Context: an optimization exercise on an open-source flow, tuned for small area, a short achievable clock period and few clock cycles. The choices shown serve that exercise and are no tape-out recipe. At most, simulation tests tie the RTL to the original design; equivalence was not proved. The series may have gaps, and a smaller design here may also do less where the tests do not look. Function not checked in runs 2 to 5, 9 and 10: the RTL went through the layout flow alone. Treat power and IR drop as tool artefacts here; the default activity estimate runs too high for this design.

==> design/flow/design.v <==
`timescale 1ns / 1ps
module Bin2BCD(
    input clk,
    input rst,
    input en,
    input [11:0] bin_d_in,
    output [15:0] bcd_d_out,
    output rdy
    );
    parameter IDLE = 3'b000;
    parameter SETUP = 3'b001;
    parameter ADD = 3'b010;
    parameter SHIFT = 3'b011;
    parameter DONE = 3'b100;
    reg [11:0] bin_data;
    reg [27:0] bcd_data;
    reg [2:0] state;
    reg busy;
    reg [3:0] sh_counter;
    reg [1:0] add_counter;
    reg result_rdy;
    always @(posedge clk)
        if(rst)
            begin
                state <= IDLE;
                busy <= 0;
                sh_counter <= 0;
                add_counter <= 0;
                result_rdy <= 0;
            end
        else
        begin
            if(en)
                begin
                    if(~busy)
                        begin
                        bcd_data <= {16'b0, bin_d_in};
                        state <= SETUP;
                        end
                end
            case(state)
                IDLE:
                    begin
                        result_rdy <=0;
                        busy <= 0;
                    end
                SETUP:
                    begin
                        busy <= 1;
                        state <= ADD;
                    end
                ADD:
                    begin
                    case(add_counter)
                        0:
                            begin
                                if(bcd_data[15:12] > 4)
                                begin
                                    bcd_data[27:12] <= bcd_data[27:12] + 3;
                                end
                                add_counter <= add_counter + 1;
                            end
                        1:
                            begin
                                if(bcd_data[19:16] > 4)
                                begin
                                    bcd_data[27:16] <= bcd_data[27:16] + 3;
                                end
                                add_counter <= add_counter + 1;
                            end
                        2:
                            begin
                                if((add_counter == 2) && (bcd_data[23:20] > 4))
                                begin
                                    bcd_data[27:20] <= bcd_data[27:20] + 3;
                                end
                                add_counter <= add_counter + 1;
                            end
                        3:
                            begin
                                if((add_counter == 3) && (bcd_data[27:24] > 4))
                                begin
                                    bcd_data[27:24] <= bcd_data[27:24] + 3;
                                end
                                add_counter <= 0;
                                state   <= SHIFT;
                            end
                    endcase
                    end
                SHIFT:
                    begin
                    sh_counter <= sh_counter + 1;
                    bcd_data <= bcd_data <<1;
                    if (sh_counter == 11)
                        begin
                            sh_counter <= 0;
                            state <= DONE;
                        end
                    else
                        begin
                            state <= ADD;
                        end
                    end
                DONE:
                    begin
                        result_rdy <= 1;
                        state <= IDLE;
                    end
                    default:
                        begin
                            state <= IDLE;
                        end
             endcase
        end
        assign bcd_d_out = bcd_data[27:12];
        assign rdy = result_rdy;
endmodule
==> design/flow/run.sh <==
#!/bin/bash
# synth_recipe.tcl (not shown) runs the flow's synth.tcl, then flattens the netlist and writes it again
# the make line also repeats each setting of config.mk as NAME=value (left out here)
make -C /OpenROAD-flow-scripts/flow DESIGN_CONFIG=/design/flow/config.mk WORK_HOME=/design/flow/orfs CLKGATE_MAP_FILE= SYNTH_SCRIPT=/design/flow/synth_recipe.tcl finish
==> design/flow/config.mk <==
export PLATFORM = sky130hd
export DESIGN_NAME = Bin2BCD
export DESIGN_NICKNAME = Bin2BCD
export VERILOG_FILES = /design/flow/design.v
export SDC_FILE = /design/flow/constraint.sdc
export NUM_CORES = 4
export LEC_CHECK = 0
export CAP_MARGIN = 20
export CORE_MARGIN = 2
export CORE_UTILIZATION = 40
export SLEW_MARGIN = 20
==> design/flow/constraint.sdc <==
create_clock -name core_clock -period 3.0 [get_ports {clk}]
set_input_delay 0.6000 -clock core_clock [delete_from_list [all_inputs] [get_ports {clk}]]
set_output_delay 0.6000 -clock core_clock [all_outputs]
set_load 0.01 [all_outputs]
**Run 1: IR drop over the die**

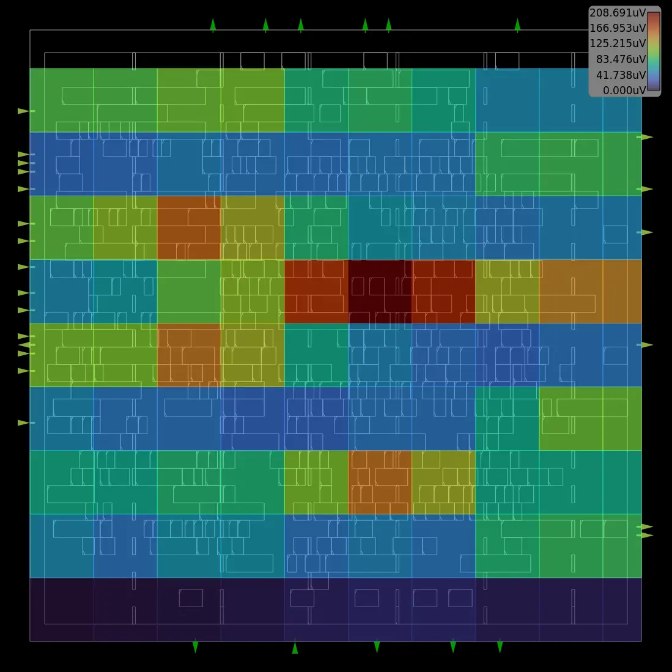

**Run 1: clock distribution**

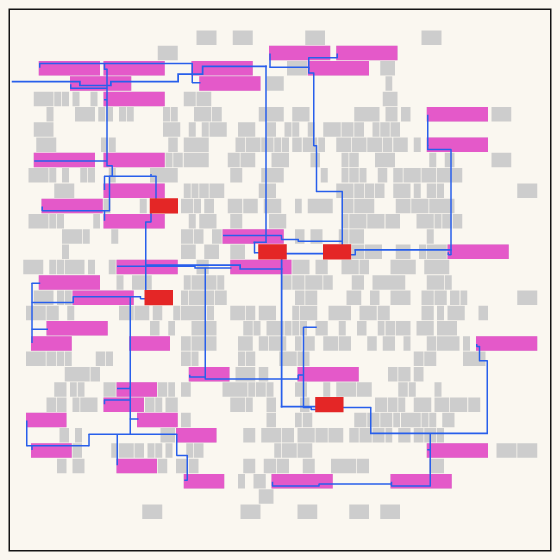
legend:
  blue:
    item: clock wires
    length: 713 um
  red:
    item: cells driving clock nets
    count: 5
  magenta:
    item: flip-flops
    count: 39
flops lie: spread over the die
routed clock nets: 6
Clock Latency Late Sink: 0.31 ns
Layout Skew: 0.0131 ns

==> impl_metrics.tcl, run 1 <==
set metrics [dict create \
    crit_path_top_delay_cell "edfxtp_1" \
    drc 0 \
    multiInputGateArea_mm2 0.00191 \
    max-clock-path-buffers 2 \
    synthAdderAreaFrac_pct 5.91 \
    largest_reg_flops 28 \
    yosysTopAreaCell "edfxtp_1" \
    setup_tns_ns 0 \
    final_nets 455 \
    grt_use_met3_pct 3.76 \
    fin_util_pct 45.0 \
    antenna_found_initial 0 \
    ios 32 \
    core_mm2 0.00822 \
    clk_share_pct 2.64 \
    dpl.cell_count 522 \
    nFlopsAndLatches 39 \
    crit_path_end "bcd_data[26]" \
    synth_top_family_by_area "compound AO/OA/AOI/OAI gates" \
    synth_cells 423 \
    worst_pin_slew_ns 0.663 \
    yosysUniqueCellTypes 64 \
    die_h_um 96.1 \
    ctsHoldBuffers 0 \
    clk_pin_slew_ns 0.10 \
    period_minus_slack_ns 2.47 \
    yosysSeqAreaShare_pct 31.3 \
    nWellTaps 105 \
    sh_seq_area_pct 28.7 \
    clkbuf_count 6 \
    met1_usage_pct 28.8 \
    critPathMaxStageDelay_ns 0.59 \
    synth_xor_area_share_pct 2.07 \
    slew_headroom_pct 55.8 \
    n_all_buffers 44 \
    met2_usage_pct 33.4 \
    ys.flop_type "edfxtp_1" \
    post-route-period-util_pct 82.5 \
    htreeDepth 2 \
    row_count 33 \
    synth_nets 454 \
    multi_input_area_share_pct 51.7 \
    buffer_area_share_pct 11.0 \
    synthArstFlopShare_pct 0 \
    synth-edff-count 28 \
    hold_class "reg -> reg" \
    cts_buffers 5 \
    nNonClkInverters 23 \
    ant_nets 0 \
    crit_start "bcd_data[20]" \
    antenna_cells 0 \
    cpMostUsedCell "a31oi_1" \
    start_util_pct 41.3 \
    chipWidth_um 96.1 \
    crit_required_ns 3.06 \
    cap_violations 0 \
    grt_start_max_net_pins 18 \
    final_common_cell "nand2_1" \
    start_kind "register" \
    grt_pass1_vias 2876 \
    critPathKind "reg -> reg" \
    cp.arrival_ns 2.53 \
    dieArea_mm2 0.00923 \
    hold_viol_final 0 \
    pre_cts_slack_ns 0.576 \
    final_cell_mix "68 x nand2_1, 31 x clkdlybuf4s50_1, 30 x a21oi_1, 28 x edfxtp_1, 26 x o21ai_0" \
    whs_path_depth 2 \
    hold_end "sh_counter[1]" \
    wl_met3_um 703 \
    clock_sinks 39 \
    area_delta_synth_final_pct 9.15 \
    worst-path-stages 7 \
    worstPathMaxFanout 11 \
    r2r-end "bcd_data[26]" \
    gp_congestion 0.903 \
    dp_hpwl_um 6550 \
    crit_chain "inv_1 -> ha_1 -> nand2b_1 -> a32oi_2 -> a31oi_1 -> o31ai_1 -> a31oi_1" \
    biggestRegsByFlops "bcd_data: 28 flops, sh_counter: 4 flops, state: 3 flops" \
    status "timing/DRC/antenna clean" \
    setup_viol 0 \
    wl_met2_um 4300 \
]
Testbench counts for the RTL of run 1, summed over its fixed seeds: cycles 131,072.
**Run 1: signal metal coverage by tile**

Bar = 20 um. The die is cut into 19 by 19 equal tiles; black is low, pale yellow is high, scaled to the fullest tile. Values are wire area over tile area, all layers added.
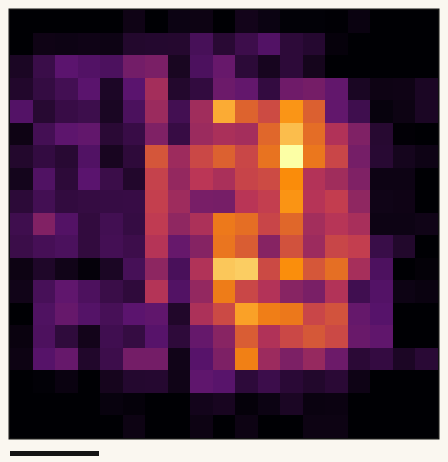
tiles over half the peak: 15%
nearly empty tiles: 19%
densest ninth of the die: centre
emptiest ninth of the die: south-west
mean over tiles: 0.17
fullest tile: 0.75
Global Route Usage Sum: 21.3%
per-cell routed wire length: 17.7 um
Vias: 3160
drt total wl: 9400 um

**Run 1: the metal 3 layer**

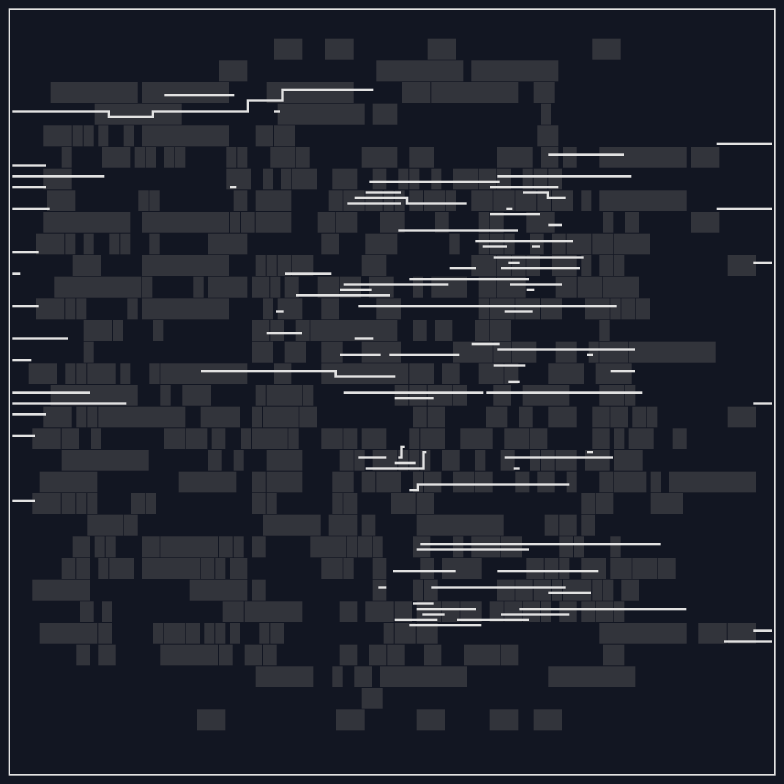

==> inputs of run 2 (changes only) <==
==> design/flow/design.v (replaced) <==
module Bin2BCD(
    input clk,
    input rst,
    input en,
    input [11:0] bin_d_in,
    output [15:0] bcd_d_out,
    output rdy
    );
    reg [11:0] bin_q;
    reg        rdy_q;
    always @(posedge clk) begin
        if (en) bin_q <= bin_d_in;
        rdy_q <= en & ~rst;
    end
    function [3:0] add3(input [3:0] d);
        add3 = (d > 4) ? d + 4'd3 : d;
    endfunction
    reg [27:0] s;
    integer i;
    always @* begin
        s = {16'b0, bin_q};
        for (i = 0; i < 12; i = i + 1) begin
            s[15:12] = add3(s[15:12]);
            s[19:16] = add3(s[19:16]);
            s[23:20] = add3(s[23:20]);
            s[27:24] = add3(s[27:24]);
            s = s << 1;
        end
    end
    assign bcd_d_out = s[27:12];
    assign rdy = rdy_q;
endmodule
**Run 2: the metal 3 layer**

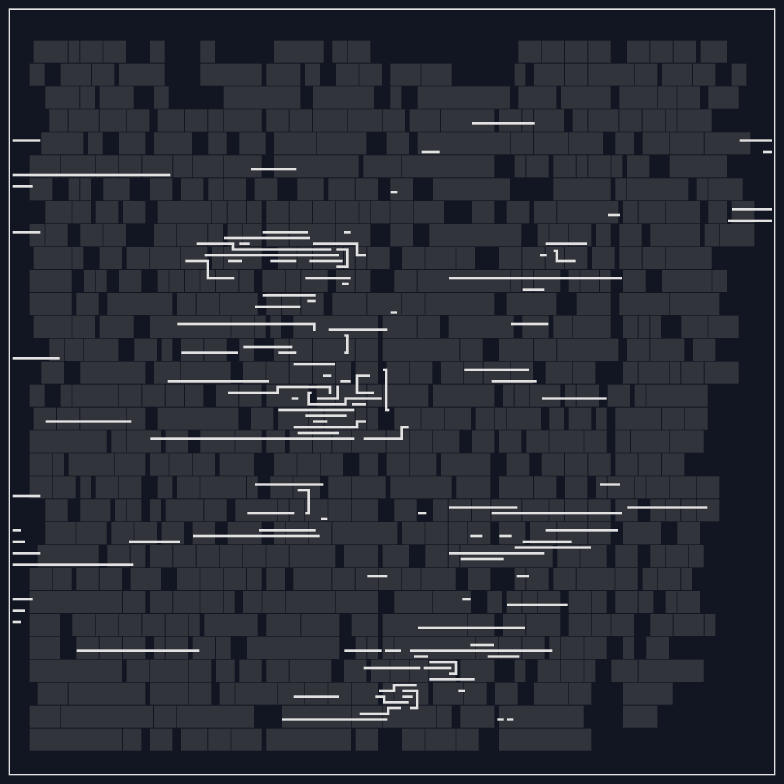
wire length on this layer: 644 um
share of all routed wire: 5.0%
main direction: horizontal
nets with wire on the layer: 93
GRT met3 Usage: 2.09%
Vias: 4381

**Run 2: metal 2**

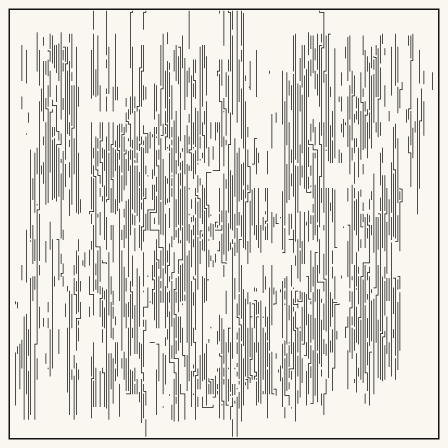
wire length on this layer: 6750 um
share of all routed wire: 52%
nets with wire on the layer: 612
main direction: vertical
longest straight run: 40.1 um
GR Layer Usage met2: 48.6%
drt total wl: 13000 um

**Run 2: clock distribution**

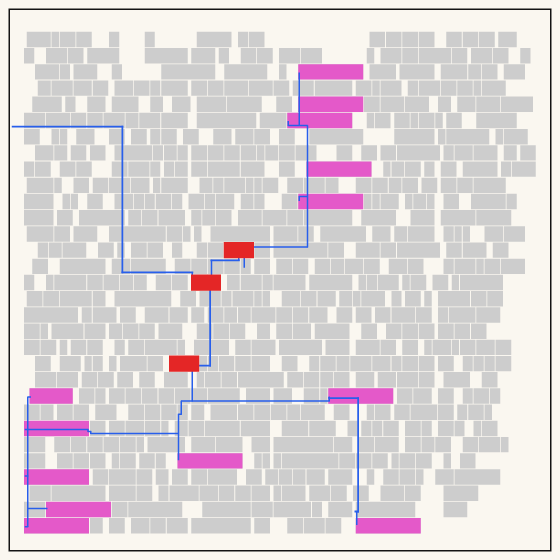
legend:
  blue:
    item: clock wires
    length: 260 um
  red:
    item: cells driving clock nets
    count: 3
  magenta:
    item: flip-flops
    count: 13
routed clock nets: 4

**Run 2: signal metal coverage by tile**

Bar = 20 um. The die is cut into 18 by 18 equal tiles; black is low, pale yellow is high, scaled to the fullest tile. Values are wire area over tile area, all layers added.
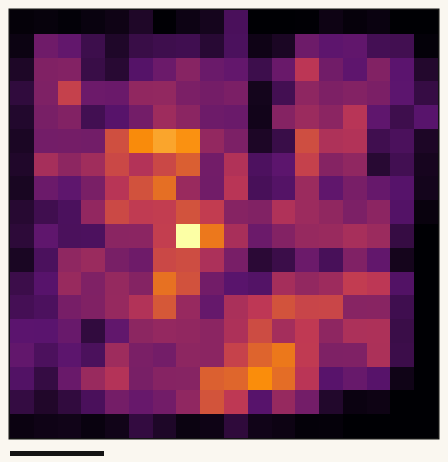
nearly empty tiles: 8.0%
mean over tiles: 0.25
tiles over half the peak: 13%
fullest tile: 0.87
per-cell routed wire length: 17.5 um
Global Route Usage Sum: 26.3%

==> run 2 against run 1 <==
Highest routed layer unchanged. Hold slack better by 0.39 ns. Sequential cell count is 26 lower. Setup slack worse by 4.1 ns. Count of clock-buffer cells in the layout is 3 lower. Non-clock buffer count is 221 higher. Core utilization is 37 points higher. Now fails the layout checks on negative setup slack. Final cell count is 39% higher. Sequential share of layout area is 22 points lower.
==> impl_metrics.tcl, run 2 <==
set metrics [dict create \
    hold_viol_final 0 \
    worstPathMaxFanout 8 \
    largest_reg_flops 12 \
    post-cts-setup-buffer-count 39 \
    synth_nets 426 \
    cp.arrival_ns 5.94 \
    start_util_pct 41.4 \
    cap_violations 0 \
    biggestRegsByFlops "bin_q: 12 flops, rdy_q: 1 flops" \
    sh_seq_area_pct 6.39 \
    clock_sinks 13 \
    multiInputGateArea_mm2 0.00321 \
    buffer_area_share_pct 35.3 \
    ant_nets 0 \
    yosysSeqAreaShare_pct 12.7 \
    synthArstFlopShare_pct 0 \
    dp_hpwl_um 7840 \
    avgViaCountPerCell 5.94 \
    crit_path_end "bcd_d_out[5]" \
    core_mm2 0.00725 \
    nNonClkInverters 22 \
    so_faults "negative setup slack" \
    yosys_warnings 1 \
    yosysUniqueCellTypes 90 \
    whs_path_depth 2 \
    synth_cells 393 \
    grt_start_max_net_pins 14 \
    final_cell_mix "213 x buf_4, 29 x nor2_1, 21 x buf_6, 16 x clkdlybuf4s50_1, 15 x nand2_1" \
    ys.flop_type "edfxtp_1" \
    die_h_um 90.6 \
    drc 0 \
    gp_congestion 0.918 \
    worst_slack_ns -3.54 \
    setup_tns_ns -45.36 \
    final_nets 673 \
    clkbuf_count 3 \
    ctsHoldBuffers 0 \
    chipWidth_um 90.6 \
    ios 32 \
    wl_met2_um 6750 \
    multi_input_area_share_pct 54.0 \
    critPathKind "reg -> out" \
    grt_pass1_vias 4044 \
    cpMostUsedCell "ha_4" \
    antenna_cells 0 \
    fin_util_pct 82.1 \
    clk_share_pct 0.777 \
    worst_pin_slew_ns 0.769 \
    slew_headroom_pct 48.6 \
    hold_end "rdy_q" \
    htreeDepth 1 \
    synthAdderAreaFrac_pct 8.50 \
    cp_num_buf_inv 5 \
    setup_viol 14 \
    start_kind "register" \
    pre_cts_slack_ns -3.82 \
    cts_buffers 3 \
    synthTopCellsByCount "40 x nor2_1, 22 x nand2_1, 21 x inv_1" \
    synth-edff-count 12 \
    dieArea_mm2 0.00821 \
    antenna_found_initial 0 \
    nFlopsAndLatches 13 \
    cts_resized 109 \
    status "complete, but fails checks" \
    clock.fmax_mhz 153 \
    worst-path-stages 29 \
    critPathMaxStageDelay_ns 0.43 \
    final_common_cell "buf_4" \
    hold_class "in -> reg" \
    crit_path_top_delay_cell "or3b_4" \
    synth_xor_area_share_pct 4.29 \
    period_minus_slack_ns 6.54 \
    fillCellCount 442 \
    dpl.cell_count 663 \
    synthTopCellsByArea "edfxtp_1 12%, ha_1 7.5%, nor2_1 5.0%" \
    synthMuxAreaShare_pct 4.79 \
    area_delta_synth_final_pct 98.4 \
    synth_top_family_by_area "compound AO/OA/AOI/OAI gates" \
    met1_usage_pct 33.3 \
    n_all_buffers 265 \
    nWellTaps 99 \
    max-clock-path-buffers 2 \
    yosysTopAreaCell "edfxtp_1" \
    crit_start "bin_q[9]" \
    clk_pin_slew_ns 0.08 \
    wl_met3_um 644 \
    row_count 31 \
    post-route-period-util_pct 218 \
    crit_required_ns 2.40 \
]
**Run 2: IR drop over the die**

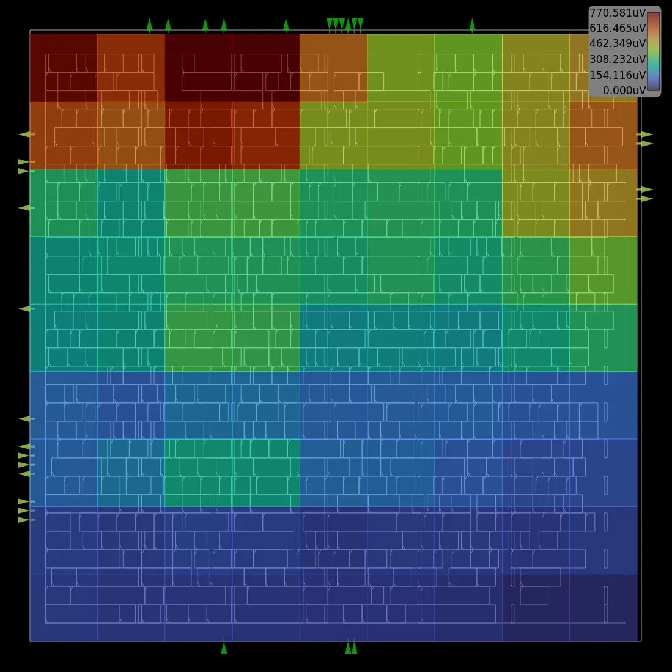

==> inputs of run 3 (changes only) <==
==> design/flow/design.v (replaced) <==
module Bin2BCD(
    input clk,
    input rst,
    input en,
    input [11:0] bin_d_in,
    output [15:0] bcd_d_out,
    output rdy
    );
    function [3:0] add3(input [3:0] d);
        case (d)
            4'd5: add3 = 4'd8;
            4'd6: add3 = 4'd9;
            4'd7: add3 = 4'd10;
            4'd8: add3 = 4'd11;
            4'd9: add3 = 4'd12;
            default: add3 = d;
        endcase
    endfunction
    reg [27:0] s;
    integer i;
    always @* begin
        s = {16'b0, bin_d_in};
        for (i = 0; i < 12; i = i + 1) begin
            s[15:12] = add3(s[15:12]);
            s[19:16] = add3(s[19:16]);
            s[23:20] = add3(s[23:20]);
            s[27:24] = add3(s[27:24]);
            s = s << 1;
        end
    end
    reg [15:0] bcd_q;
    reg        rdy_q;
    always @(posedge clk) begin
        if (en) bcd_q <= s[27:12];
        rdy_q <= en & ~rst;
    end
    assign bcd_d_out = bcd_q;
    assign rdy = rdy_q;
endmodule
**Run 3: IR drop over the die**

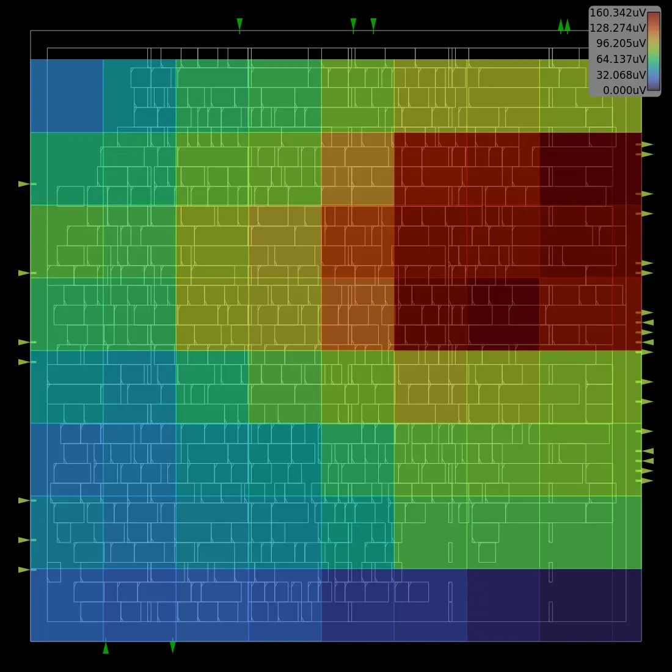

**Run 3: clock distribution**

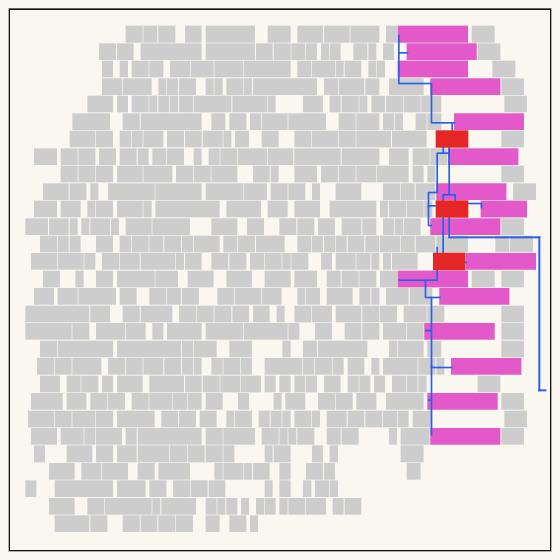
legend:
  blue:
    item: clock wires
    length: 174 um
  red:
    item: cells driving clock nets
    count: 3
  magenta:
    item: flip-flops
    count: 16
routed clock nets: 4

==> run 3 against run 2 <==
The layout still fails its checks (negative setup slack). Die area down 14%. Final cell count down 22%. Synthesized cell count down 12%. Maximum frequency up 81%. Sequential share of layout area up 3.8 points. Area after synthesis down 15%. First-iteration DRC count down 34%. Critical endpoint is now bcd_q[9].
==> impl_metrics.tcl, run 3 <==
set metrics [dict create \
    critPathKind "in -> reg" \
    yosysTopAreaCell "edfxtp_1" \
    start_util_pct 40.8 \
    crit_required_ns 2.99 \
    crit_path_top_delay_cell "or4_4" \
    avgViaCountPerCell 5.74 \
    yosysSeqAreaShare_pct 18.4 \
    antenna_found_initial 0 \
    cp.arrival_ns 3.59 \
    clock_sinks 16 \
    nWellTaps 77 \
    htreeDepth 1 \
    slew_headroom_pct 56.7 \
    period_minus_slack_ns 3.60 \
    die_h_um 84 \
    synth-edff-count 15 \
    cts_tree "yes" \
    synth_nets 360 \
    met2_usage_pct 44.4 \
    whs_path_depth 2 \
    setup_tns_ns -6.17 \
    ios 32 \
    antenna_cells 0 \
    hold_class "in -> reg" \
    core_mm2 0.00628 \
    so_faults "negative setup slack" \
    largest_reg_flops 15 \
    buffer_area_share_pct 33.1 \
    synth_xor_area_share_pct 2.39 \
    setup_viol 14 \
    dpl.cell_count 529 \
    n_all_buffers 178 \
    fin_util_pct 73.5 \
    post-cts-setup-buffer-count 28 \
    pre_cts_slack_ns -1.16 \
    status "complete, but fails checks" \
    cts_buffers 3 \
    synth_simple_gate_area_share_pct 28.2 \
    synthTopCellsByArea "edfxtp_1 18%, o21ai_0 6.3%, nor2_1 5.4%" \
    worstPathMaxFanout 5 \
    wl_met2_um 4510 \
    ant_nets 0 \
    cts_resized 97 \
    area_delta_synth_final_pct 80.3 \
    yosys_warnings 1 \
    hold_viol_final 0 \
    worst_pin_slew_ns 0.648 \
    synth.most_common_cell "nor2_1" \
    met1_usage_pct 29.3 \
    final_cell_mix "122 x buf_4, 29 x nor2_1, 25 x nand2_1, 24 x clkdlybuf4s50_1, 22 x buf_6" \
    synth_top_family_by_area "compound AO/OA/AOI/OAI gates" \
    crit_path_end "bcd_q[9]" \
    cap_violations 0 \
    max-clock-path-buffers 2 \
    gp_congestion 0.948 \
    crit_chain "buf_8 -> buf_6 -> or3b_4 -> a32oi_4 -> nor3_4 -> buf_6 -> nor2_4 -> nor3_4 -> o41ai_4 -> o221ai_2 -> or4_4 -> a31oi_4 -> nor2_4 -> mux2_4 -> o211ai_2" \
    yosysUniqueCellTypes 84 \
    worst-path-stages 15 \
    crit_start "bin_d_in[11]" \
    chipWidth_um 84 \
    clk_pin_slew_ns 0.06 \
    synthTopCellsByCount "37 x nor2_1, 32 x o21ai_0, 30 x nand2_1" \
    clock.fmax_mhz 277 \
    nNonClkInverters 9 \
    ys_seq_elements 16 \
    grt_start_max_net_pins 19 \
    final_common_cell "buf_4" \
    synth_cells 345 \
    sh_seq_area_pct 10.2 \
    cts-root-buf "clkbuf_8" \
    hold_end "rdy_q" \
    row_count 29 \
    multiInputGateArea_mm2 0.00243 \
    multi_input_area_share_pct 52.6 \
    start_kind "input pin" \
    final_nets 511 \
    synthMuxAreaShare_pct 4.59 \
    post-route-period-util_pct 120 \
    clk_share_pct 1.19 \
    dieArea_mm2 0.00706 \
    synthAdderAreaFrac_pct 0.782 \
    synthArstFlopShare_pct 0 \
    biggestRegsByFlops "bcd_q: 15 flops, rdy_q: 1 flops" \
    dp_hpwl_um 5600 \
    nFlopsAndLatches 16 \
    cp_num_buf_inv 3 \
    ys.flop_type "edfxtp_1" \
    fillCellCount 425 \
    worst_slack_ns -0.605 \
    wl_met3_um 305 \
    ctsHoldBuffers 0 \
    critPathMaxStageDelay_ns 0.46 \
]
**Run 3: the metal 3 layer**

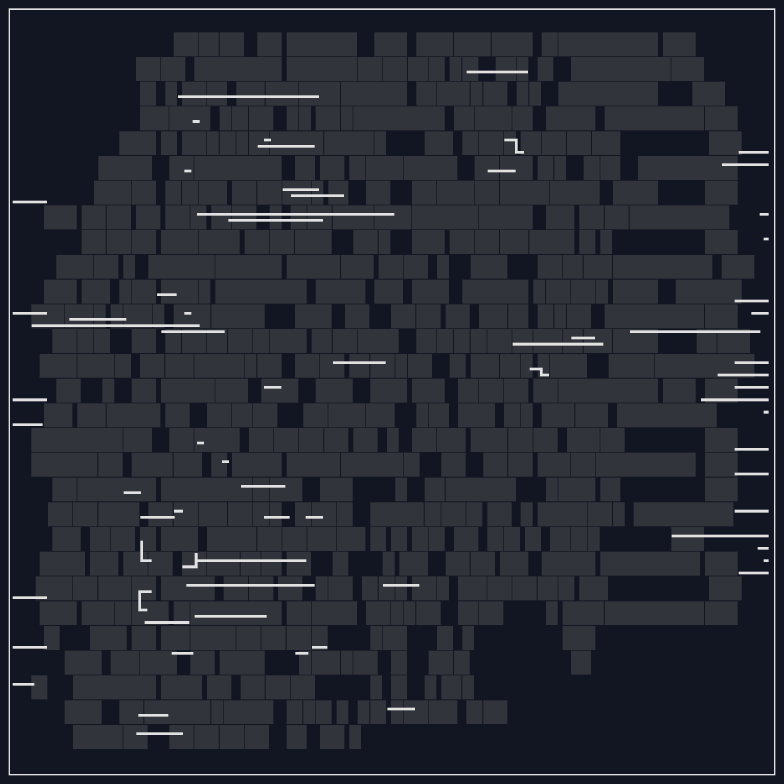
longest straight run: 21.4 um
share of all routed wire: 3.5%
wire length on this layer: 305 um
main direction: horizontal
nets with wire on the layer: 56
drt total wl: 8770 um
GRT met3 Usage: 2.08%

**Run 3: signal metal coverage by tile**

Bar = 20 um. The die is cut into 17 by 17 equal tiles; black is low, pale yellow is high, scaled to the fullest tile. Values are wire area over tile area, all layers added.
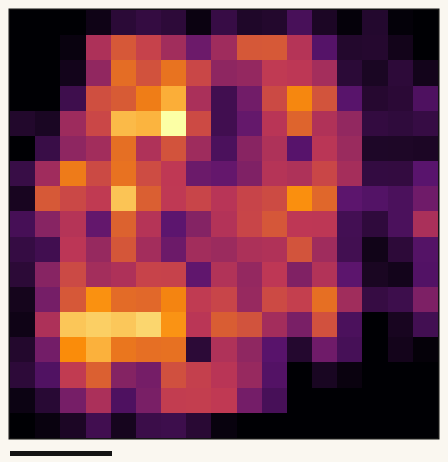
emptiest ninth of the die: south-east
mean over tiles: 0.20
nearly empty tiles: 13%
fullest tile: 0.59
tiles over half the peak: 27%
Vias: 3281
Global Route Usage Sum: 24.1%
per-cell routed wire length: 15.3 um

**Run 3: metal 2**

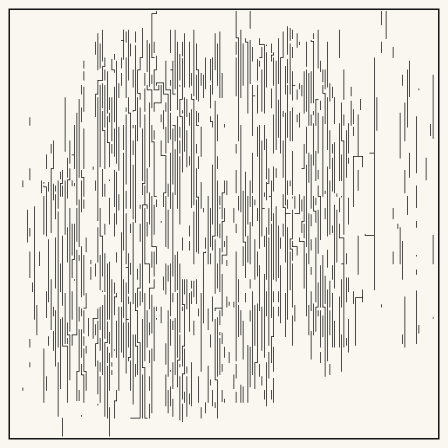

==> inputs of run 4 (changes only) <==
==> design/flow/design.v (replaced) <==
module Bin2BCD(
    input clk,
    input rst,
    input en,
    input [11:0] bin_d_in,
    output [15:0] bcd_d_out,
    output rdy
    );
    function [3:0] add3(input [3:0] d);
        case (d)
            4'd5: add3 = 4'd8;
            4'd6: add3 = 4'd9;
            4'd7: add3 = 4'd10;
            4'd8: add3 = 4'd11;
            4'd9: add3 = 4'd12;
            default: add3 = d;
        endcase
    endfunction
    reg [21:0] a;
    integer i;
    always @* begin
        a = {10'b0, bin_d_in};
        for (i = 0; i < 8; i = i + 1) begin
            a[15:12] = add3(a[15:12]);
            a[19:16] = add3(a[19:16]);
            a = a << 1;
        end
    end
    reg [13:0] mid_q;    
    reg        rdy_q;
    always @(posedge clk) begin
        if (en) mid_q <= a[21:8];
        rdy_q <= en & ~rst;
    end
    reg [27:0] s;
    integer j;
    always @* begin
        s = {6'b0, mid_q, 8'b0};
        for (j = 0; j < 4; j = j + 1) begin
            s[15:12] = add3(s[15:12]);
            s[19:16] = add3(s[19:16]);
            s[23:20] = add3(s[23:20]);
            s[27:24] = add3(s[27:24]);
            s = s << 1;
        end
    end
    assign bcd_d_out = s[27:12];
    assign rdy = rdy_q;
endmodule
**Run 4: metal 2**

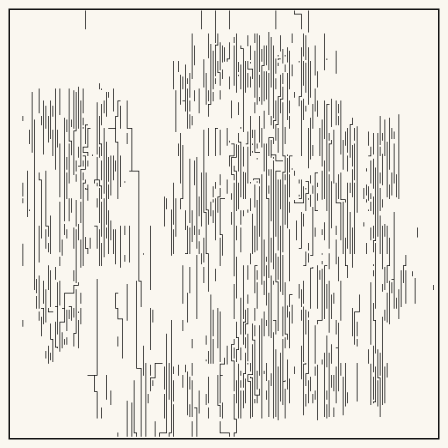
wire length on this layer: 3920 um
share of all routed wire: 48%
Vias: 3310
GR Layer Usage met2: 35.2%
drt total wl: 8180 um

**Run 4: clock distribution**

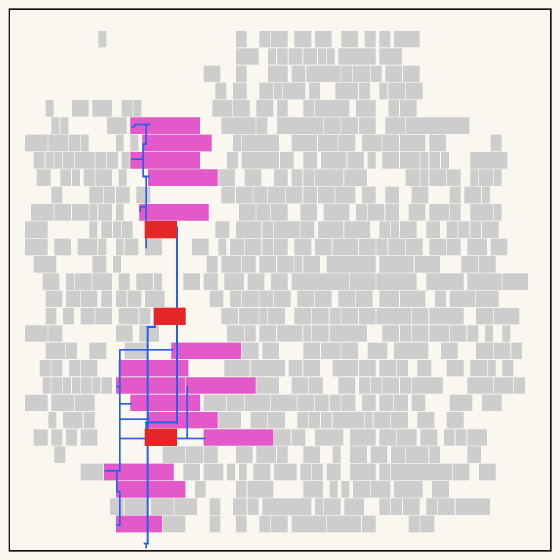
legend:
  magenta:
    item: flip-flops
    count: 15
  blue:
    item: clock wires
    length: 180 um
  red:
    item: cells driving clock nets
    count: 3
routed clock nets: 4

**Run 4: the metal 3 layer**

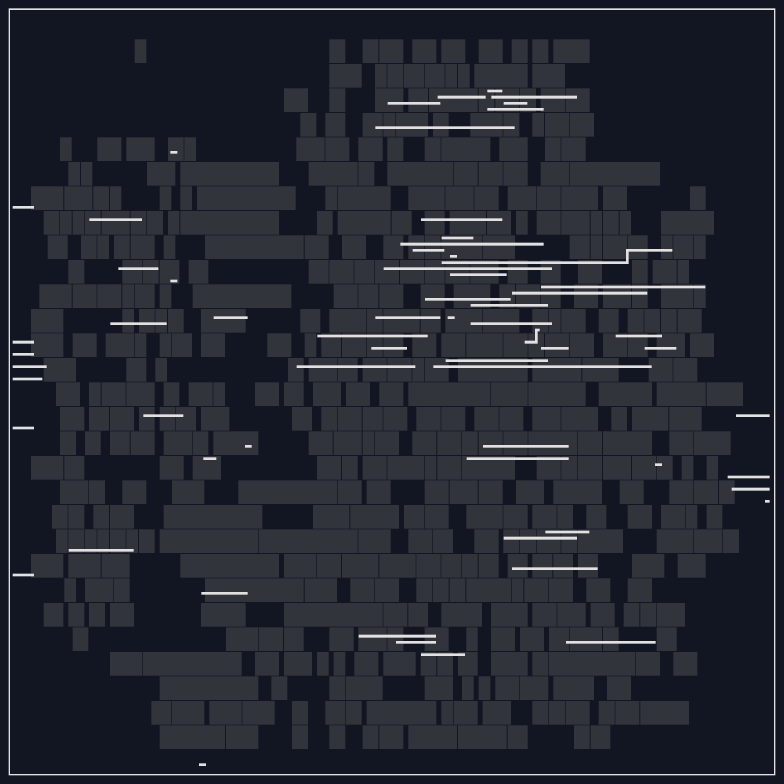
wire length on this layer: 404 um
longest straight run: 23.9 um
share of all routed wire: 4.9%
nets with wire on the layer: 55
main direction: horizontal
GRT met3 Usage: 1.17%

**Run 4: signal metal coverage by tile**

Bar = 20 um. The die is cut into 17 by 17 equal tiles; black is low, pale yellow is high, scaled to the fullest tile. Values are wire area over tile area, all layers added.
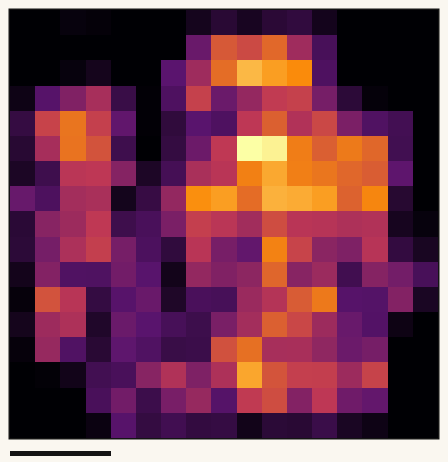
fullest tile: 0.63
densest ninth of the die: centre
emptiest ninth of the die: north-west
per-cell routed wire length: 14.7 um
Global Route Usage Sum: 21.2%

==> run 4 against run 3 <==
Still fails the layout checks on negative setup slack. Sequential share of layout area increased by 0.80 points. Hold slack got worse by 0.0058 ns. Global-route usage decreased by 2.9 points. First-iteration DRC count increased by 61%. Final cell count decreased by 2.8%.
==> impl_metrics.tcl, run 4 <==
set metrics [dict create \
    synth-edff-count 14 \
    synthAdderAreaFrac_pct 0.383 \
    synthMuxAreaShare_pct 2.16 \
    synthTopCellsByArea "edfxtp_1 16%, a21oi_1 5.7%, o21ai_0 5.4%" \
    core_mm2 0.00635 \
    chipWidth_um 84.8 \
    critPathKind "reg -> out" \
    clk_pin_slew_ns 0.06 \
    synth_xor_area_share_pct 1.68 \
    setup_viol 13 \
    antenna_cells 0 \
    crit_start "mid_q[6]" \
    so_faults "negative setup slack" \
    area_delta_synth_final_pct 53.4 \
    clk_share_pct 1.22 \
    crit_required_ns 2.40 \
    clock.fmax_mhz 303 \
    ctsHoldBuffers 0 \
    worst_slack_ns -0.302 \
    final_nets 495 \
    dpl.cell_count 525 \
    gp_congestion 0.912 \
    yosysTopAreaCell "edfxtp_1" \
    worst_pin_slew_ns 0.612 \
    pre_cts_slack_ns -0.442 \
    htreeDepth 1 \
    sh_seq_area_pct 11.0 \
    status "complete, but fails checks" \
    synth_cells 375 \
    setup_tns_ns -2.15 \
    synth_simple_gate_area_share_pct 35.6 \
    post-cts-setup-buffer-count 20 \
    synth_top_family_by_area "simple AND/OR/NAND/NOR gates" \
    ant_nets 0 \
    fin_util_pct 63.1 \
    hold_viol_final 0 \
    grt_start_max_net_pins 25 \
    cts-root-buf "clkbuf_8" \
    antenna_found_initial 0 \
    ys_seq_elements 15 \
    wl_met3_um 404 \
    largest_reg_flops 14 \
    hold_end "rdy_q" \
    start_util_pct 41.1 \
    critPathMaxStageDelay_ns 0.47 \
    dp_hpwl_um 5710 \
    multi_input_area_share_pct 56.9 \
]
**Run 4: IR drop over the die**

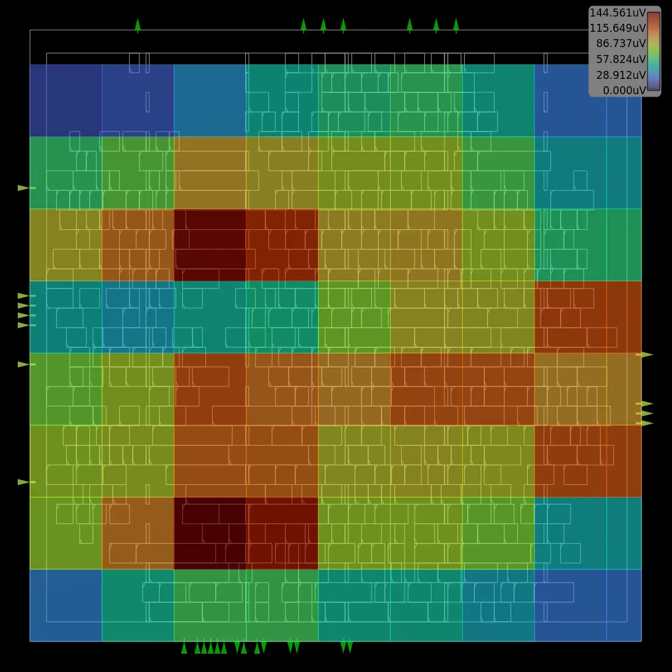

==> inputs of run 5 (changes only) <==
--- a/design/flow/design.v
+++ b/design/flow/design.v
@@ -16,17 +16,19 @@
             default: add3 = d;
         endcase
     endfunction
-    reg [21:0] a;
+    reg [27:0] a;
     integer i;
     always @* begin
-        a = {10'b0, bin_d_in};
+        a = {16'b0, bin_d_in};
         for (i = 0; i < 8; i = i + 1) begin
             a[15:12] = add3(a[15:12]);
             a[19:16] = add3(a[19:16]);
+            a[23:20] = add3(a[23:20]);
+            a[27:24] = add3(a[27:24]);
             a = a << 1;
         end
     end
-    reg [13:0] mid_q;    
+    reg [13:0] mid_q;
     reg        rdy_q;
     always @(posedge clk) begin
         if (en) mid_q <= a[21:8];
@@ -35,7 +37,8 @@
     reg [27:0] s;
     integer j;
     always @* begin
-        s = {6'b0, mid_q, 8'b0};
+        s = 28'b0;
+        s[21:8] = mid_q;
         for (j = 0; j < 4; j = j + 1) begin
             s[15:12] = add3(s[15:12]);
             s[19:16] = add3(s[19:16]);
--- a/design/flow/config.mk
+++ b/design/flow/config.mk
@@ -5,6 +5,7 @@
 export SDC_FILE = /design/flow/constraint.sdc
 export NUM_CORES = 4
 export LEC_CHECK = 0
+export ABC_AREA = 1
 export CAP_MARGIN = 20
 export CORE_MARGIN = 2
 export CORE_UTILIZATION = 40
**Run 5: IR drop over the die**

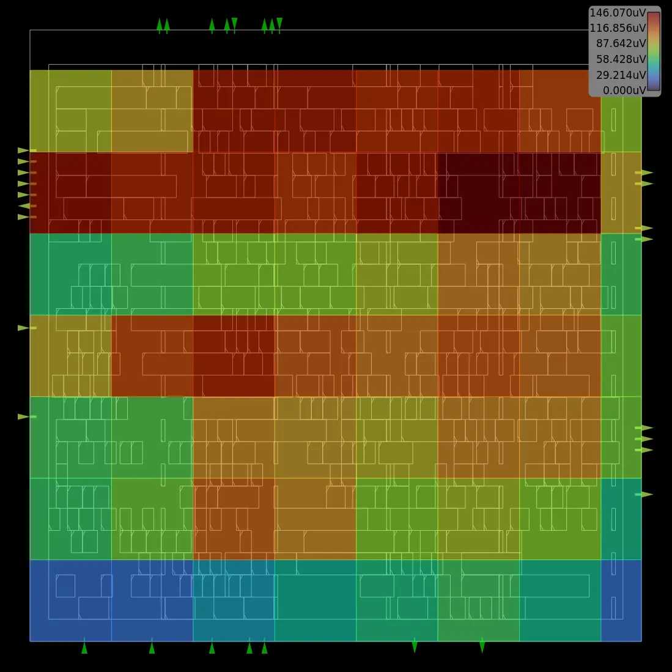

**Run 5: signal metal coverage by tile**

Bar = 20 um. The die is cut into 15 by 15 equal tiles; black is low, pale yellow is high, scaled to the fullest tile. Values are wire area over tile area, all layers added.
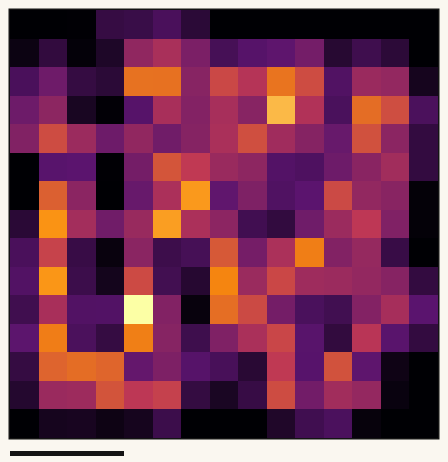
fullest tile: 0.40
nearly empty tiles: 13%
mean over tiles: 0.12
densest ninth of the die: centre
per-cell routed wire length: 9.28 um
Global Route Usage Sum: 16.0%
drt total wl: 4330 um

**Run 5: the metal 3 layer**

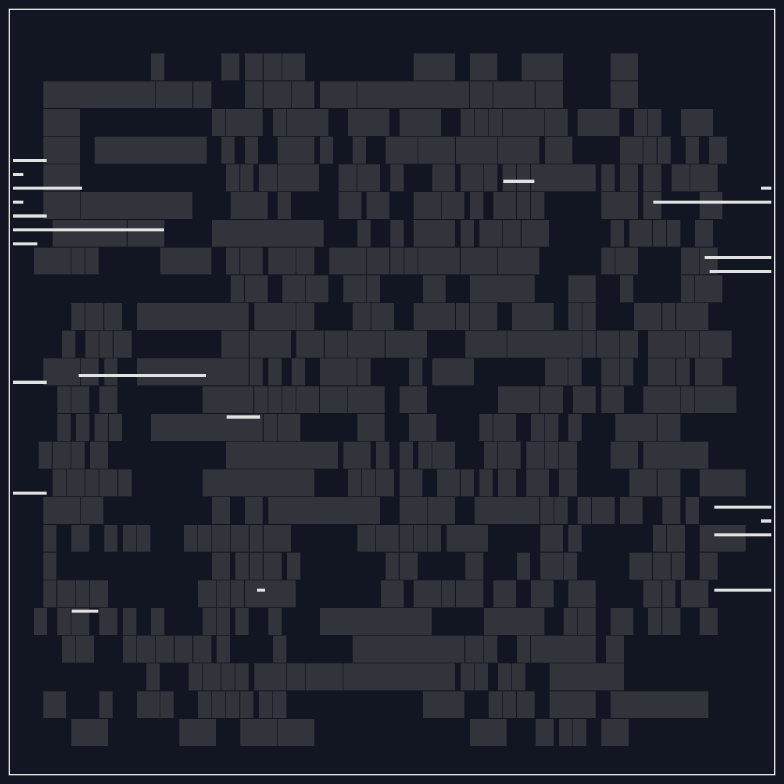
share of all routed wire: 2.3%
longest straight run: 14.5 um
main direction: horizontal
wire length on this layer: 97.5 um
nets with wire on the layer: 20
Vias: 2178
GRT met3 Usage: 1.47%

**Run 5: clock distribution**

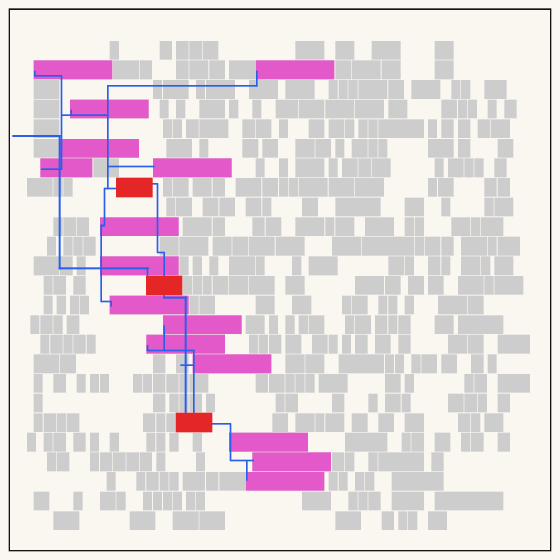
legend:
  blue:
    item: clock wires
    length: 218 um
  magenta:
    item: flip-flops
    count: 15
  red:
    item: cells driving clock nets
    count: 3
routed clock nets: 4

==> run 5 against run 4 <==
The layout still fails its checks (negative setup slack). Area after synthesis down 23%. Global-route usage down 5.2 points. Final cell count down 16%. Hold slack worse by 0.025 ns. Die area down 22%. Wire length down 47%. Critical path depth up 9.
==> impl_metrics.tcl, run 5 <==
set metrics [dict create \
    status "complete, but fails checks" \
    so_faults "negative setup slack" \
    clk_pin_slew_ns 0.07 \
    seq_area_um2 440 \
    cpMostUsedCell "nand2_4" \
    drt-met1-wl_um 2010 \
    drive_gt1_share_pct 42.0 \
    dpl.cell_count 448 \
    final_nets 416 \
    fillCellCount 489 \
    start_util_pct 42.1 \
    crit_path_end "bcd_d_out[7]" \
    worst_pin_slew_ns 0.665 \
    cp_top_family "simple AND/OR/NAND/NOR gates" \
    critPathMaxStageDelay_ns 0.48 \
    synth_compound_area_share_pct 11.5 \
    hold_end "rdy_q" \
    hold_viol_final 0 \
    crit_required_ns 2.40 \
    row_count 25 \
    top_layer "met4" \
    hold_slack_ns 0.862 \
    chipWidth_um 74.9 \
    buffer_area_share_pct 17.8 \
    crit_chain "inv_2 -> nand3_1 -> nand2_1 -> nand2_2 -> inv_2 -> nand2_4 -> inv_4 -> nand2_4 -> nand3_4 -> nand3_4 -> nand2_4 -> nand2_4 -> nor2_4 -> nand3_2 -> nand2_2 -> nand2_2 -> o21ai_2 -> buf_2" \
    ios 32 \
    synthAdderAreaFrac_pct 0 \
    grt_pass1_wl_um 7360 \
    ant_nets 0 \
    antenna_cells 0 \
    nFlopsAndLatches 15 \
    ys_seq_elements 15 \
    synth-edff-count 14 \
    hold_class "in -> reg" \
    clock.fmax_mhz 331 \
    cp.arrival_ns 2.42 \
    yosysUniqueCellTypes 25 \
    grt_start_max_net_pins 16 \
    nWellTaps 67 \
    met2_usage_pct 28.0 \
    synth_simple_gate_area_share_pct 53.8 \
    slew_headroom_pct 55.5 \
    fin_util_pct 60.6 \
    drc 0 \
    met1_usage_pct 20.8 \
    syn_avg_cell_area_um2 6.01 \
    synthTopCellsByArea "edfxtp_1 21%, nand2_1 15%, nand3_1 8.2%" \
    stdcell_count 467 \
    multi_input_area_share_pct 54.0 \
    crit_start "mid_q[7]" \
    period_minus_slack_ns 3.02 \
    n_all_buffers 63 \
    core_mm2 0.00479 \
    slew_viol_final 0 \
    clk_share_pct 1.60 \
    largest_reg_flops 14 \
    synth_xor_area_share_pct 0 \
    largest_class "multi-input combinational cells" \
    place_area_mm2 0.00252 \
    synthTopCellsByCount "80 x nand2_1, 44 x nor2_1, 41 x inv_1" \
    htreeDepth 1 \
    dr.first_iter.drc_count 52 \
    gp_congestion 0.839 \
    antenna_found_initial 0 \
    area_delta_synth_final_pct 44.1 \
    post-route-period-util_pct 101 \
    cts_resized 40 \
    synth.cell_area_mm2 0.00201 \
    grt_overflow 0 \
    busiest_layer "met2" \
    pre_cts_slack_ns -0.118 \
    synth.most_common_cell "nand2_1" \
    dieArea_mm2 0.00562 \
    min-delay-start "rst" \
    synthMuxAreaShare_pct 0 \
    cts_tree "yes" \
    io_buffers 30 \
    dp_hpwl_um 3280 \
    ys.flop_type "edfxtp_1" \
    cts-root-buf "clkbuf_8" \
    grt_pass1_vias 1896 \
    setup_tns_ns -0.0389 \
    synth_top_family_by_area "simple AND/OR/NAND/NOR gates" \
    rsz0062_at_grt "yes" \
    clock_sinks 15 \
    setup_viol 2 \
    worst_slack_ns -0.0195 \
    yosysTopAreaCell "edfxtp_1" \
    first_pass_iters 4 \
    ctsHoldBuffers 0 \
    worstPathMaxFanout 6 \
    final_cell_mix "62 x nand2_1, 36 x inv_1, 32 x buf_4, 31 x nor2_1, 30 x nand2_2" \
    cp_num_buf_inv 4 \
    synth_cells 335 \
    clkbuf_count 3 \
    critPathKind "reg -> out" \
    worst-path-stages 18 \
    wl_met3_um 97 \
    regMostFlops "mid_q" \
    max-clock-path-buffers 2 \
    post-cts-setup-buffer-count 7 \
    sh_seq_area_pct 15.2 \
]
**Run 5: metal 2**

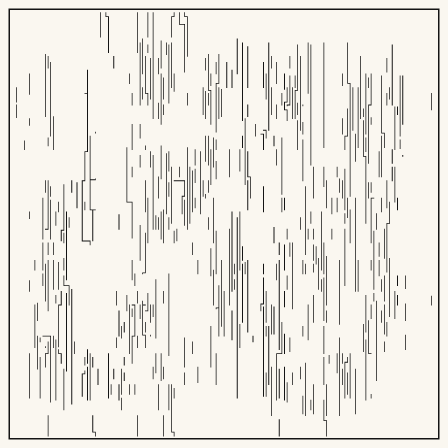

==> inputs of run 6 (changes only) <==
--- a/design/flow/design.v
+++ b/design/flow/design.v
@@ -20,7 +20,7 @@
     integer i;
     always @* begin
         a = {16'b0, bin_d_in};
-        for (i = 0; i < 8; i = i + 1) begin
+        for (i = 0; i < 9; i = i + 1) begin
             a[15:12] = add3(a[15:12]);
             a[19:16] = add3(a[19:16]);
             a[23:20] = add3(a[23:20]);
@@ -31,15 +31,15 @@
     reg [13:0] mid_q;
     reg        rdy_q;
     always @(posedge clk) begin
-        if (en) mid_q <= a[21:8];
+        if (en) mid_q <= a[22:9];
         rdy_q <= en & ~rst;
     end
     reg [27:0] s;
     integer j;
     always @* begin
         s = 28'b0;
-        s[21:8] = mid_q;
-        for (j = 0; j < 4; j = j + 1) begin
+        s[22:9] = mid_q;
+        for (j = 0; j < 3; j = j + 1) begin
             s[15:12] = add3(s[15:12]);
             s[19:16] = add3(s[19:16]);
             s[23:20] = add3(s[23:20]);
--- a/design/flow/config.mk
+++ b/design/flow/config.mk
@@ -9,4 +9,5 @@
 export CAP_MARGIN = 20
 export CORE_MARGIN = 2
 export CORE_UTILIZATION = 40
+export SETUP_SLACK_MARGIN = 0.5
 export SLEW_MARGIN = 20
**Run 6: metal 2**

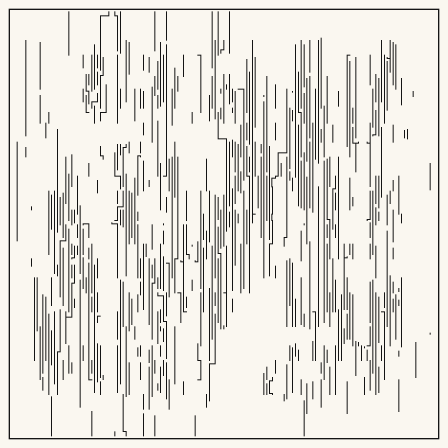
share of all routed wire: 56%
longest straight run: 29.2 um
wire length on this layer: 2730 um
nets with wire on the layer: 348
drt total wl: 4910 um
GR Layer Usage met2: 40.6%
Vias: 2113

**Run 6: IR drop over the die**

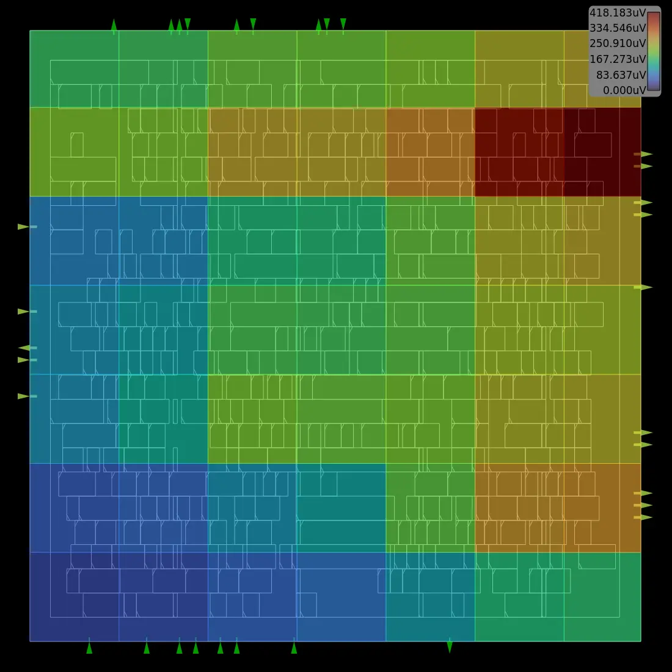

==> run 6 against run 5 <==
The run now finishes clean. Global-route usage rose by 4.3 points. Die area shrank 16%. Core utilization is 11 points higher. Critical path depth shrank 4. Via count is 3.0% lower. Count of clock-buffer cells in the layout is the same. Sequential cell count stayed put. Sequential share of layout area grew 0.16 points. Synthesized cell count fell by 15%. Maximum frequency increased by 2.2%. Final cell count shrank 8.1%. Critical path type unchanged. Largest cell class unchanged.
==> impl_metrics.tcl, run 6 <==
set metrics [dict create \
    first_pass_iters 4 \
    io_buffers 30 \
    post-route-period-util_pct 98.5 \
    rsz0062_at_grt "yes" \
    antenna_found_initial 0 \
    place_area_mm2 0.00223 \
    hold_viol_final 0 \
    ant_nets 0 \
    worst_pin_slew_ns 0.729 \
    max-clock-path-buffers 2 \
    grt_start_max_net_pins 16 \
    core_mm2 0.00400 \
    sh_seq_area_pct 15.3 \
    ctsHoldBuffers 0 \
    hold_slack_ns 0.773 \
    worst_slack_ns 0.0450 \
    cts-root-buf "clkbuf_8" \
    largest_reg_flops 14 \
    n_all_buffers 91 \
    top_layer "met4" \
    dpl.cell_count 392 \
    regMostFlops "mid_q" \
    drc 0 \
    chipWidth_um 68.6 \
    cp_top_family "compound AO/OA/AOI/OAI gates" \
    slew_headroom_pct 51.2 \
    cts_resized 125 \
    cp.arrival_ns 2.35 \
    wl_met3_um 93 \
    slew_viol_final 0 \
    grt_use_met3_pct 1.46 \
    clock.fmax_mhz 338 \
    antenna_cells 0 \
    stdcell_count 429 \
    synthTopCellsByArea "edfxtp_1 25%, nand2_1 18%, inv_1 12%" \
    grt_pass1_wl_um 7410 \
    grt_pass1_vias 1924 \
    ios 32 \
    synth_simple_gate_area_share_pct 41.0 \
    hold_end "mid_q[13]" \
    yosysTopAreaCell "edfxtp_1" \
    hold_class "in -> reg" \
    clock_sinks 15 \
    critPathKind "reg -> out" \
    row_count 23 \
    period_minus_slack_ns 2.95 \
    fillCellCount 328 \
    clk_share_pct 1.61 \
    ys_seq_elements 15 \
    largest_class "multi-input combinational cells" \
    crit_chain "buf_4 -> nand2_4 -> nor2_4 -> a21oi_4 -> nand2_4 -> o21ai_4 -> nand2_2 -> nor2_4 -> inv_2 -> o211ai_1 -> buf_4 -> nand2_1 -> o21ai_1 -> buf_2" \
    synth.most_common_cell "nand2_1" \
    synth_cells 286 \
    synth.cell_area_mm2 0.00167 \
    multi_input_area_share_pct 47.7 \
    status "timing/DRC/antenna clean" \
    buffer_area_share_pct 25.1 \
    final_nets 395 \
]
Testbench counts for the RTL of run 6, summed over its fixed seeds: cycles 4,096.
**Run 6: signal metal coverage by tile**

Bar = 20 um. The die is cut into 14 by 14 equal tiles; black is low, pale yellow is high, scaled to the fullest tile. Values are wire area over tile area, all layers added.
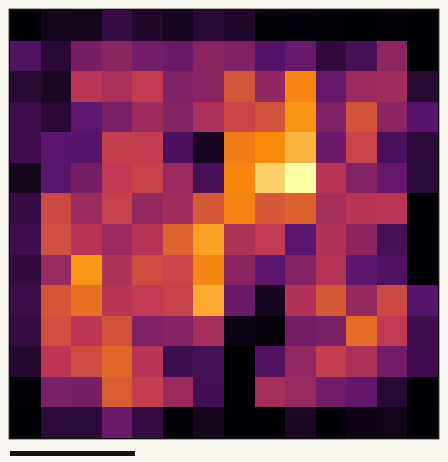
mean over tiles: 0.16
densest ninth of the die: centre
nearly empty tiles: 11%
fullest tile: 0.49
per-cell routed wire length: 11.4 um
Global Route Usage Sum: 20.3%

**Run 6: clock distribution**

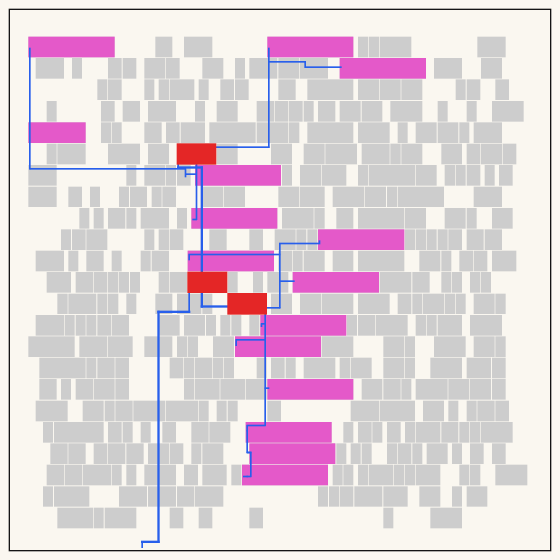
legend:
  red:
    item: cells driving clock nets
    count: 3
  magenta:
    item: flip-flops
    count: 15
  blue:
    item: clock wires
    length: 211 um
routed clock nets: 4

**Run 6: the metal 3 layer**

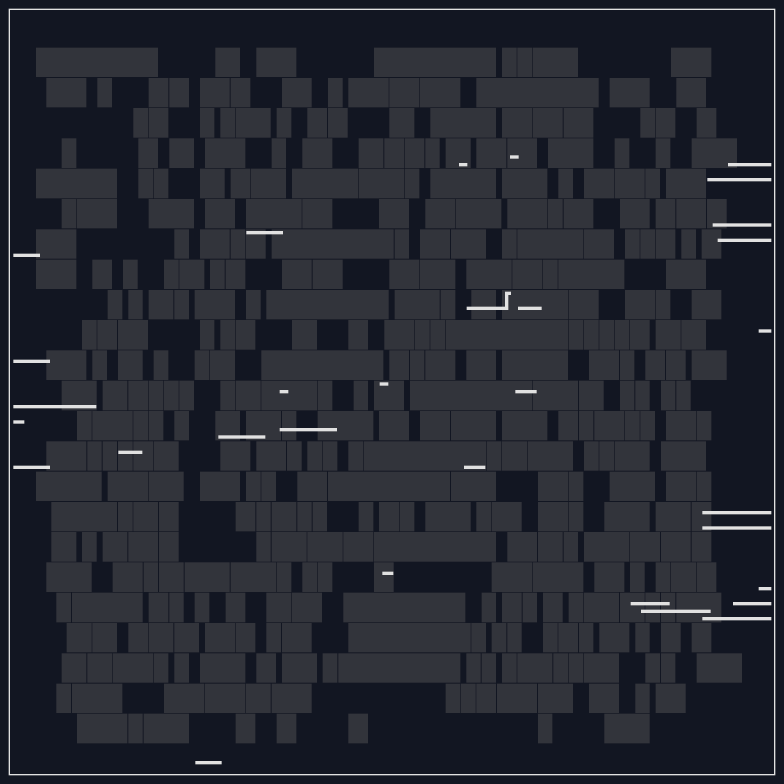

==> inputs of run 7 (changes only) <==
--- a/design/flow/config.mk
+++ b/design/flow/config.mk
@@ -9,5 +9,5 @@
 export CAP_MARGIN = 20
 export CORE_MARGIN = 2
 export CORE_UTILIZATION = 40
-export SETUP_SLACK_MARGIN = 0.5
+export SETUP_SLACK_MARGIN = 0.8
 export SLEW_MARGIN = 20
**Run 7: the metal 3 layer**

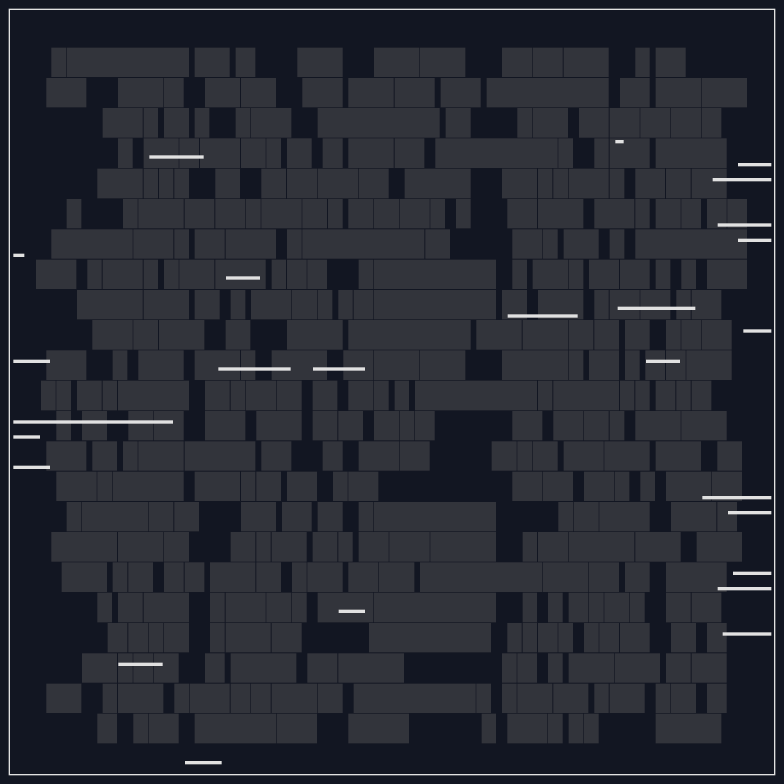
main direction: horizontal
nets with wire on the layer: 23
wire length on this layer: 103 um
longest straight run: 14.0 um
Vias: 2119
drt total wl: 4970 um

**Run 7: metal 2**

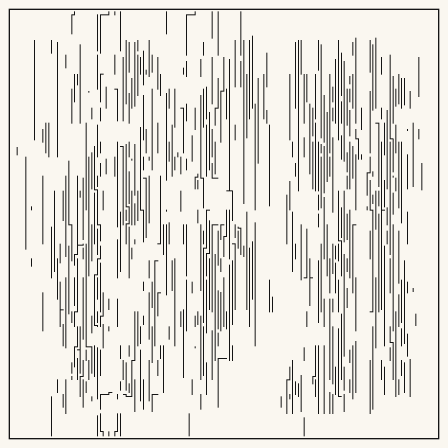
nets with wire on the layer: 347
longest straight run: 26.9 um
wire length on this layer: 2830 um
GR Layer Usage met2: 36.7%

==> run 7 against run 6 <==
The layout now fails its checks (negative setup slack). Critical path depth up 3. Sequential cell count unchanged. Final area up 8.6%. Count of clock-buffer cells in the layout unchanged. Setup slack worse by 0.074 ns. Via count up 0.28%. Non-clock buffer count down 8.
==> impl_metrics.tcl, run 7 <==
set metrics [dict create \
    antenna_found_initial 0 \
    max-clock-path-buffers 2 \
    critPathKind "reg -> out" \
    stdcell_count 421 \
    post-route-period-util_pct 101 \
    first_pass_iters 4 \
    hold_end "mid_q[13]" \
    core_mm2 0.00400 \
    grt_start_max_net_pins 16 \
    worst_pin_slew_ns 0.696 \
    slew_headroom_pct 53.5 \
    clock.fmax_mhz 330 \
    hold_slack_ns 0.791 \
    cts_resized 153 \
    multi_input_area_share_pct 52.1 \
    place_area_mm2 0.00222 \
    rsz0062_at_grt "yes" \
    wl_met3_um 103 \
    row_count 23 \
    synth_simple_gate_area_share_pct 41.0 \
    largest_class "multi-input combinational cells" \
    hold_class "in -> reg" \
    fillCellCount 270 \
    synthTopCellsByArea "edfxtp_1 25%, nand2_1 18%, inv_1 12%" \
    multi_input_cells 209 \
    ant_nets 0 \
    dpl.cell_count 380 \
    drc 0 \
    grt_pass1_wl_um 7210 \
    cp_top_family "simple AND/OR/NAND/NOR gates" \
    antenna_cells 0 \
    period_minus_slack_ns 3.03 \
    sh_seq_area_pct 14.1 \
    io_buffers 30 \
    slew_viol_final 0 \
    worst_slack_ns -0.0289 \
    synth.most_common_cell "nand2_1" \
    yosysTopAreaCell "edfxtp_1" \
    status "complete, but fails checks" \
    ys_seq_elements 15 \
    setup_viol 2 \
    n_all_buffers 83 \
    largest_reg_flops 14 \
    clk_share_pct 1.48 \
    so_faults "negative setup slack" \
    synthMuxAreaShare_pct 0 \
    regMostFlops "mid_q" \
    ctsHoldBuffers 0 \
    chipWidth_um 68.6 \
    clock_sinks 15 \
    synth.cell_area_mm2 0.00167 \
    multiInputGateArea_mm2 0.00162 \
    crit_chain "inv_2 -> nand2_4 -> nand2_4 -> o21ai_2 -> or2_4 -> nand2_4 -> inv_4 -> nand2_4 -> nand2_4 -> nor2_4 -> inv_2 -> o211ai_1 -> buf_4 -> buf_6 -> nand3_2 -> nand3_2 -> buf_6" \
    buffer_area_share_pct 22.5 \
    cp.arrival_ns 2.43 \
    cts-root-buf "clkbuf_8" \
]
**Run 7: signal metal coverage by tile**

Bar = 20 um. The die is cut into 14 by 14 equal tiles; black is low, pale yellow is high, scaled to the fullest tile. Values are wire area over tile area, all layers added.
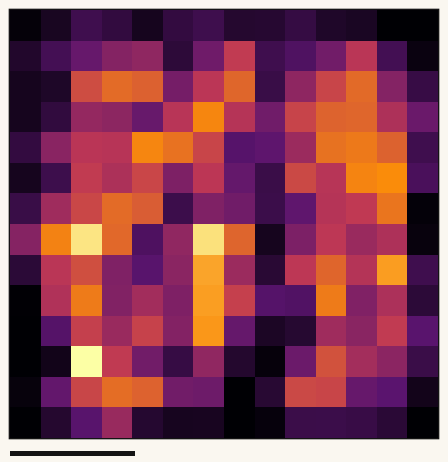
mean over tiles: 0.16
fullest tile: 0.47
tiles over half the peak: 27%
nearly empty tiles: 7.1%
per-cell routed wire length: 11.8 um
Global Route Usage Sum: 19.6%

**Run 7: IR drop over the die**

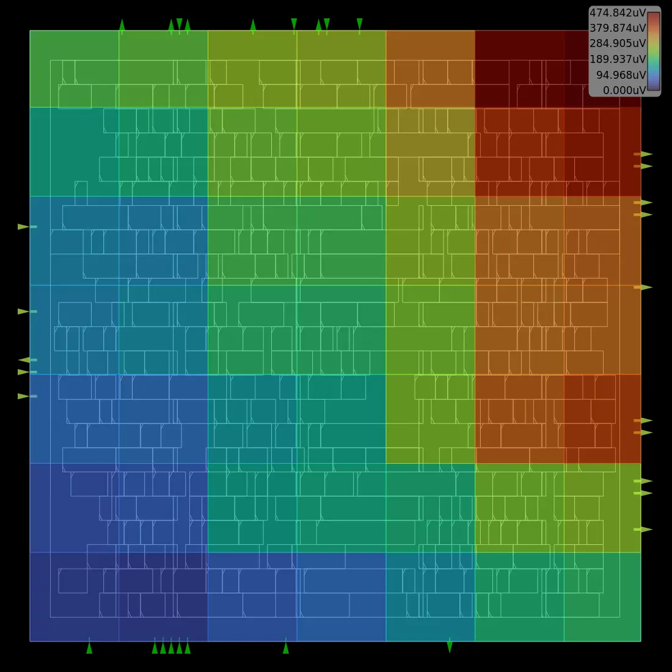

**Run 7: clock distribution**

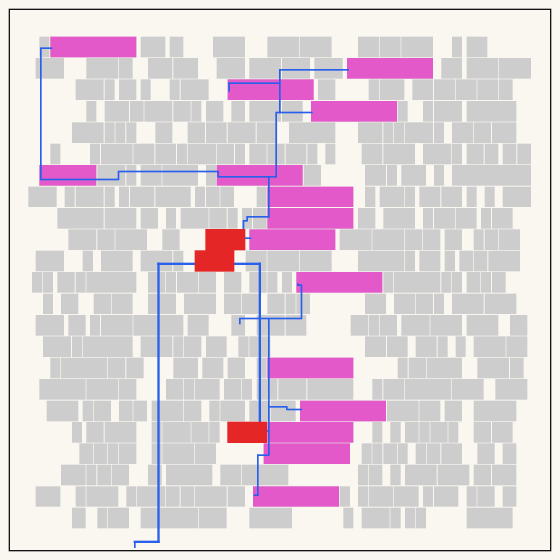

==> inputs of run 8 (changes only) <==
--- a/design/flow/config.mk
+++ b/design/flow/config.mk
@@ -9,5 +9,4 @@
 export CAP_MARGIN = 20
 export CORE_MARGIN = 2
 export CORE_UTILIZATION = 40
-export SETUP_SLACK_MARGIN = 0.8
 export SLEW_MARGIN = 20
**Run 8: clock distribution**

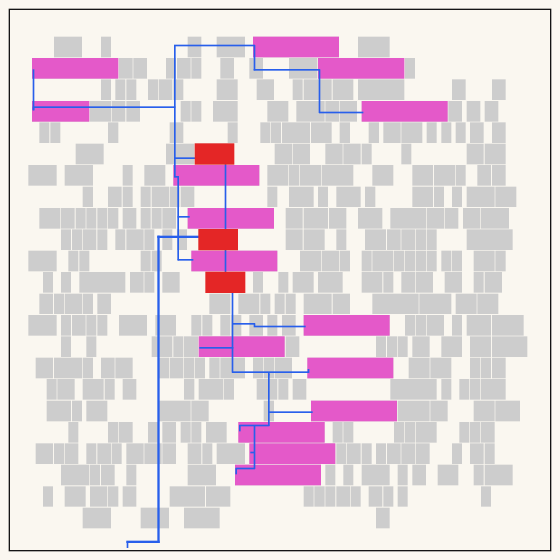
legend:
  red:
    item: cells driving clock nets
    count: 3
  blue:
    item: clock wires
    length: 226 um
  magenta:
    item: flip-flops
    count: 15
routed clock nets: 4

**Run 8: signal metal coverage by tile**

Bar = 20 um. The die is cut into 14 by 14 equal tiles; black is low, pale yellow is high, scaled to the fullest tile. Values are wire area over tile area, all layers added.
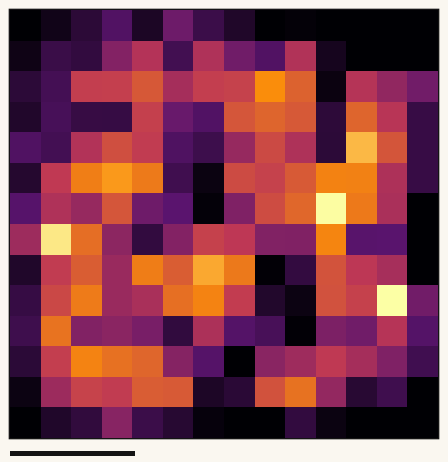
tiles over half the peak: 32%
fullest tile: 0.38
mean over tiles: 0.13
drt total wl: 3960 um
Global Route Usage Sum: 17.0%
Vias: 1921
per-cell routed wire length: 9.79 um

**Run 8: metal 2**

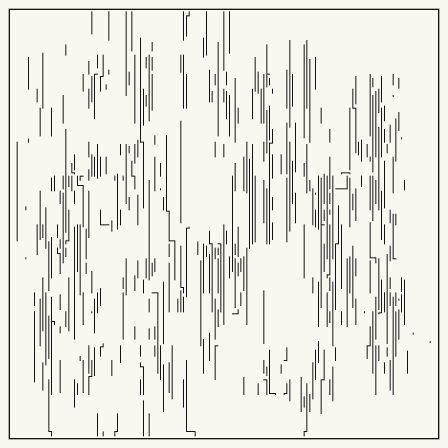
longest straight run: 20.7 um
nets with wire on the layer: 303
GR Layer Usage met2: 30.5%

**Run 8: the metal 3 layer**

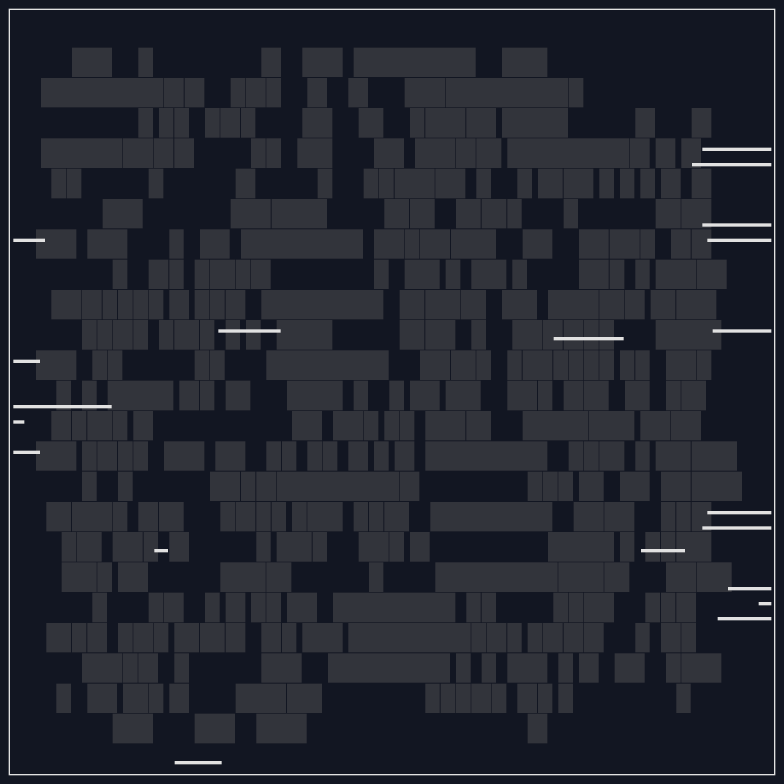
share of all routed wire: 2.1%
wire length on this layer: 84.9 um
longest straight run: 8.50 um
GRT met3 Usage: 1.14%

==> run 8 against run 7 <==
Setup slack better by 0.088 ns. Sequential cell count stayed put. Now clean on timing, DRC and antenna. Hold slack better by 0.086 ns. Global-route usage is 2.5 points lower. Non-clock buffer count is 16 lower. Synthesized cell count stayed put. First-iteration DRC count is 10% lower. Critical path type unchanged. Final cell count is 3.8% lower. Area after synthesis stayed put. Maximum frequency is 3.0% higher.
==> impl_metrics.tcl, run 8 <==
set metrics [dict create \
    worst_pin_slew_ns 0.715 \
    fin_util_pct 62.1 \
    chipWidth_um 68.6 \
    critPathKind "reg -> out" \
    buffer_area_share_pct 21.7 \
    io_buffers 30 \
    status "timing/DRC/antenna clean" \
    multiInputGateArea_mm2 0.00117 \
    ctsHoldBuffers 0 \
    slew_viol_final 0 \
    crit_chain "buf_4 -> buf_4 -> nor3_2 -> a21oi_2 -> inv_1 -> nor2_4 -> o21ai_4 -> nand2_1 -> nor2_2 -> inv_1 -> o211ai_1 -> buf_4 -> nand3_2 -> nand3_1 -> buf_2" \
    synth_xor_area_share_pct 0 \
    clock.fmax_mhz 340 \
    antenna_cells 0 \
    biggestRegsByFlops "mid_q: 14 flops, rdy_q: 1 flops" \
    hold_slack_ns 0.877 \
    synth_simple_gate_area_share_pct 41.0 \
    grt_start_max_net_pins 16 \
    busiest_layer "met2" \
    setup_viol 0 \
    avgViaCountPerCell 4.74 \
    clock_sinks 15 \
    cp_top_family "buffers and inverters" \
    stdcell_count 405 \
    synth.most_common_cell "nand2_1" \
    drc 0 \
    sh_seq_area_pct 17.7 \
    max-clock-path-buffers 2 \
    synthMuxAreaShare_pct 0 \
    place_area_mm2 0.00224 \
    fillCellCount 409 \
    grt_pass1_wl_um 6350 \
    worst_slack_ns 0.0594 \
    critPathMaxStageDelay_ns 0.41 \
    multi_input_area_share_pct 47.1 \
    regMostFlops "mid_q" \
    largest_reg_flops 14 \
    post-route-period-util_pct 98.0 \
    slew_headroom_pct 52.2 \
    cp.arrival_ns 2.34 \
    multi_input_cells 209 \
    ys_seq_elements 15 \
    synth.cell_area_mm2 0.00167 \
    hold_class "in -> reg" \
    dpl.cell_count 394 \
    cts-root-buf "clkbuf_8" \
    row_count 23 \
    rsz0062_at_grt "yes" \
    clk_share_pct 1.81 \
    hold_end "rdy_q" \
    largest_class "multi-input combinational cells" \
    antenna_found_initial 0 \
    wl_met3_um 84 \
    n_all_buffers 67 \
    synthTopCellsByArea "edfxtp_1 25%, nand2_1 18%, inv_1 12%" \
]
**Run 8: IR drop over the die**

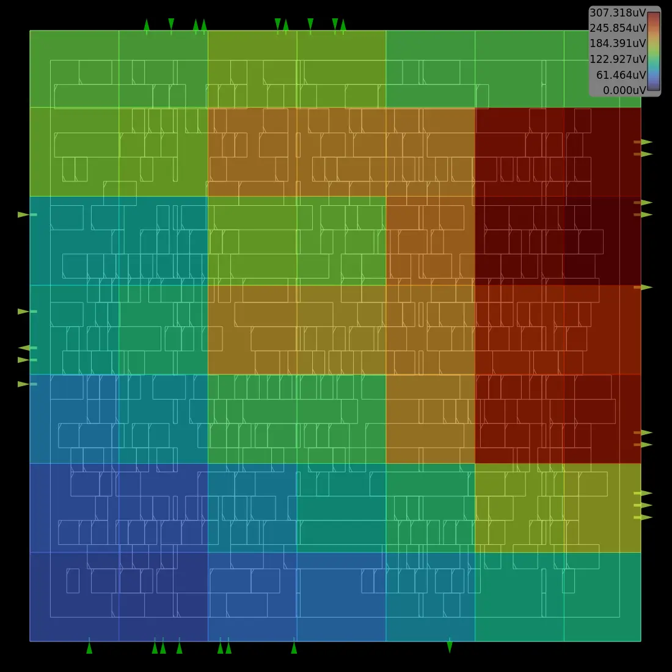

==> inputs of run 9 (changes only) <==
--- a/design/flow/design.v
+++ b/design/flow/design.v
@@ -20,7 +20,7 @@
     integer i;
     always @* begin
         a = {16'b0, bin_d_in};
-        for (i = 0; i < 9; i = i + 1) begin
+        for (i = 0; i < 10; i = i + 1) begin
             a[15:12] = add3(a[15:12]);
             a[19:16] = add3(a[19:16]);
             a[23:20] = add3(a[23:20]);
@@ -28,18 +28,18 @@
             a = a << 1;
         end
     end
-    reg [13:0] mid_q;
+    reg [14:0] mid_q;
     reg        rdy_q;
     always @(posedge clk) begin
-        if (en) mid_q <= a[22:9];
+        if (en) mid_q <= a[24:10];
         rdy_q <= en & ~rst;
     end
     reg [27:0] s;
     integer j;
     always @* begin
         s = 28'b0;
-        s[22:9] = mid_q;
-        for (j = 0; j < 3; j = j + 1) begin
+        s[24:10] = mid_q;
+        for (j = 0; j < 2; j = j + 1) begin
             s[15:12] = add3(s[15:12]);
             s[19:16] = add3(s[19:16]);
             s[23:20] = add3(s[23:20]);
--- a/design/flow/config.mk
+++ b/design/flow/config.mk
@@ -9,4 +9,5 @@
 export CAP_MARGIN = 20
 export CORE_MARGIN = 2
 export CORE_UTILIZATION = 40
+export SETUP_SLACK_MARGIN = 0.5
 export SLEW_MARGIN = 20
**Run 9: IR drop over the die**

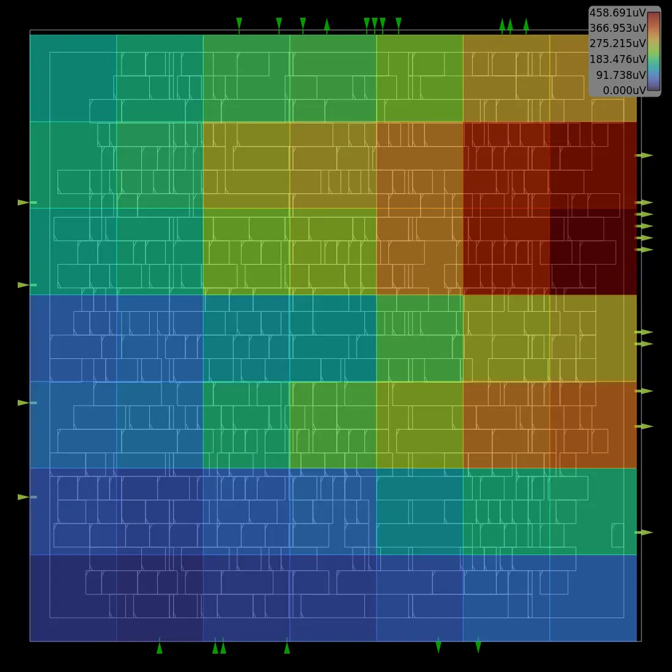

**Run 9: metal 2**

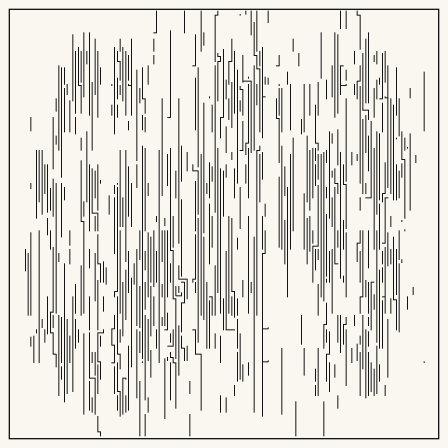
main direction: vertical
nets with wire on the layer: 359
share of all routed wire: 58%
longest straight run: 35.0 um
GR Layer Usage met2: 36.6%
Vias: 2189
drt total wl: 5680 um

==> run 9 against run 8 <==
Wire length increased by 43%. Largest cell class unchanged. Count of clock-buffer cells in the layout unchanged. Hold slack got worse by 0.0033 ns. Still clean on timing, DRC and antenna. Non-clock buffer count increased by 25.
==> impl_metrics.tcl, run 9 <==
set metrics [dict create \
    multi_input_cells 210 \
    crit_start "bin_d_in[10]" \
    die_h_um 70.6 \
    slew_headroom_pct 51.7 \
    synthMuxAreaShare_pct 0 \
    buffer_area_share_pct 24.3 \
    clock_sinks 16 \
    start_util_pct 41.0 \
    dr.first_iter.drc_count 33 \
    post-route-period-util_pct 87.6 \
    grt_overflow 0 \
    antenna_cells 0 \
    drc 0 \
    synth_simple_gate_area_share_pct 42.9 \
    cp.arrival_ns 2.63 \
    grt_start_max_net_pins 17 \
    synthTopCellsByCount "78 x nand2_1, 47 x inv_1, 31 x nor2_1" \
    biggestRegsByFlops "mid_q: 15 flops, rdy_q: 1 flops" \
    yosys_warnings 1 \
    ys.flop_type "edfxtp_1" \
    clk_share_pct 1.67 \
    row_count 24 \
    critPathMaxStageDelay_ns 0.19 \
    status "timing/DRC/antenna clean" \
    clock.fmax_mhz 381 \
    fin_util_pct 76.2 \
    multiInputGateArea_mm2 0.00165 \
    ys_seq_elements 16 \
    rsz0062_at_grt "yes" \
    cpMostUsedCell "nand2_2" \
    dieArea_mm2 0.00498 \
    ctsHoldBuffers 0 \
    synth_xor_area_share_pct 0.494 \
    htreeDepth 1 \
    n_all_buffers 92 \
    yosysTopAreaCell "edfxtp_1" \
    hold_slack_ns 0.874 \
    slew_viol_final 0 \
    period_minus_slack_ns 2.63 \
    core_mm2 0.00432 \
    critPathKind "in -> reg" \
    regMostFlops "mid_q" \
    synth_compound_area_share_pct 16.5 \
    design_area_mm2 0.00329 \
    antenna_found_initial 0 \
    synth_top_area_share_pct 25.4 \
    io_buffers 30 \
    hold_end "rdy_q" \
    cap_violations 0 \
    synth_nets 301 \
    max-clock-path-buffers 2 \
    drive_gt1_share_pct 60.9 \
    fillCellCount 297 \
    largest_class "multi-input combinational cells" \
    met1_usage_pct 20.6 \
    pre_cts_slack_ns -0.188 \
    area_delta_synth_final_pct 85.8 \
    ios 32 \
    synth_cells 286 \
    post-cts-setup-buffer-count 31 \
    final_nets 395 \
    grt_pass1_wl_um 7890 \
    sh_seq_area_pct 14.3 \
    setup_viol 0 \
    dpl.cell_count 382 \
    crit_required_ns 3.00 \
    synthAdderAreaFrac_pct 0 \
    chipWidth_um 70.6 \
    grt_pass1_vias 2031 \
    avgViaCountPerCell 5.08 \
    multi_input_area_share_pct 50.2 \
    cts_buffers 3 \
    largest_reg_flops 15 \
    stdcell_count 431 \
    worst_slack_ns 0.372 \
    synth-edff-count 15 \
    hold_class "in -> reg" \
    place_area_mm2 0.00224 \
    wl_met3_um 105 \
    cp_top_family "simple AND/OR/NAND/NOR gates" \
    yosysSeqAreaShare_pct 26.5 \
    synth.cell_area_mm2 0.00177 \
    hold_viol_final 0 \
    worstPathMaxFanout 5 \
    wl_met2_um 3300 \
    gp_congestion 0.837 \
    worst_pin_slew_ns 0.722 \
    clk_pin_slew_ns 0.06 \
    crit_chain "buf_6 -> o21ai_4 -> nand2_4 -> nand2_2 -> nand2_2 -> nand3_2 -> nand2_2 -> nand2_2 -> nand2_4 -> nand2_2 -> nand2_2 -> inv_2 -> nor2_4 -> buf_4 -> o21ai_4 -> nor2_1 -> nand2_2 -> nand2_2 -> nand2_1 -> nand2_2 -> nand2_1 -> o21ai_1" \
    ant_nets 0 \
    busiest_layer "met2" \
    synthArstFlopShare_pct 0 \
    synthTopCellsByArea "edfxtp_1 25%, nand2_1 17%, inv_1 10%" \
    cts-root-buf "clkbuf_8" \
    synth.most_common_cell "nand2_1" \
]
**Run 9: the metal 3 layer**

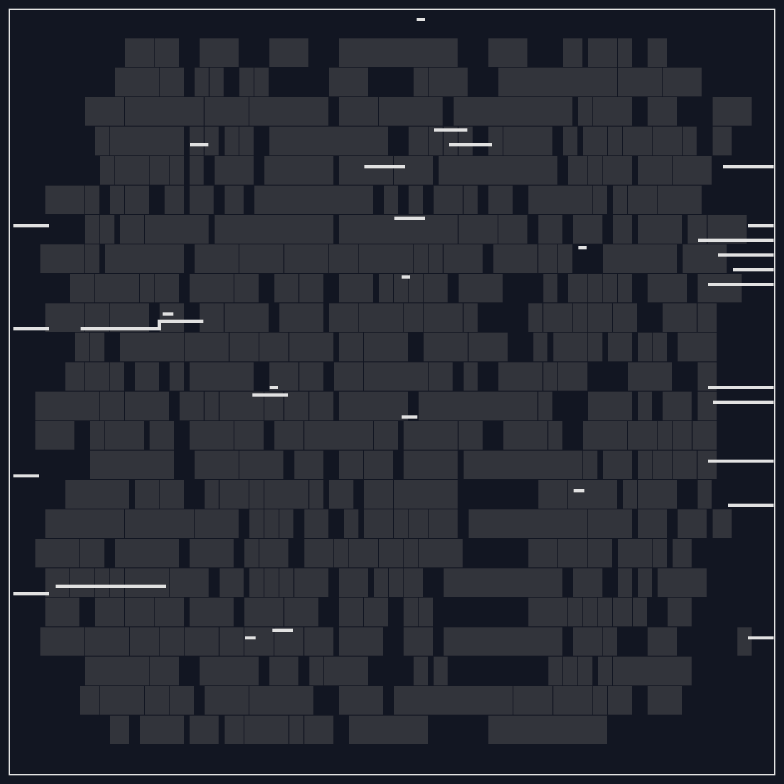
main direction: horizontal
wire length on this layer: 105 um
share of all routed wire: 1.8%
GRT met3 Usage: 1.71%

**Run 9: signal metal coverage by tile**

Bar = 20 um. The die is cut into 14 by 14 equal tiles; black is low, pale yellow is high, scaled to the fullest tile. Values are wire area over tile area, all layers added.
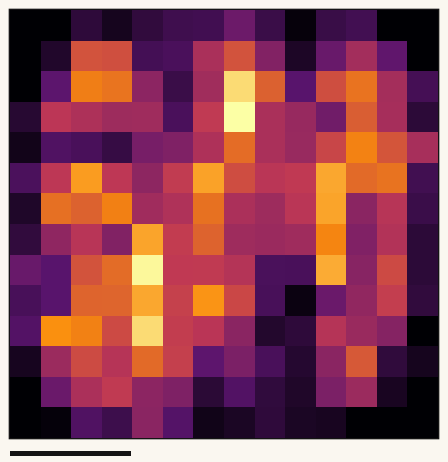
densest ninth of the die: centre
mean over tiles: 0.18
tiles over half the peak: 30%
Global Route Usage Sum: 18.9%
per-cell routed wire length: 13.2 um

**Run 9: clock distribution**

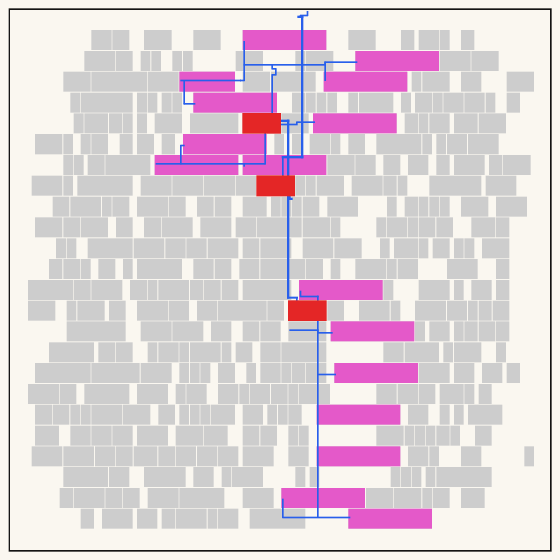

==> inputs of run 10 (changes only) <==
--- a/design/flow/design.v
+++ b/design/flow/design.v
@@ -20,7 +20,7 @@
     integer i;
     always @* begin
         a = {16'b0, bin_d_in};
-        for (i = 0; i < 10; i = i + 1) begin
+        for (i = 0; i < 11; i = i + 1) begin
             a[15:12] = add3(a[15:12]);
             a[19:16] = add3(a[19:16]);
             a[23:20] = add3(a[23:20]);
@@ -31,15 +31,15 @@
     reg [14:0] mid_q;
     reg        rdy_q;
     always @(posedge clk) begin
-        if (en) mid_q <= a[24:10];
+        if (en) mid_q <= a[25:11];
         rdy_q <= en & ~rst;
     end
     reg [27:0] s;
     integer j;
     always @* begin
         s = 28'b0;
-        s[24:10] = mid_q;
-        for (j = 0; j < 2; j = j + 1) begin
+        s[25:11] = mid_q;
+        for (j = 0; j < 1; j = j + 1) begin
             s[15:12] = add3(s[15:12]);
             s[19:16] = add3(s[19:16]);
             s[23:20] = add3(s[23:20]);
**Run 10: clock distribution**

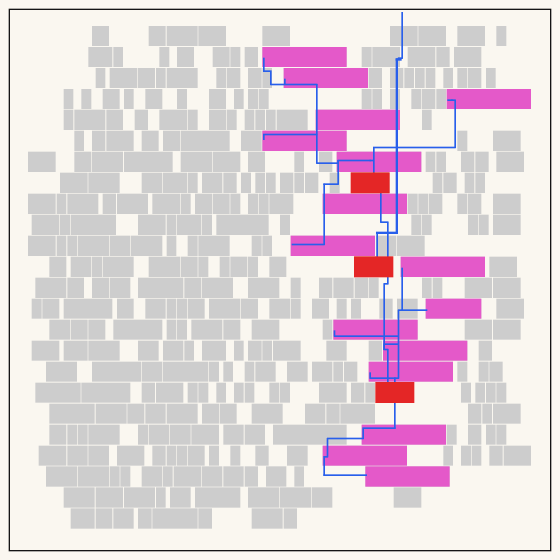
legend:
  red:
    item: cells driving clock nets
    count: 3
  blue:
    item: clock wires
    length: 214 um
  magenta:
    item: flip-flops
    count: 16
routed clock nets: 4

**Run 10: the metal 3 layer**

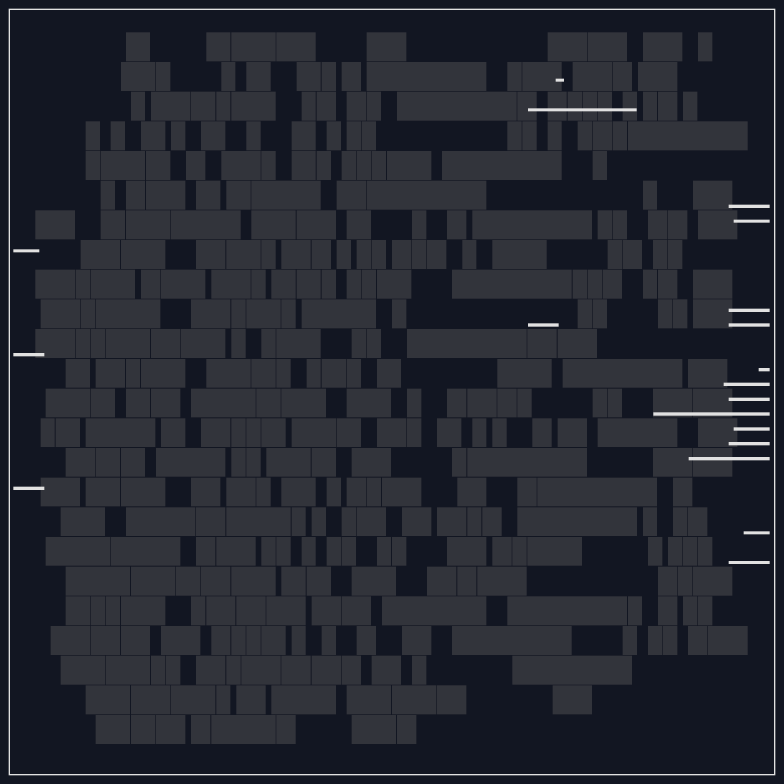
wire length on this layer: 70.4 um
longest straight run: 10.3 um
nets with wire on the layer: 18
drt total wl: 4250 um
GRT met3 Usage: 1.01%
Vias: 1970

==> run 10 against run 9 <==
Global-route usage fell by 2.3 points. Wire length fell by 25%. Area after synthesis decreased by 1.7%. Hold slack better by 0.0078 ns. Final cell count is 5.3% lower. Count of clock-buffer cells in the layout unchanged. Critical path type unchanged.
==> impl_metrics.tcl, run 10 <==
set metrics [dict create \
    antenna_found_initial 0 \
    dr.first_iter.drc_count 111 \
    grt_overflow 0 \
    area_delta_synth_final_pct 65.0 \
    slew_viol_final 0 \
    largest_class "multi-input combinational cells" \
    worst_slack_ns 0.131 \
    final_nets 372 \
    status "timing/DRC/antenna clean" \
    post-cts-setup-buffer-count 9 \
    cts-root-buf "clkbuf_8" \
    gp_congestion 0.804 \
    row_count 24 \
    cp.arrival_ns 2.86 \
    cts_buffers 3 \
    largest_reg_flops 15 \
    cpMostUsedCell "nand2_1" \
    io_buffers 30 \
    crit_required_ns 3.00 \
    antenna_cells 0 \
    yosys_warnings 1 \
    synth_compound_area_share_pct 13.8 \
    start_util_pct 40.9 \
    ctsHoldBuffers 0 \
    post-route-period-util_pct 95.6 \
    rsz0062_at_grt "yes" \
    drive_gt1_share_pct 44.9 \
    clock_sinks 16 \
    worst_pin_slew_ns 0.694 \
    cap_violations 0 \
    grtUsageTotal_pct 16.6 \
    regMostFlops "mid_q" \
    buffer_area_share_pct 20.7 \
    biggestRegsByFlops "mid_q: 15 flops, rdy_q: 1 flops" \
    yosysSeqAreaShare_pct 27.0 \
    hold_class "in -> reg" \
    synth.most_common_cell "nand2_1" \
    hold_slack_ns 0.882 \
    clk_pin_slew_ns 0.06 \
    design_area_mm2 0.00288 \
    sh_seq_area_pct 16.4 \
    place_area_mm2 0.00236 \
    hold_viol_final 0 \
    multi_input_cells 211 \
    worstPathMaxFanout 6 \
    dieArea_mm2 0.00490 \
    clock.fmax_mhz 349 \
    ios 32 \
    clk_share_pct 1.57 \
    die_h_um 70.0 \
    fillCellCount 376 \
    synth.cell_area_mm2 0.00174 \
    slew_headroom_pct 53.6 \
    critPathKind "in -> reg" \
    cp_top_family "simple AND/OR/NAND/NOR gates" \
    synthAdderAreaFrac_pct 0 \
    synth_xor_area_share_pct 0 \
    synthArstFlopShare_pct 0 \
]
**Run 10: IR drop over the die**

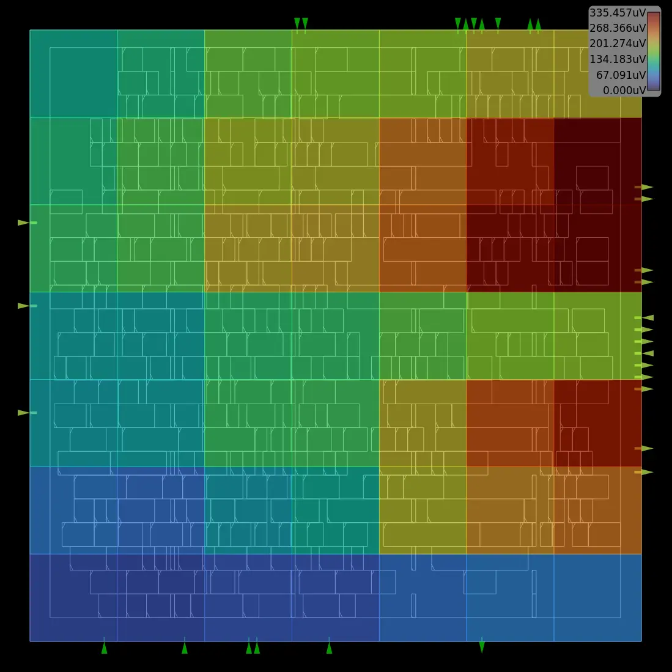

**Run 10: metal 2**

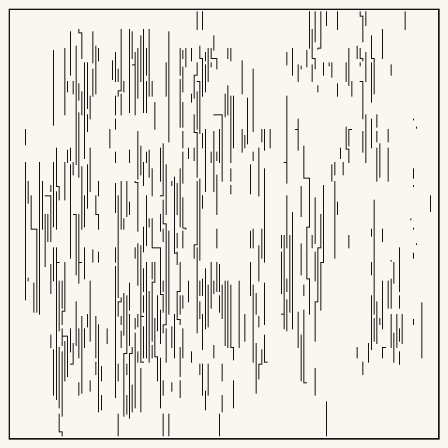
main direction: vertical
wire length on this layer: 2240 um
GR Layer Usage met2: 29.5%

**Run 10: signal metal coverage by tile**

Bar = 20 um. The die is cut into 14 by 14 equal tiles; black is low, pale yellow is high, scaled to the fullest tile. Values are wire area over tile area, all layers added.
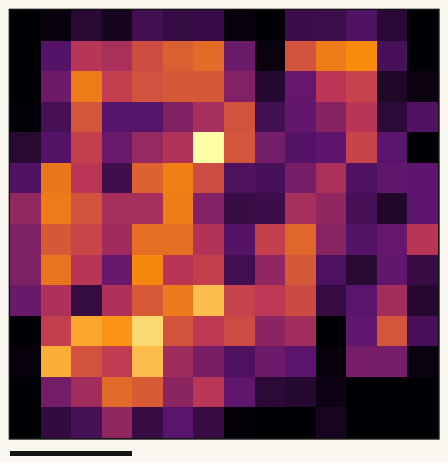

==> inputs of run 11 (changes only) <==
==> design/flow/design.v (replaced) <==
module Bin2BCD(
    input clk,
    input rst,
    input en,
    input [11:0] bin_d_in,
    output [15:0] bcd_d_out,
    output rdy
    );
    function [2:0] mod5(input [3:0] d);
        begin
            mod5[2] = (d[2] & ~d[1] & ~d[0]) | (d[3] & d[0]);
            mod5[1] = (d[1] & ~d[2]) | (d[1] & d[0]) | (d[3] & ~d[0]);
            mod5[0] = (~d[3] & ~d[2] & d[0]) | (d[2] & d[1] & ~d[0]) | (d[3] & ~d[0]);
        end
    endfunction
    function ge5(input [3:0] d);
        ge5 = d[3] | (d[2] & (d[1] | d[0]));
    endfunction
    wire [3:0] a0_0 = {3'd0, bin_d_in[11]};
    wire [3:0] a1_0 = {a0_0[2:0], bin_d_in[10]};
    wire [3:0] a2_0 = {a1_0[2:0], bin_d_in[9]};
    wire [3:0] a3_0 = {mod5(a2_0), bin_d_in[8]};
    wire [3:0] a3_1 = {3'd0, ge5(a2_0)};
    wire [3:0] a4_0 = {mod5(a3_0), bin_d_in[7]};
    wire [3:0] a4_1 = {a3_1[2:0], ge5(a3_0)};
    wire [3:0] a5_0 = {mod5(a4_0), bin_d_in[6]};
    wire [3:0] a5_1 = {a4_1[2:0], ge5(a4_0)};
    wire [3:0] a6_0 = {mod5(a5_0), bin_d_in[5]};
    wire [3:0] a6_1 = {mod5(a5_1), ge5(a5_0)};
    wire [3:0] a6_2 = {3'd0, ge5(a5_1)};
    wire [3:0] a7_0 = {mod5(a6_0), bin_d_in[4]};
    wire [3:0] a7_1 = {mod5(a6_1), ge5(a6_0)};
    wire [3:0] a7_2 = {a6_2[2:0], ge5(a6_1)};
    wire [3:0] a8_0 = {mod5(a7_0), bin_d_in[3]};
    wire [3:0] a8_1 = {mod5(a7_1), ge5(a7_0)};
    wire [3:0] a8_2 = {a7_2[2:0], ge5(a7_1)};
    reg [13:0] mid_q;
    reg        rdy_q;
    always @(posedge clk) begin
        if (en) mid_q <= {a8_2[2:0], a8_1[3:0], a8_0[3:0], bin_d_in[2:0]};
        rdy_q <= en & ~rst;
    end
    wire [3:0] m_2 = {1'b0, mid_q[13:11]};
    wire [3:0] m_1 = {mid_q[10:7]};
    wire [3:0] m_0 = {mid_q[6:3]};
    wire [3:0] b9_0 = {mod5(m_0), mid_q[2]};
    wire [3:0] b9_1 = {mod5(m_1), ge5(m_0)};
    wire [3:0] b9_2 = {mod5(m_2), ge5(m_1)};
    wire [3:0] b9_3 = {3'd0, ge5(m_2)};
    wire [3:0] b10_0 = {mod5(b9_0), mid_q[1]};
    wire [3:0] b10_1 = {mod5(b9_1), ge5(b9_0)};
    wire [3:0] b10_2 = {mod5(b9_2), ge5(b9_1)};
    wire [3:0] b10_3 = {b9_3[2:0], ge5(b9_2)};
    wire [3:0] b11_0 = {mod5(b10_0), mid_q[0]};
    wire [3:0] b11_1 = {mod5(b10_1), ge5(b10_0)};
    wire [3:0] b11_2 = {mod5(b10_2), ge5(b10_1)};
    wire [3:0] b11_3 = {b10_3[2:0], ge5(b10_2)};
    assign bcd_d_out = {b11_3, b11_2, b11_1, b11_0};
    assign rdy = rdy_q;
endmodule
==> design/flow/flow/run.sh (new file) <==
#!/bin/bash
set -euo pipefail
bash standard.sh synth > synth.log 2>&1
export BUFFER_PORTS_ARGS="-buffer_cell sky130_fd_sc_hd__buf_1"
export DONT_USE_CELLS="sky130_fd_sc_hd__clkdlybuf4s50_1 sky130_fd_sc_hd__clkdlybuf4s50_2 sky130_fd_sc_hd__clkdlybuf4s25_1 sky130_fd_sc_hd__clkdlybuf4s25_2 sky130_fd_sc_hd__clkdlybuf4s15_1 sky130_fd_sc_hd__clkdlybuf4s15_2 sky130_fd_sc_hd__clkdlybuf4s18_1 sky130_fd_sc_hd__clkdlybuf4s18_2 sky130_fd_sc_hd__dlymetal6s2s_1 sky130_fd_sc_hd__dlymetal6s4s_1 sky130_fd_sc_hd__dlymetal6s6s_1 sky130_fd_sc_hd__dlygate4sd1_1 sky130_fd_sc_hd__dlygate4sd2_1 sky130_fd_sc_hd__dlygate4sd3_1"
bash standard.sh > layout.log 2>&1
==> design/flow/standard.sh (new file) <==
#!/bin/bash
# synth_recipe.tcl (not shown) runs the flow's synth.tcl, then flattens the netlist and writes it again
# the make line also repeats each setting of config.mk as NAME=value (left out here)
make -C /OpenROAD-flow-scripts/flow DESIGN_CONFIG=/design/flow/config.mk WORK_HOME=/design/flow/orfs CLKGATE_MAP_FILE= SYNTH_SCRIPT=/design/flow/synth_recipe.tcl "${@:-finish}"
--- a/design/flow/config.mk
+++ b/design/flow/config.mk
@@ -9,5 +9,4 @@
 export CAP_MARGIN = 20
 export CORE_MARGIN = 2
 export CORE_UTILIZATION = 40
-export SETUP_SLACK_MARGIN = 0.5
 export SLEW_MARGIN = 20
removed: design/flow/run.sh
**Run 11: signal metal coverage by tile**

Bar = 20 um. The die is cut into 14 by 14 equal tiles; black is low, pale yellow is high, scaled to the fullest tile. Values are wire area over tile area, all layers added.
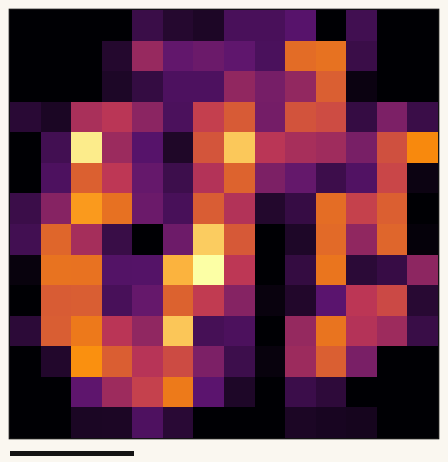
mean over tiles: 0.10
densest ninth of the die: centre
nearly empty tiles: 21%
emptiest ninth of the die: north-west
tiles over half the peak: 24%
fullest tile: 0.35
Vias: 1715
Global Route Usage Sum: 13.5%
drt total wl: 3100 um
per-cell routed wire length: 8.44 um

**Run 11: IR drop over the die**

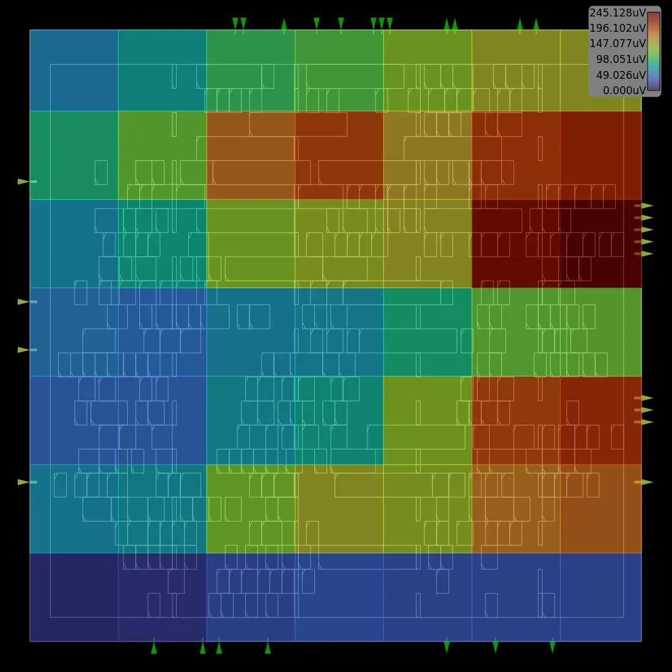

**Run 11: the metal 3 layer**

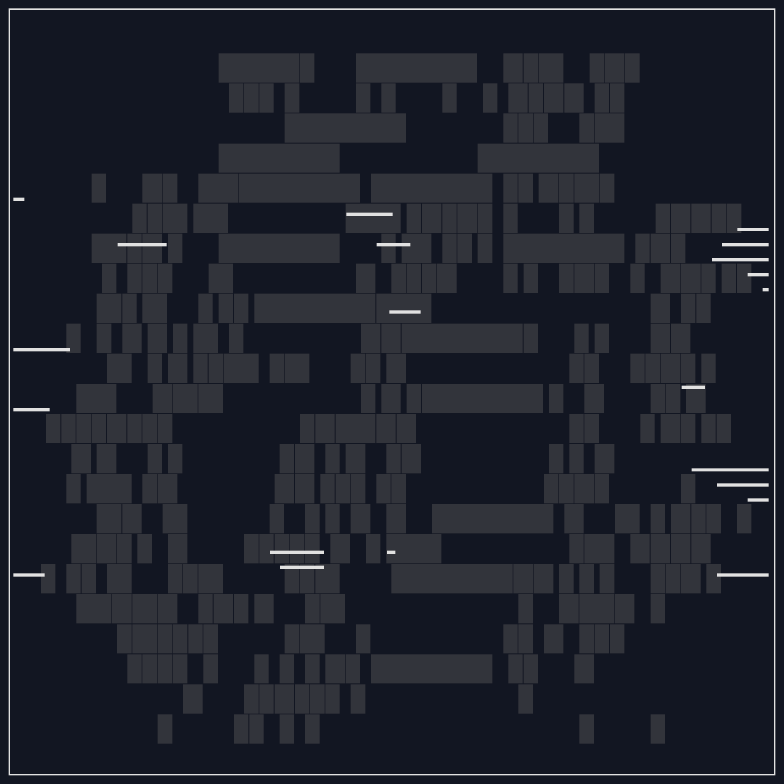
wire length on this layer: 64.9 um
share of all routed wire: 2.1%
main direction: horizontal
GRT met3 Usage: 1.02%

**Run 11: clock distribution**

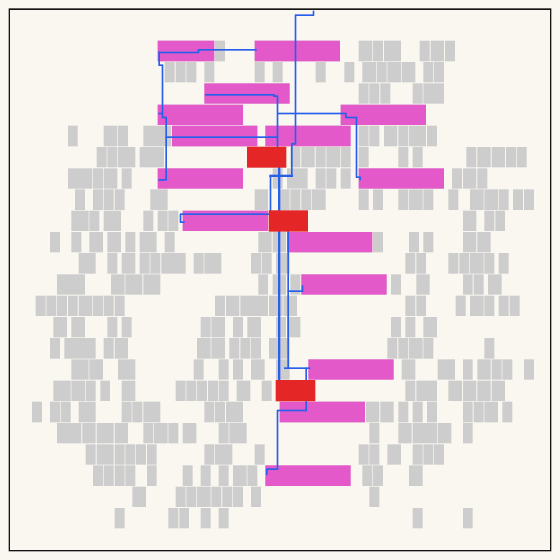
legend:
  blue:
    item: clock wires
    length: 211 um
  red:
    item: cells driving clock nets
    count: 3
  magenta:
    item: flip-flops
    count: 15
routed clock nets: 4

==> run 11 against run 10 <==
Wire length is 27% lower. First-iteration DRC count is 60% lower. Setup slack better by 0.16 ns. Global-route usage is 3.1 points lower. Final area is 35% lower. Sequential share of layout area is 7.1 points higher. Die area is 2.4% lower. Sequential cell count is 1 lower. Critical path type is now reg -> out. Highest routed layer unchanged.
==> impl_metrics.tcl, run 11 <==
set metrics [dict create \
    status "timing/DRC/antenna clean" \
    clk_share_pct 2.47 \
    nFlopsAndLatches 15 \
    crit_chain "inv_1 -> nand2_1 -> a21oi_1 -> inv_1 -> nor2_1 -> inv_1 -> a21oi_1 -> inv_1 -> or2_2 -> nand3_1 -> buf_1" \
    grt_pass1_wl_um 5600 \
    buffer_area_share_pct 6.00 \
    hold_class "in -> reg" \
    clk_pin_slew_ns 0.06 \
    ios 32 \
    sh_seq_area_pct 23.5 \
    grt_pass1_vias 1457 \
    place_area_mm2 0.00183 \
    hold_viol_final 0 \
    cts_tree "yes" \
    regMostFlops "mid_q" \
    area_delta_synth_final_pct 10.4 \
    design_area_mm2 0.00188 \
    dr.first_iter.drc_count 44 \
    antenna_cells 0 \
    cp_top_family "buffers and inverters" \
    hold_end "rdy_q" \
    gp_congestion 0.786 \
    largest_reg_flops 14 \
    worst_pin_slew_ns 0.800 \
    synth_simple_gate_area_share_pct 44.6 \
    worstPathMaxFanout 5 \
    met2_usage_pct 23.3 \
    post-cts-setup-buffer-count 0 \
    antenna_found_initial 0 \
    critPathKind "reg -> out" \
    cap_violations 0 \
    start_kind "register" \
    synth_cells 289 \
    synth_xor_area_share_pct 0 \
    ys_seq_elements 15 \
    grt_overflow 0 \
    top_layer "met4" \
    cts_buffers 3 \
    cp_num_buf_inv 5 \
    slew_viol_final 0 \
    yosysUniqueCellTypes 27 \
    clock.fmax_mhz 368 \
    synthArstFlopShare_pct 0 \
    cts-root-buf "clkbuf_8" \
    cts_resized 0 \
    syn_avg_cell_area_um2 5.88 \
    hold_slack_ns 0.495 \
    synthAdderAreaFrac_pct 0 \
    synth.cell_area_mm2 0.00170 \
    ant_nets 0 \
    final_nets 333 \
    worst_slack_ns 0.286 \
    slew_headroom_pct 46.7 \
    multi_input_cells 210 \
    synth_compound_area_share_pct 13.8 \
    yosys_warnings 1 \
    crit_start "mid_q[3]" \
    biggestRegsByFlops "mid_q: 14 flops, rdy_q: 1 flops" \
    crit_required_ns 2.40 \
    die_h_um 69.2 \
    met1_usage_pct 17.5 \
    fillCellCount 440 \
    busiest_layer "met2" \
    worst-path-stages 11 \
    dpl.cell_count 363 \
    synthTopCellsByArea "edfxtp_1 25%, nand2_1 16%, inv_1 12%" \
    grt_start_max_net_pins 16 \
    yosysSeqAreaShare_pct 25.9 \
    largest_class "multi-input combinational cells" \
    rsz0062_at_grt "no" \
    synth_top_family_by_area "simple AND/OR/NAND/NOR gates" \
    start_util_pct 41.9 \
    period_minus_slack_ns 2.71 \
    max-clock-path-buffers 2 \
    multiInputGateArea_um2 996 \
    post-route-period-util_pct 90.5 \
    dieArea_mm2 0.00479 \
    io_buffers 30 \
    cpMostUsedCell "inv_1" \
    drive_gt1_share_pct 10.4 \
    row_count 23 \
    ctsHoldBuffers 0 \
    synth.most_common_cell "nand2_1" \
    avgViaCountPerCell 4.67 \
    stdcell_count 367 \
    cp.arrival_ns 2.11 \
    yosysTopAreaCell "edfxtp_1" \
    clock_sinks 15 \
    min-delay-start "rst" \
]
Testbench counts for the RTL of run 11, summed over its fixed seeds: cycles 4,096.
**Run 11: metal 2**

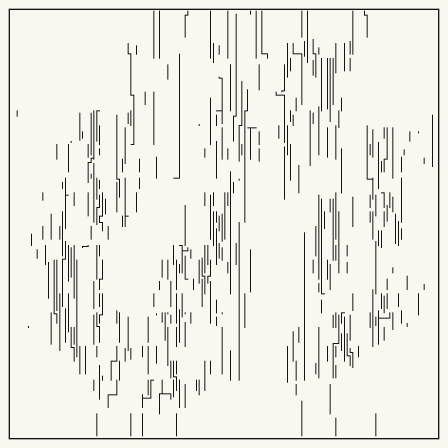

==> inputs of run 12 (changes only) <==
--- a/design/flow/config.mk
+++ b/design/flow/config.mk
@@ -9,4 +9,8 @@
 export CAP_MARGIN = 20
 export CORE_MARGIN = 2
 export CORE_UTILIZATION = 40
+export CTS_BUF_LIST = sky130_fd_sc_hd__clkbuf_4
+export CTS_CLUSTER_DIAMETER = 100
+export CTS_CLUSTER_SIZE = 30
+export SETUP_SLACK_MARGIN = 0.3
 export SLEW_MARGIN = 20
**Run 12: metal 2**

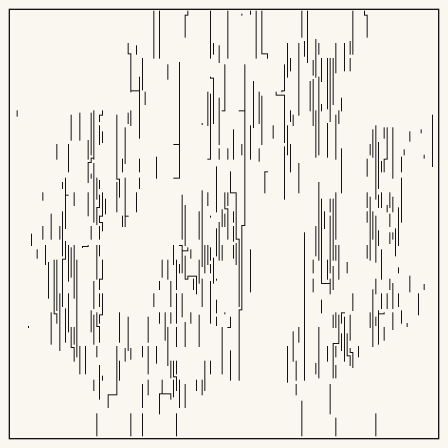
share of all routed wire: 47%
wire length on this layer: 1490 um
GR Layer Usage met2: 23.4%
drt total wl: 3160 um
Vias: 1731

**Run 12: the metal 3 layer**

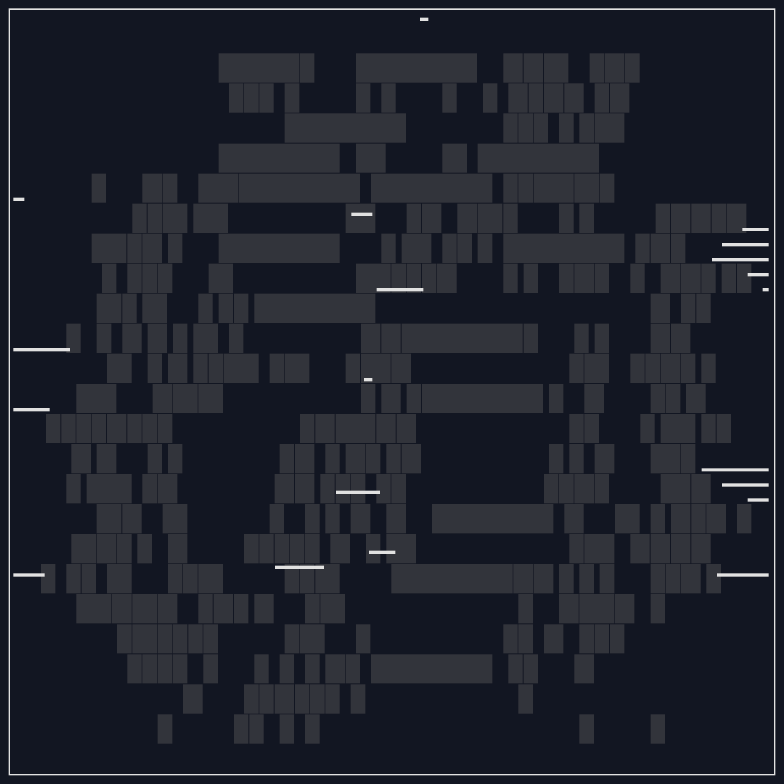
wire length on this layer: 55.2 um
main direction: horizontal
longest straight run: 5.80 um
share of all routed wire: 1.8%

**Run 12: clock distribution**

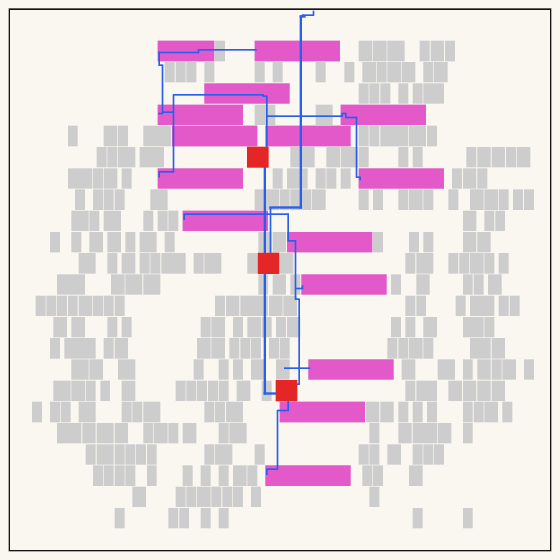
legend:
  red:
    item: cells driving clock nets
    count: 3
  blue:
    item: clock wires
    length: 206 um
  magenta:
    item: flip-flops
    count: 15
routed clock nets: 4

**Run 12: IR drop over the die**

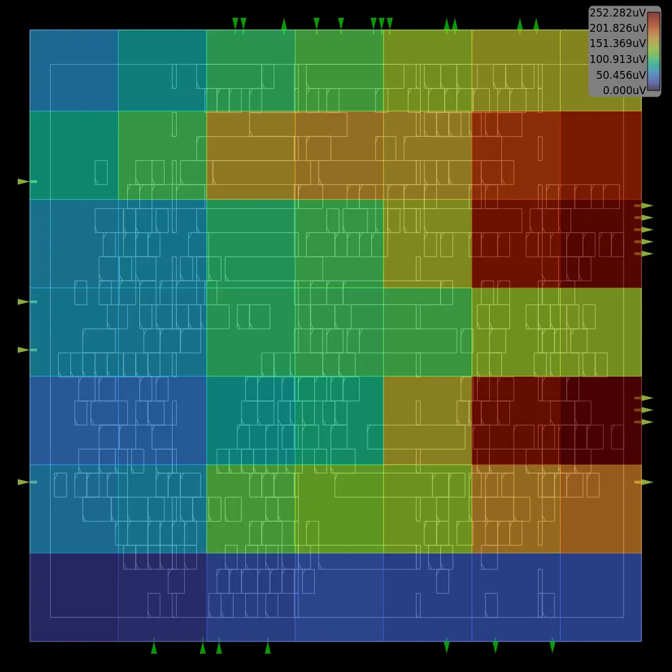

==> run 12 against run 11 <==
Still clean on timing, DRC and antenna. Sequential cell count did not move. Final cell count rose by 0.82%.
==> impl_metrics.tcl, run 12 <==
set metrics [dict create \
    slew_headroom_pct 47.6 \
    final_nets 336 \
    grt_overflow 0 \
    ios 32 \
    largest_reg_flops 14 \
    multiInputGateArea_mm2 0.00102 \
    synthTopCellsByArea "edfxtp_1 25%, nand2_1 16%, inv_1 12%" \
    synth.most_common_cell "nand2_1" \
    drive_gt1_share_pct 14.7 \
    nFlopsAndLatches 15 \
    syn_avg_cell_area_um2 5.88 \
    start_util_pct 41.9 \
    ys_seq_elements 15 \
    htreeDepth 1 \
    clk_share_pct 1.44 \
    dpl.cell_count 363 \
    io_buffers 30 \
    biggestRegsByFlops "mid_q: 14 flops, rdy_q: 1 flops" \
    die_h_um 69.2 \
    ctsHoldBuffers 0 \
    yosysTopAreaCell "edfxtp_1" \
    cp.arrival_ns 1.98 \
    worstPathMaxFanout 4 \
    cts_resized 2 \
    clock.fmax_mhz 387 \
    wl_per_cell_um 8.54 \
    core_mm2 0.00406 \
    post-route-period-util_pct 86.0 \
    worst_pin_slew_ns 0.786 \
    final_common_cell "nand2_1" \
    crit_required_ns 2.40 \
    busiest_layer "met2" \
    antenna_found_initial 0 \
    cts-root-buf "clkbuf_4" \
    cts_tree "yes" \
    avgViaCountPerCell 4.68 \
    sh_seq_area_pct 23.1 \
    status "timing/DRC/antenna clean" \
    post-cts-setup-buffer-count 1 \
    crit_start "mid_q[3]" \
    ant_nets 0 \
    synth_cells 289 \
    min-delay-start "rst" \
    top_layer "met4" \
    cp_num_buf_inv 5 \
    row_count 23 \
    synth_top_family_by_area "simple AND/OR/NAND/NOR gates" \
    worst_slack_ns 0.419 \
    design_area_mm2 0.00191 \
    cpMostUsedCell "inv_1" \
    hold_class "in -> reg" \
    largest_class "multi-input combinational cells" \
    area_delta_synth_final_pct 12.2 \
    synth_xor_area_share_pct 0 \
    grt_start_max_net_pins 16 \
    dr.first_iter.drc_count 44 \
    yosysSeqAreaShare_pct 25.9 \
    grt_pass1_wl_um 5620 \
    multi_input_cells 210 \
    synth.cell_area_mm2 0.00170 \
    rsz0062_at_grt "yes" \
    period_minus_slack_ns 2.58 \
    synth_compound_area_share_pct 13.8 \
    cts_buffers 3 \
    regMostFlops "mid_q" \
    yosys_warnings 1 \
    fillCellCount 440 \
    synth_simple_gate_area_share_pct 44.6 \
    critPathKind "reg -> out" \
    cp_top_family "simple AND/OR/NAND/NOR gates" \
    dieArea_mm2 0.00479 \
    gp_congestion 0.786 \
    worst-path-stages 11 \
    crit_chain "inv_1 -> nand2_1 -> a21oi_2 -> inv_1 -> nor2_1 -> inv_1 -> a21oi_2 -> inv_1 -> or2_2 -> nand3_1 -> buf_2" \
    yosysUniqueCellTypes 27 \
    grt_pass1_vias 1459 \
    place_area_mm2 0.00183 \
    slew_viol_final 0 \
    clock_sinks 15 \
    max-clock-path-buffers 2 \
    hold_slack_ns 0.452 \
    synthArstFlopShare_pct 0 \
    met1_usage_pct 17.6 \
    antenna_cells 0 \
    synthAdderAreaFrac_pct 0 \
]

[port drivers added, routing unchanged]
How much do the figures lean on ideal ports? The routed layouts below were timed once more, with nothing changed but the port constraints.
Step 1 sets driving cells, clkbuf_16 on the clock port and buf_2 on the other inputs (assumed; they add their load-dependent delay and slew).
Step 2 times the ports against the registers' clock, not the clock port: input delays grow and output delays shrink by t, the midpoint of the rising clock arrivals with the driver on.
a / b / c = no drivers / after step 1 / after step 2; a / b = the first two.
| run | t, ns | setup WS [ns] | latest minus earliest clock arrival (ns) |
|---|---|---|---|
| run 1 | 0.335 | 0.526 / 0.526 / 0.526 | 0.013 / 0.014 |
| run 2 | 0.280 | -3.543 / -3.571 / -3.290 | 0.019 / 0.019 |
| run 3 | 0.263 | -0.605 / -0.620 / -0.882 | 0.003 / 0.003 |
| run 4 | 0.269 | -0.302 / -0.324 / -0.056 | 0.005 / 0.005 |
| run 5 | 0.270 | -0.019 / -0.042 / 0.054 | 0.010 / 0.010 |
| run 6 | 0.272 | 0.045 / 0.021 / 0.293 | 0.003 / 0.003 |
| run 7 | 0.276 | -0.029 / -0.054 / 0.221 | 0.009 / 0.009 |
| run 8 | 0.266 | 0.059 / 0.034 / -0.007 | 0.005 / 0.005 |
| run 9 | 0.268 | 0.372 / 0.364 / 0.096 | 0.004 / 0.005 |
| run 10 | 0.267 | 0.131 / 0.119 / -0.147 | 0.006 / 0.005 |
| run 11 | 0.269 | 0.286 / 0.265 / 0.534 | 0.003 / 0.002 |
| run 12 | 0.305 | 0.419 / 0.398 / 0.553 | 0.003 / 0.003 |
Met with ideal ports but missed after step 2: setup timing in run 8 and run 10. For run 10, which loses most, drivers alone change the setup slack by -0.012 ns; drivers and shift together by -0.278 ns.
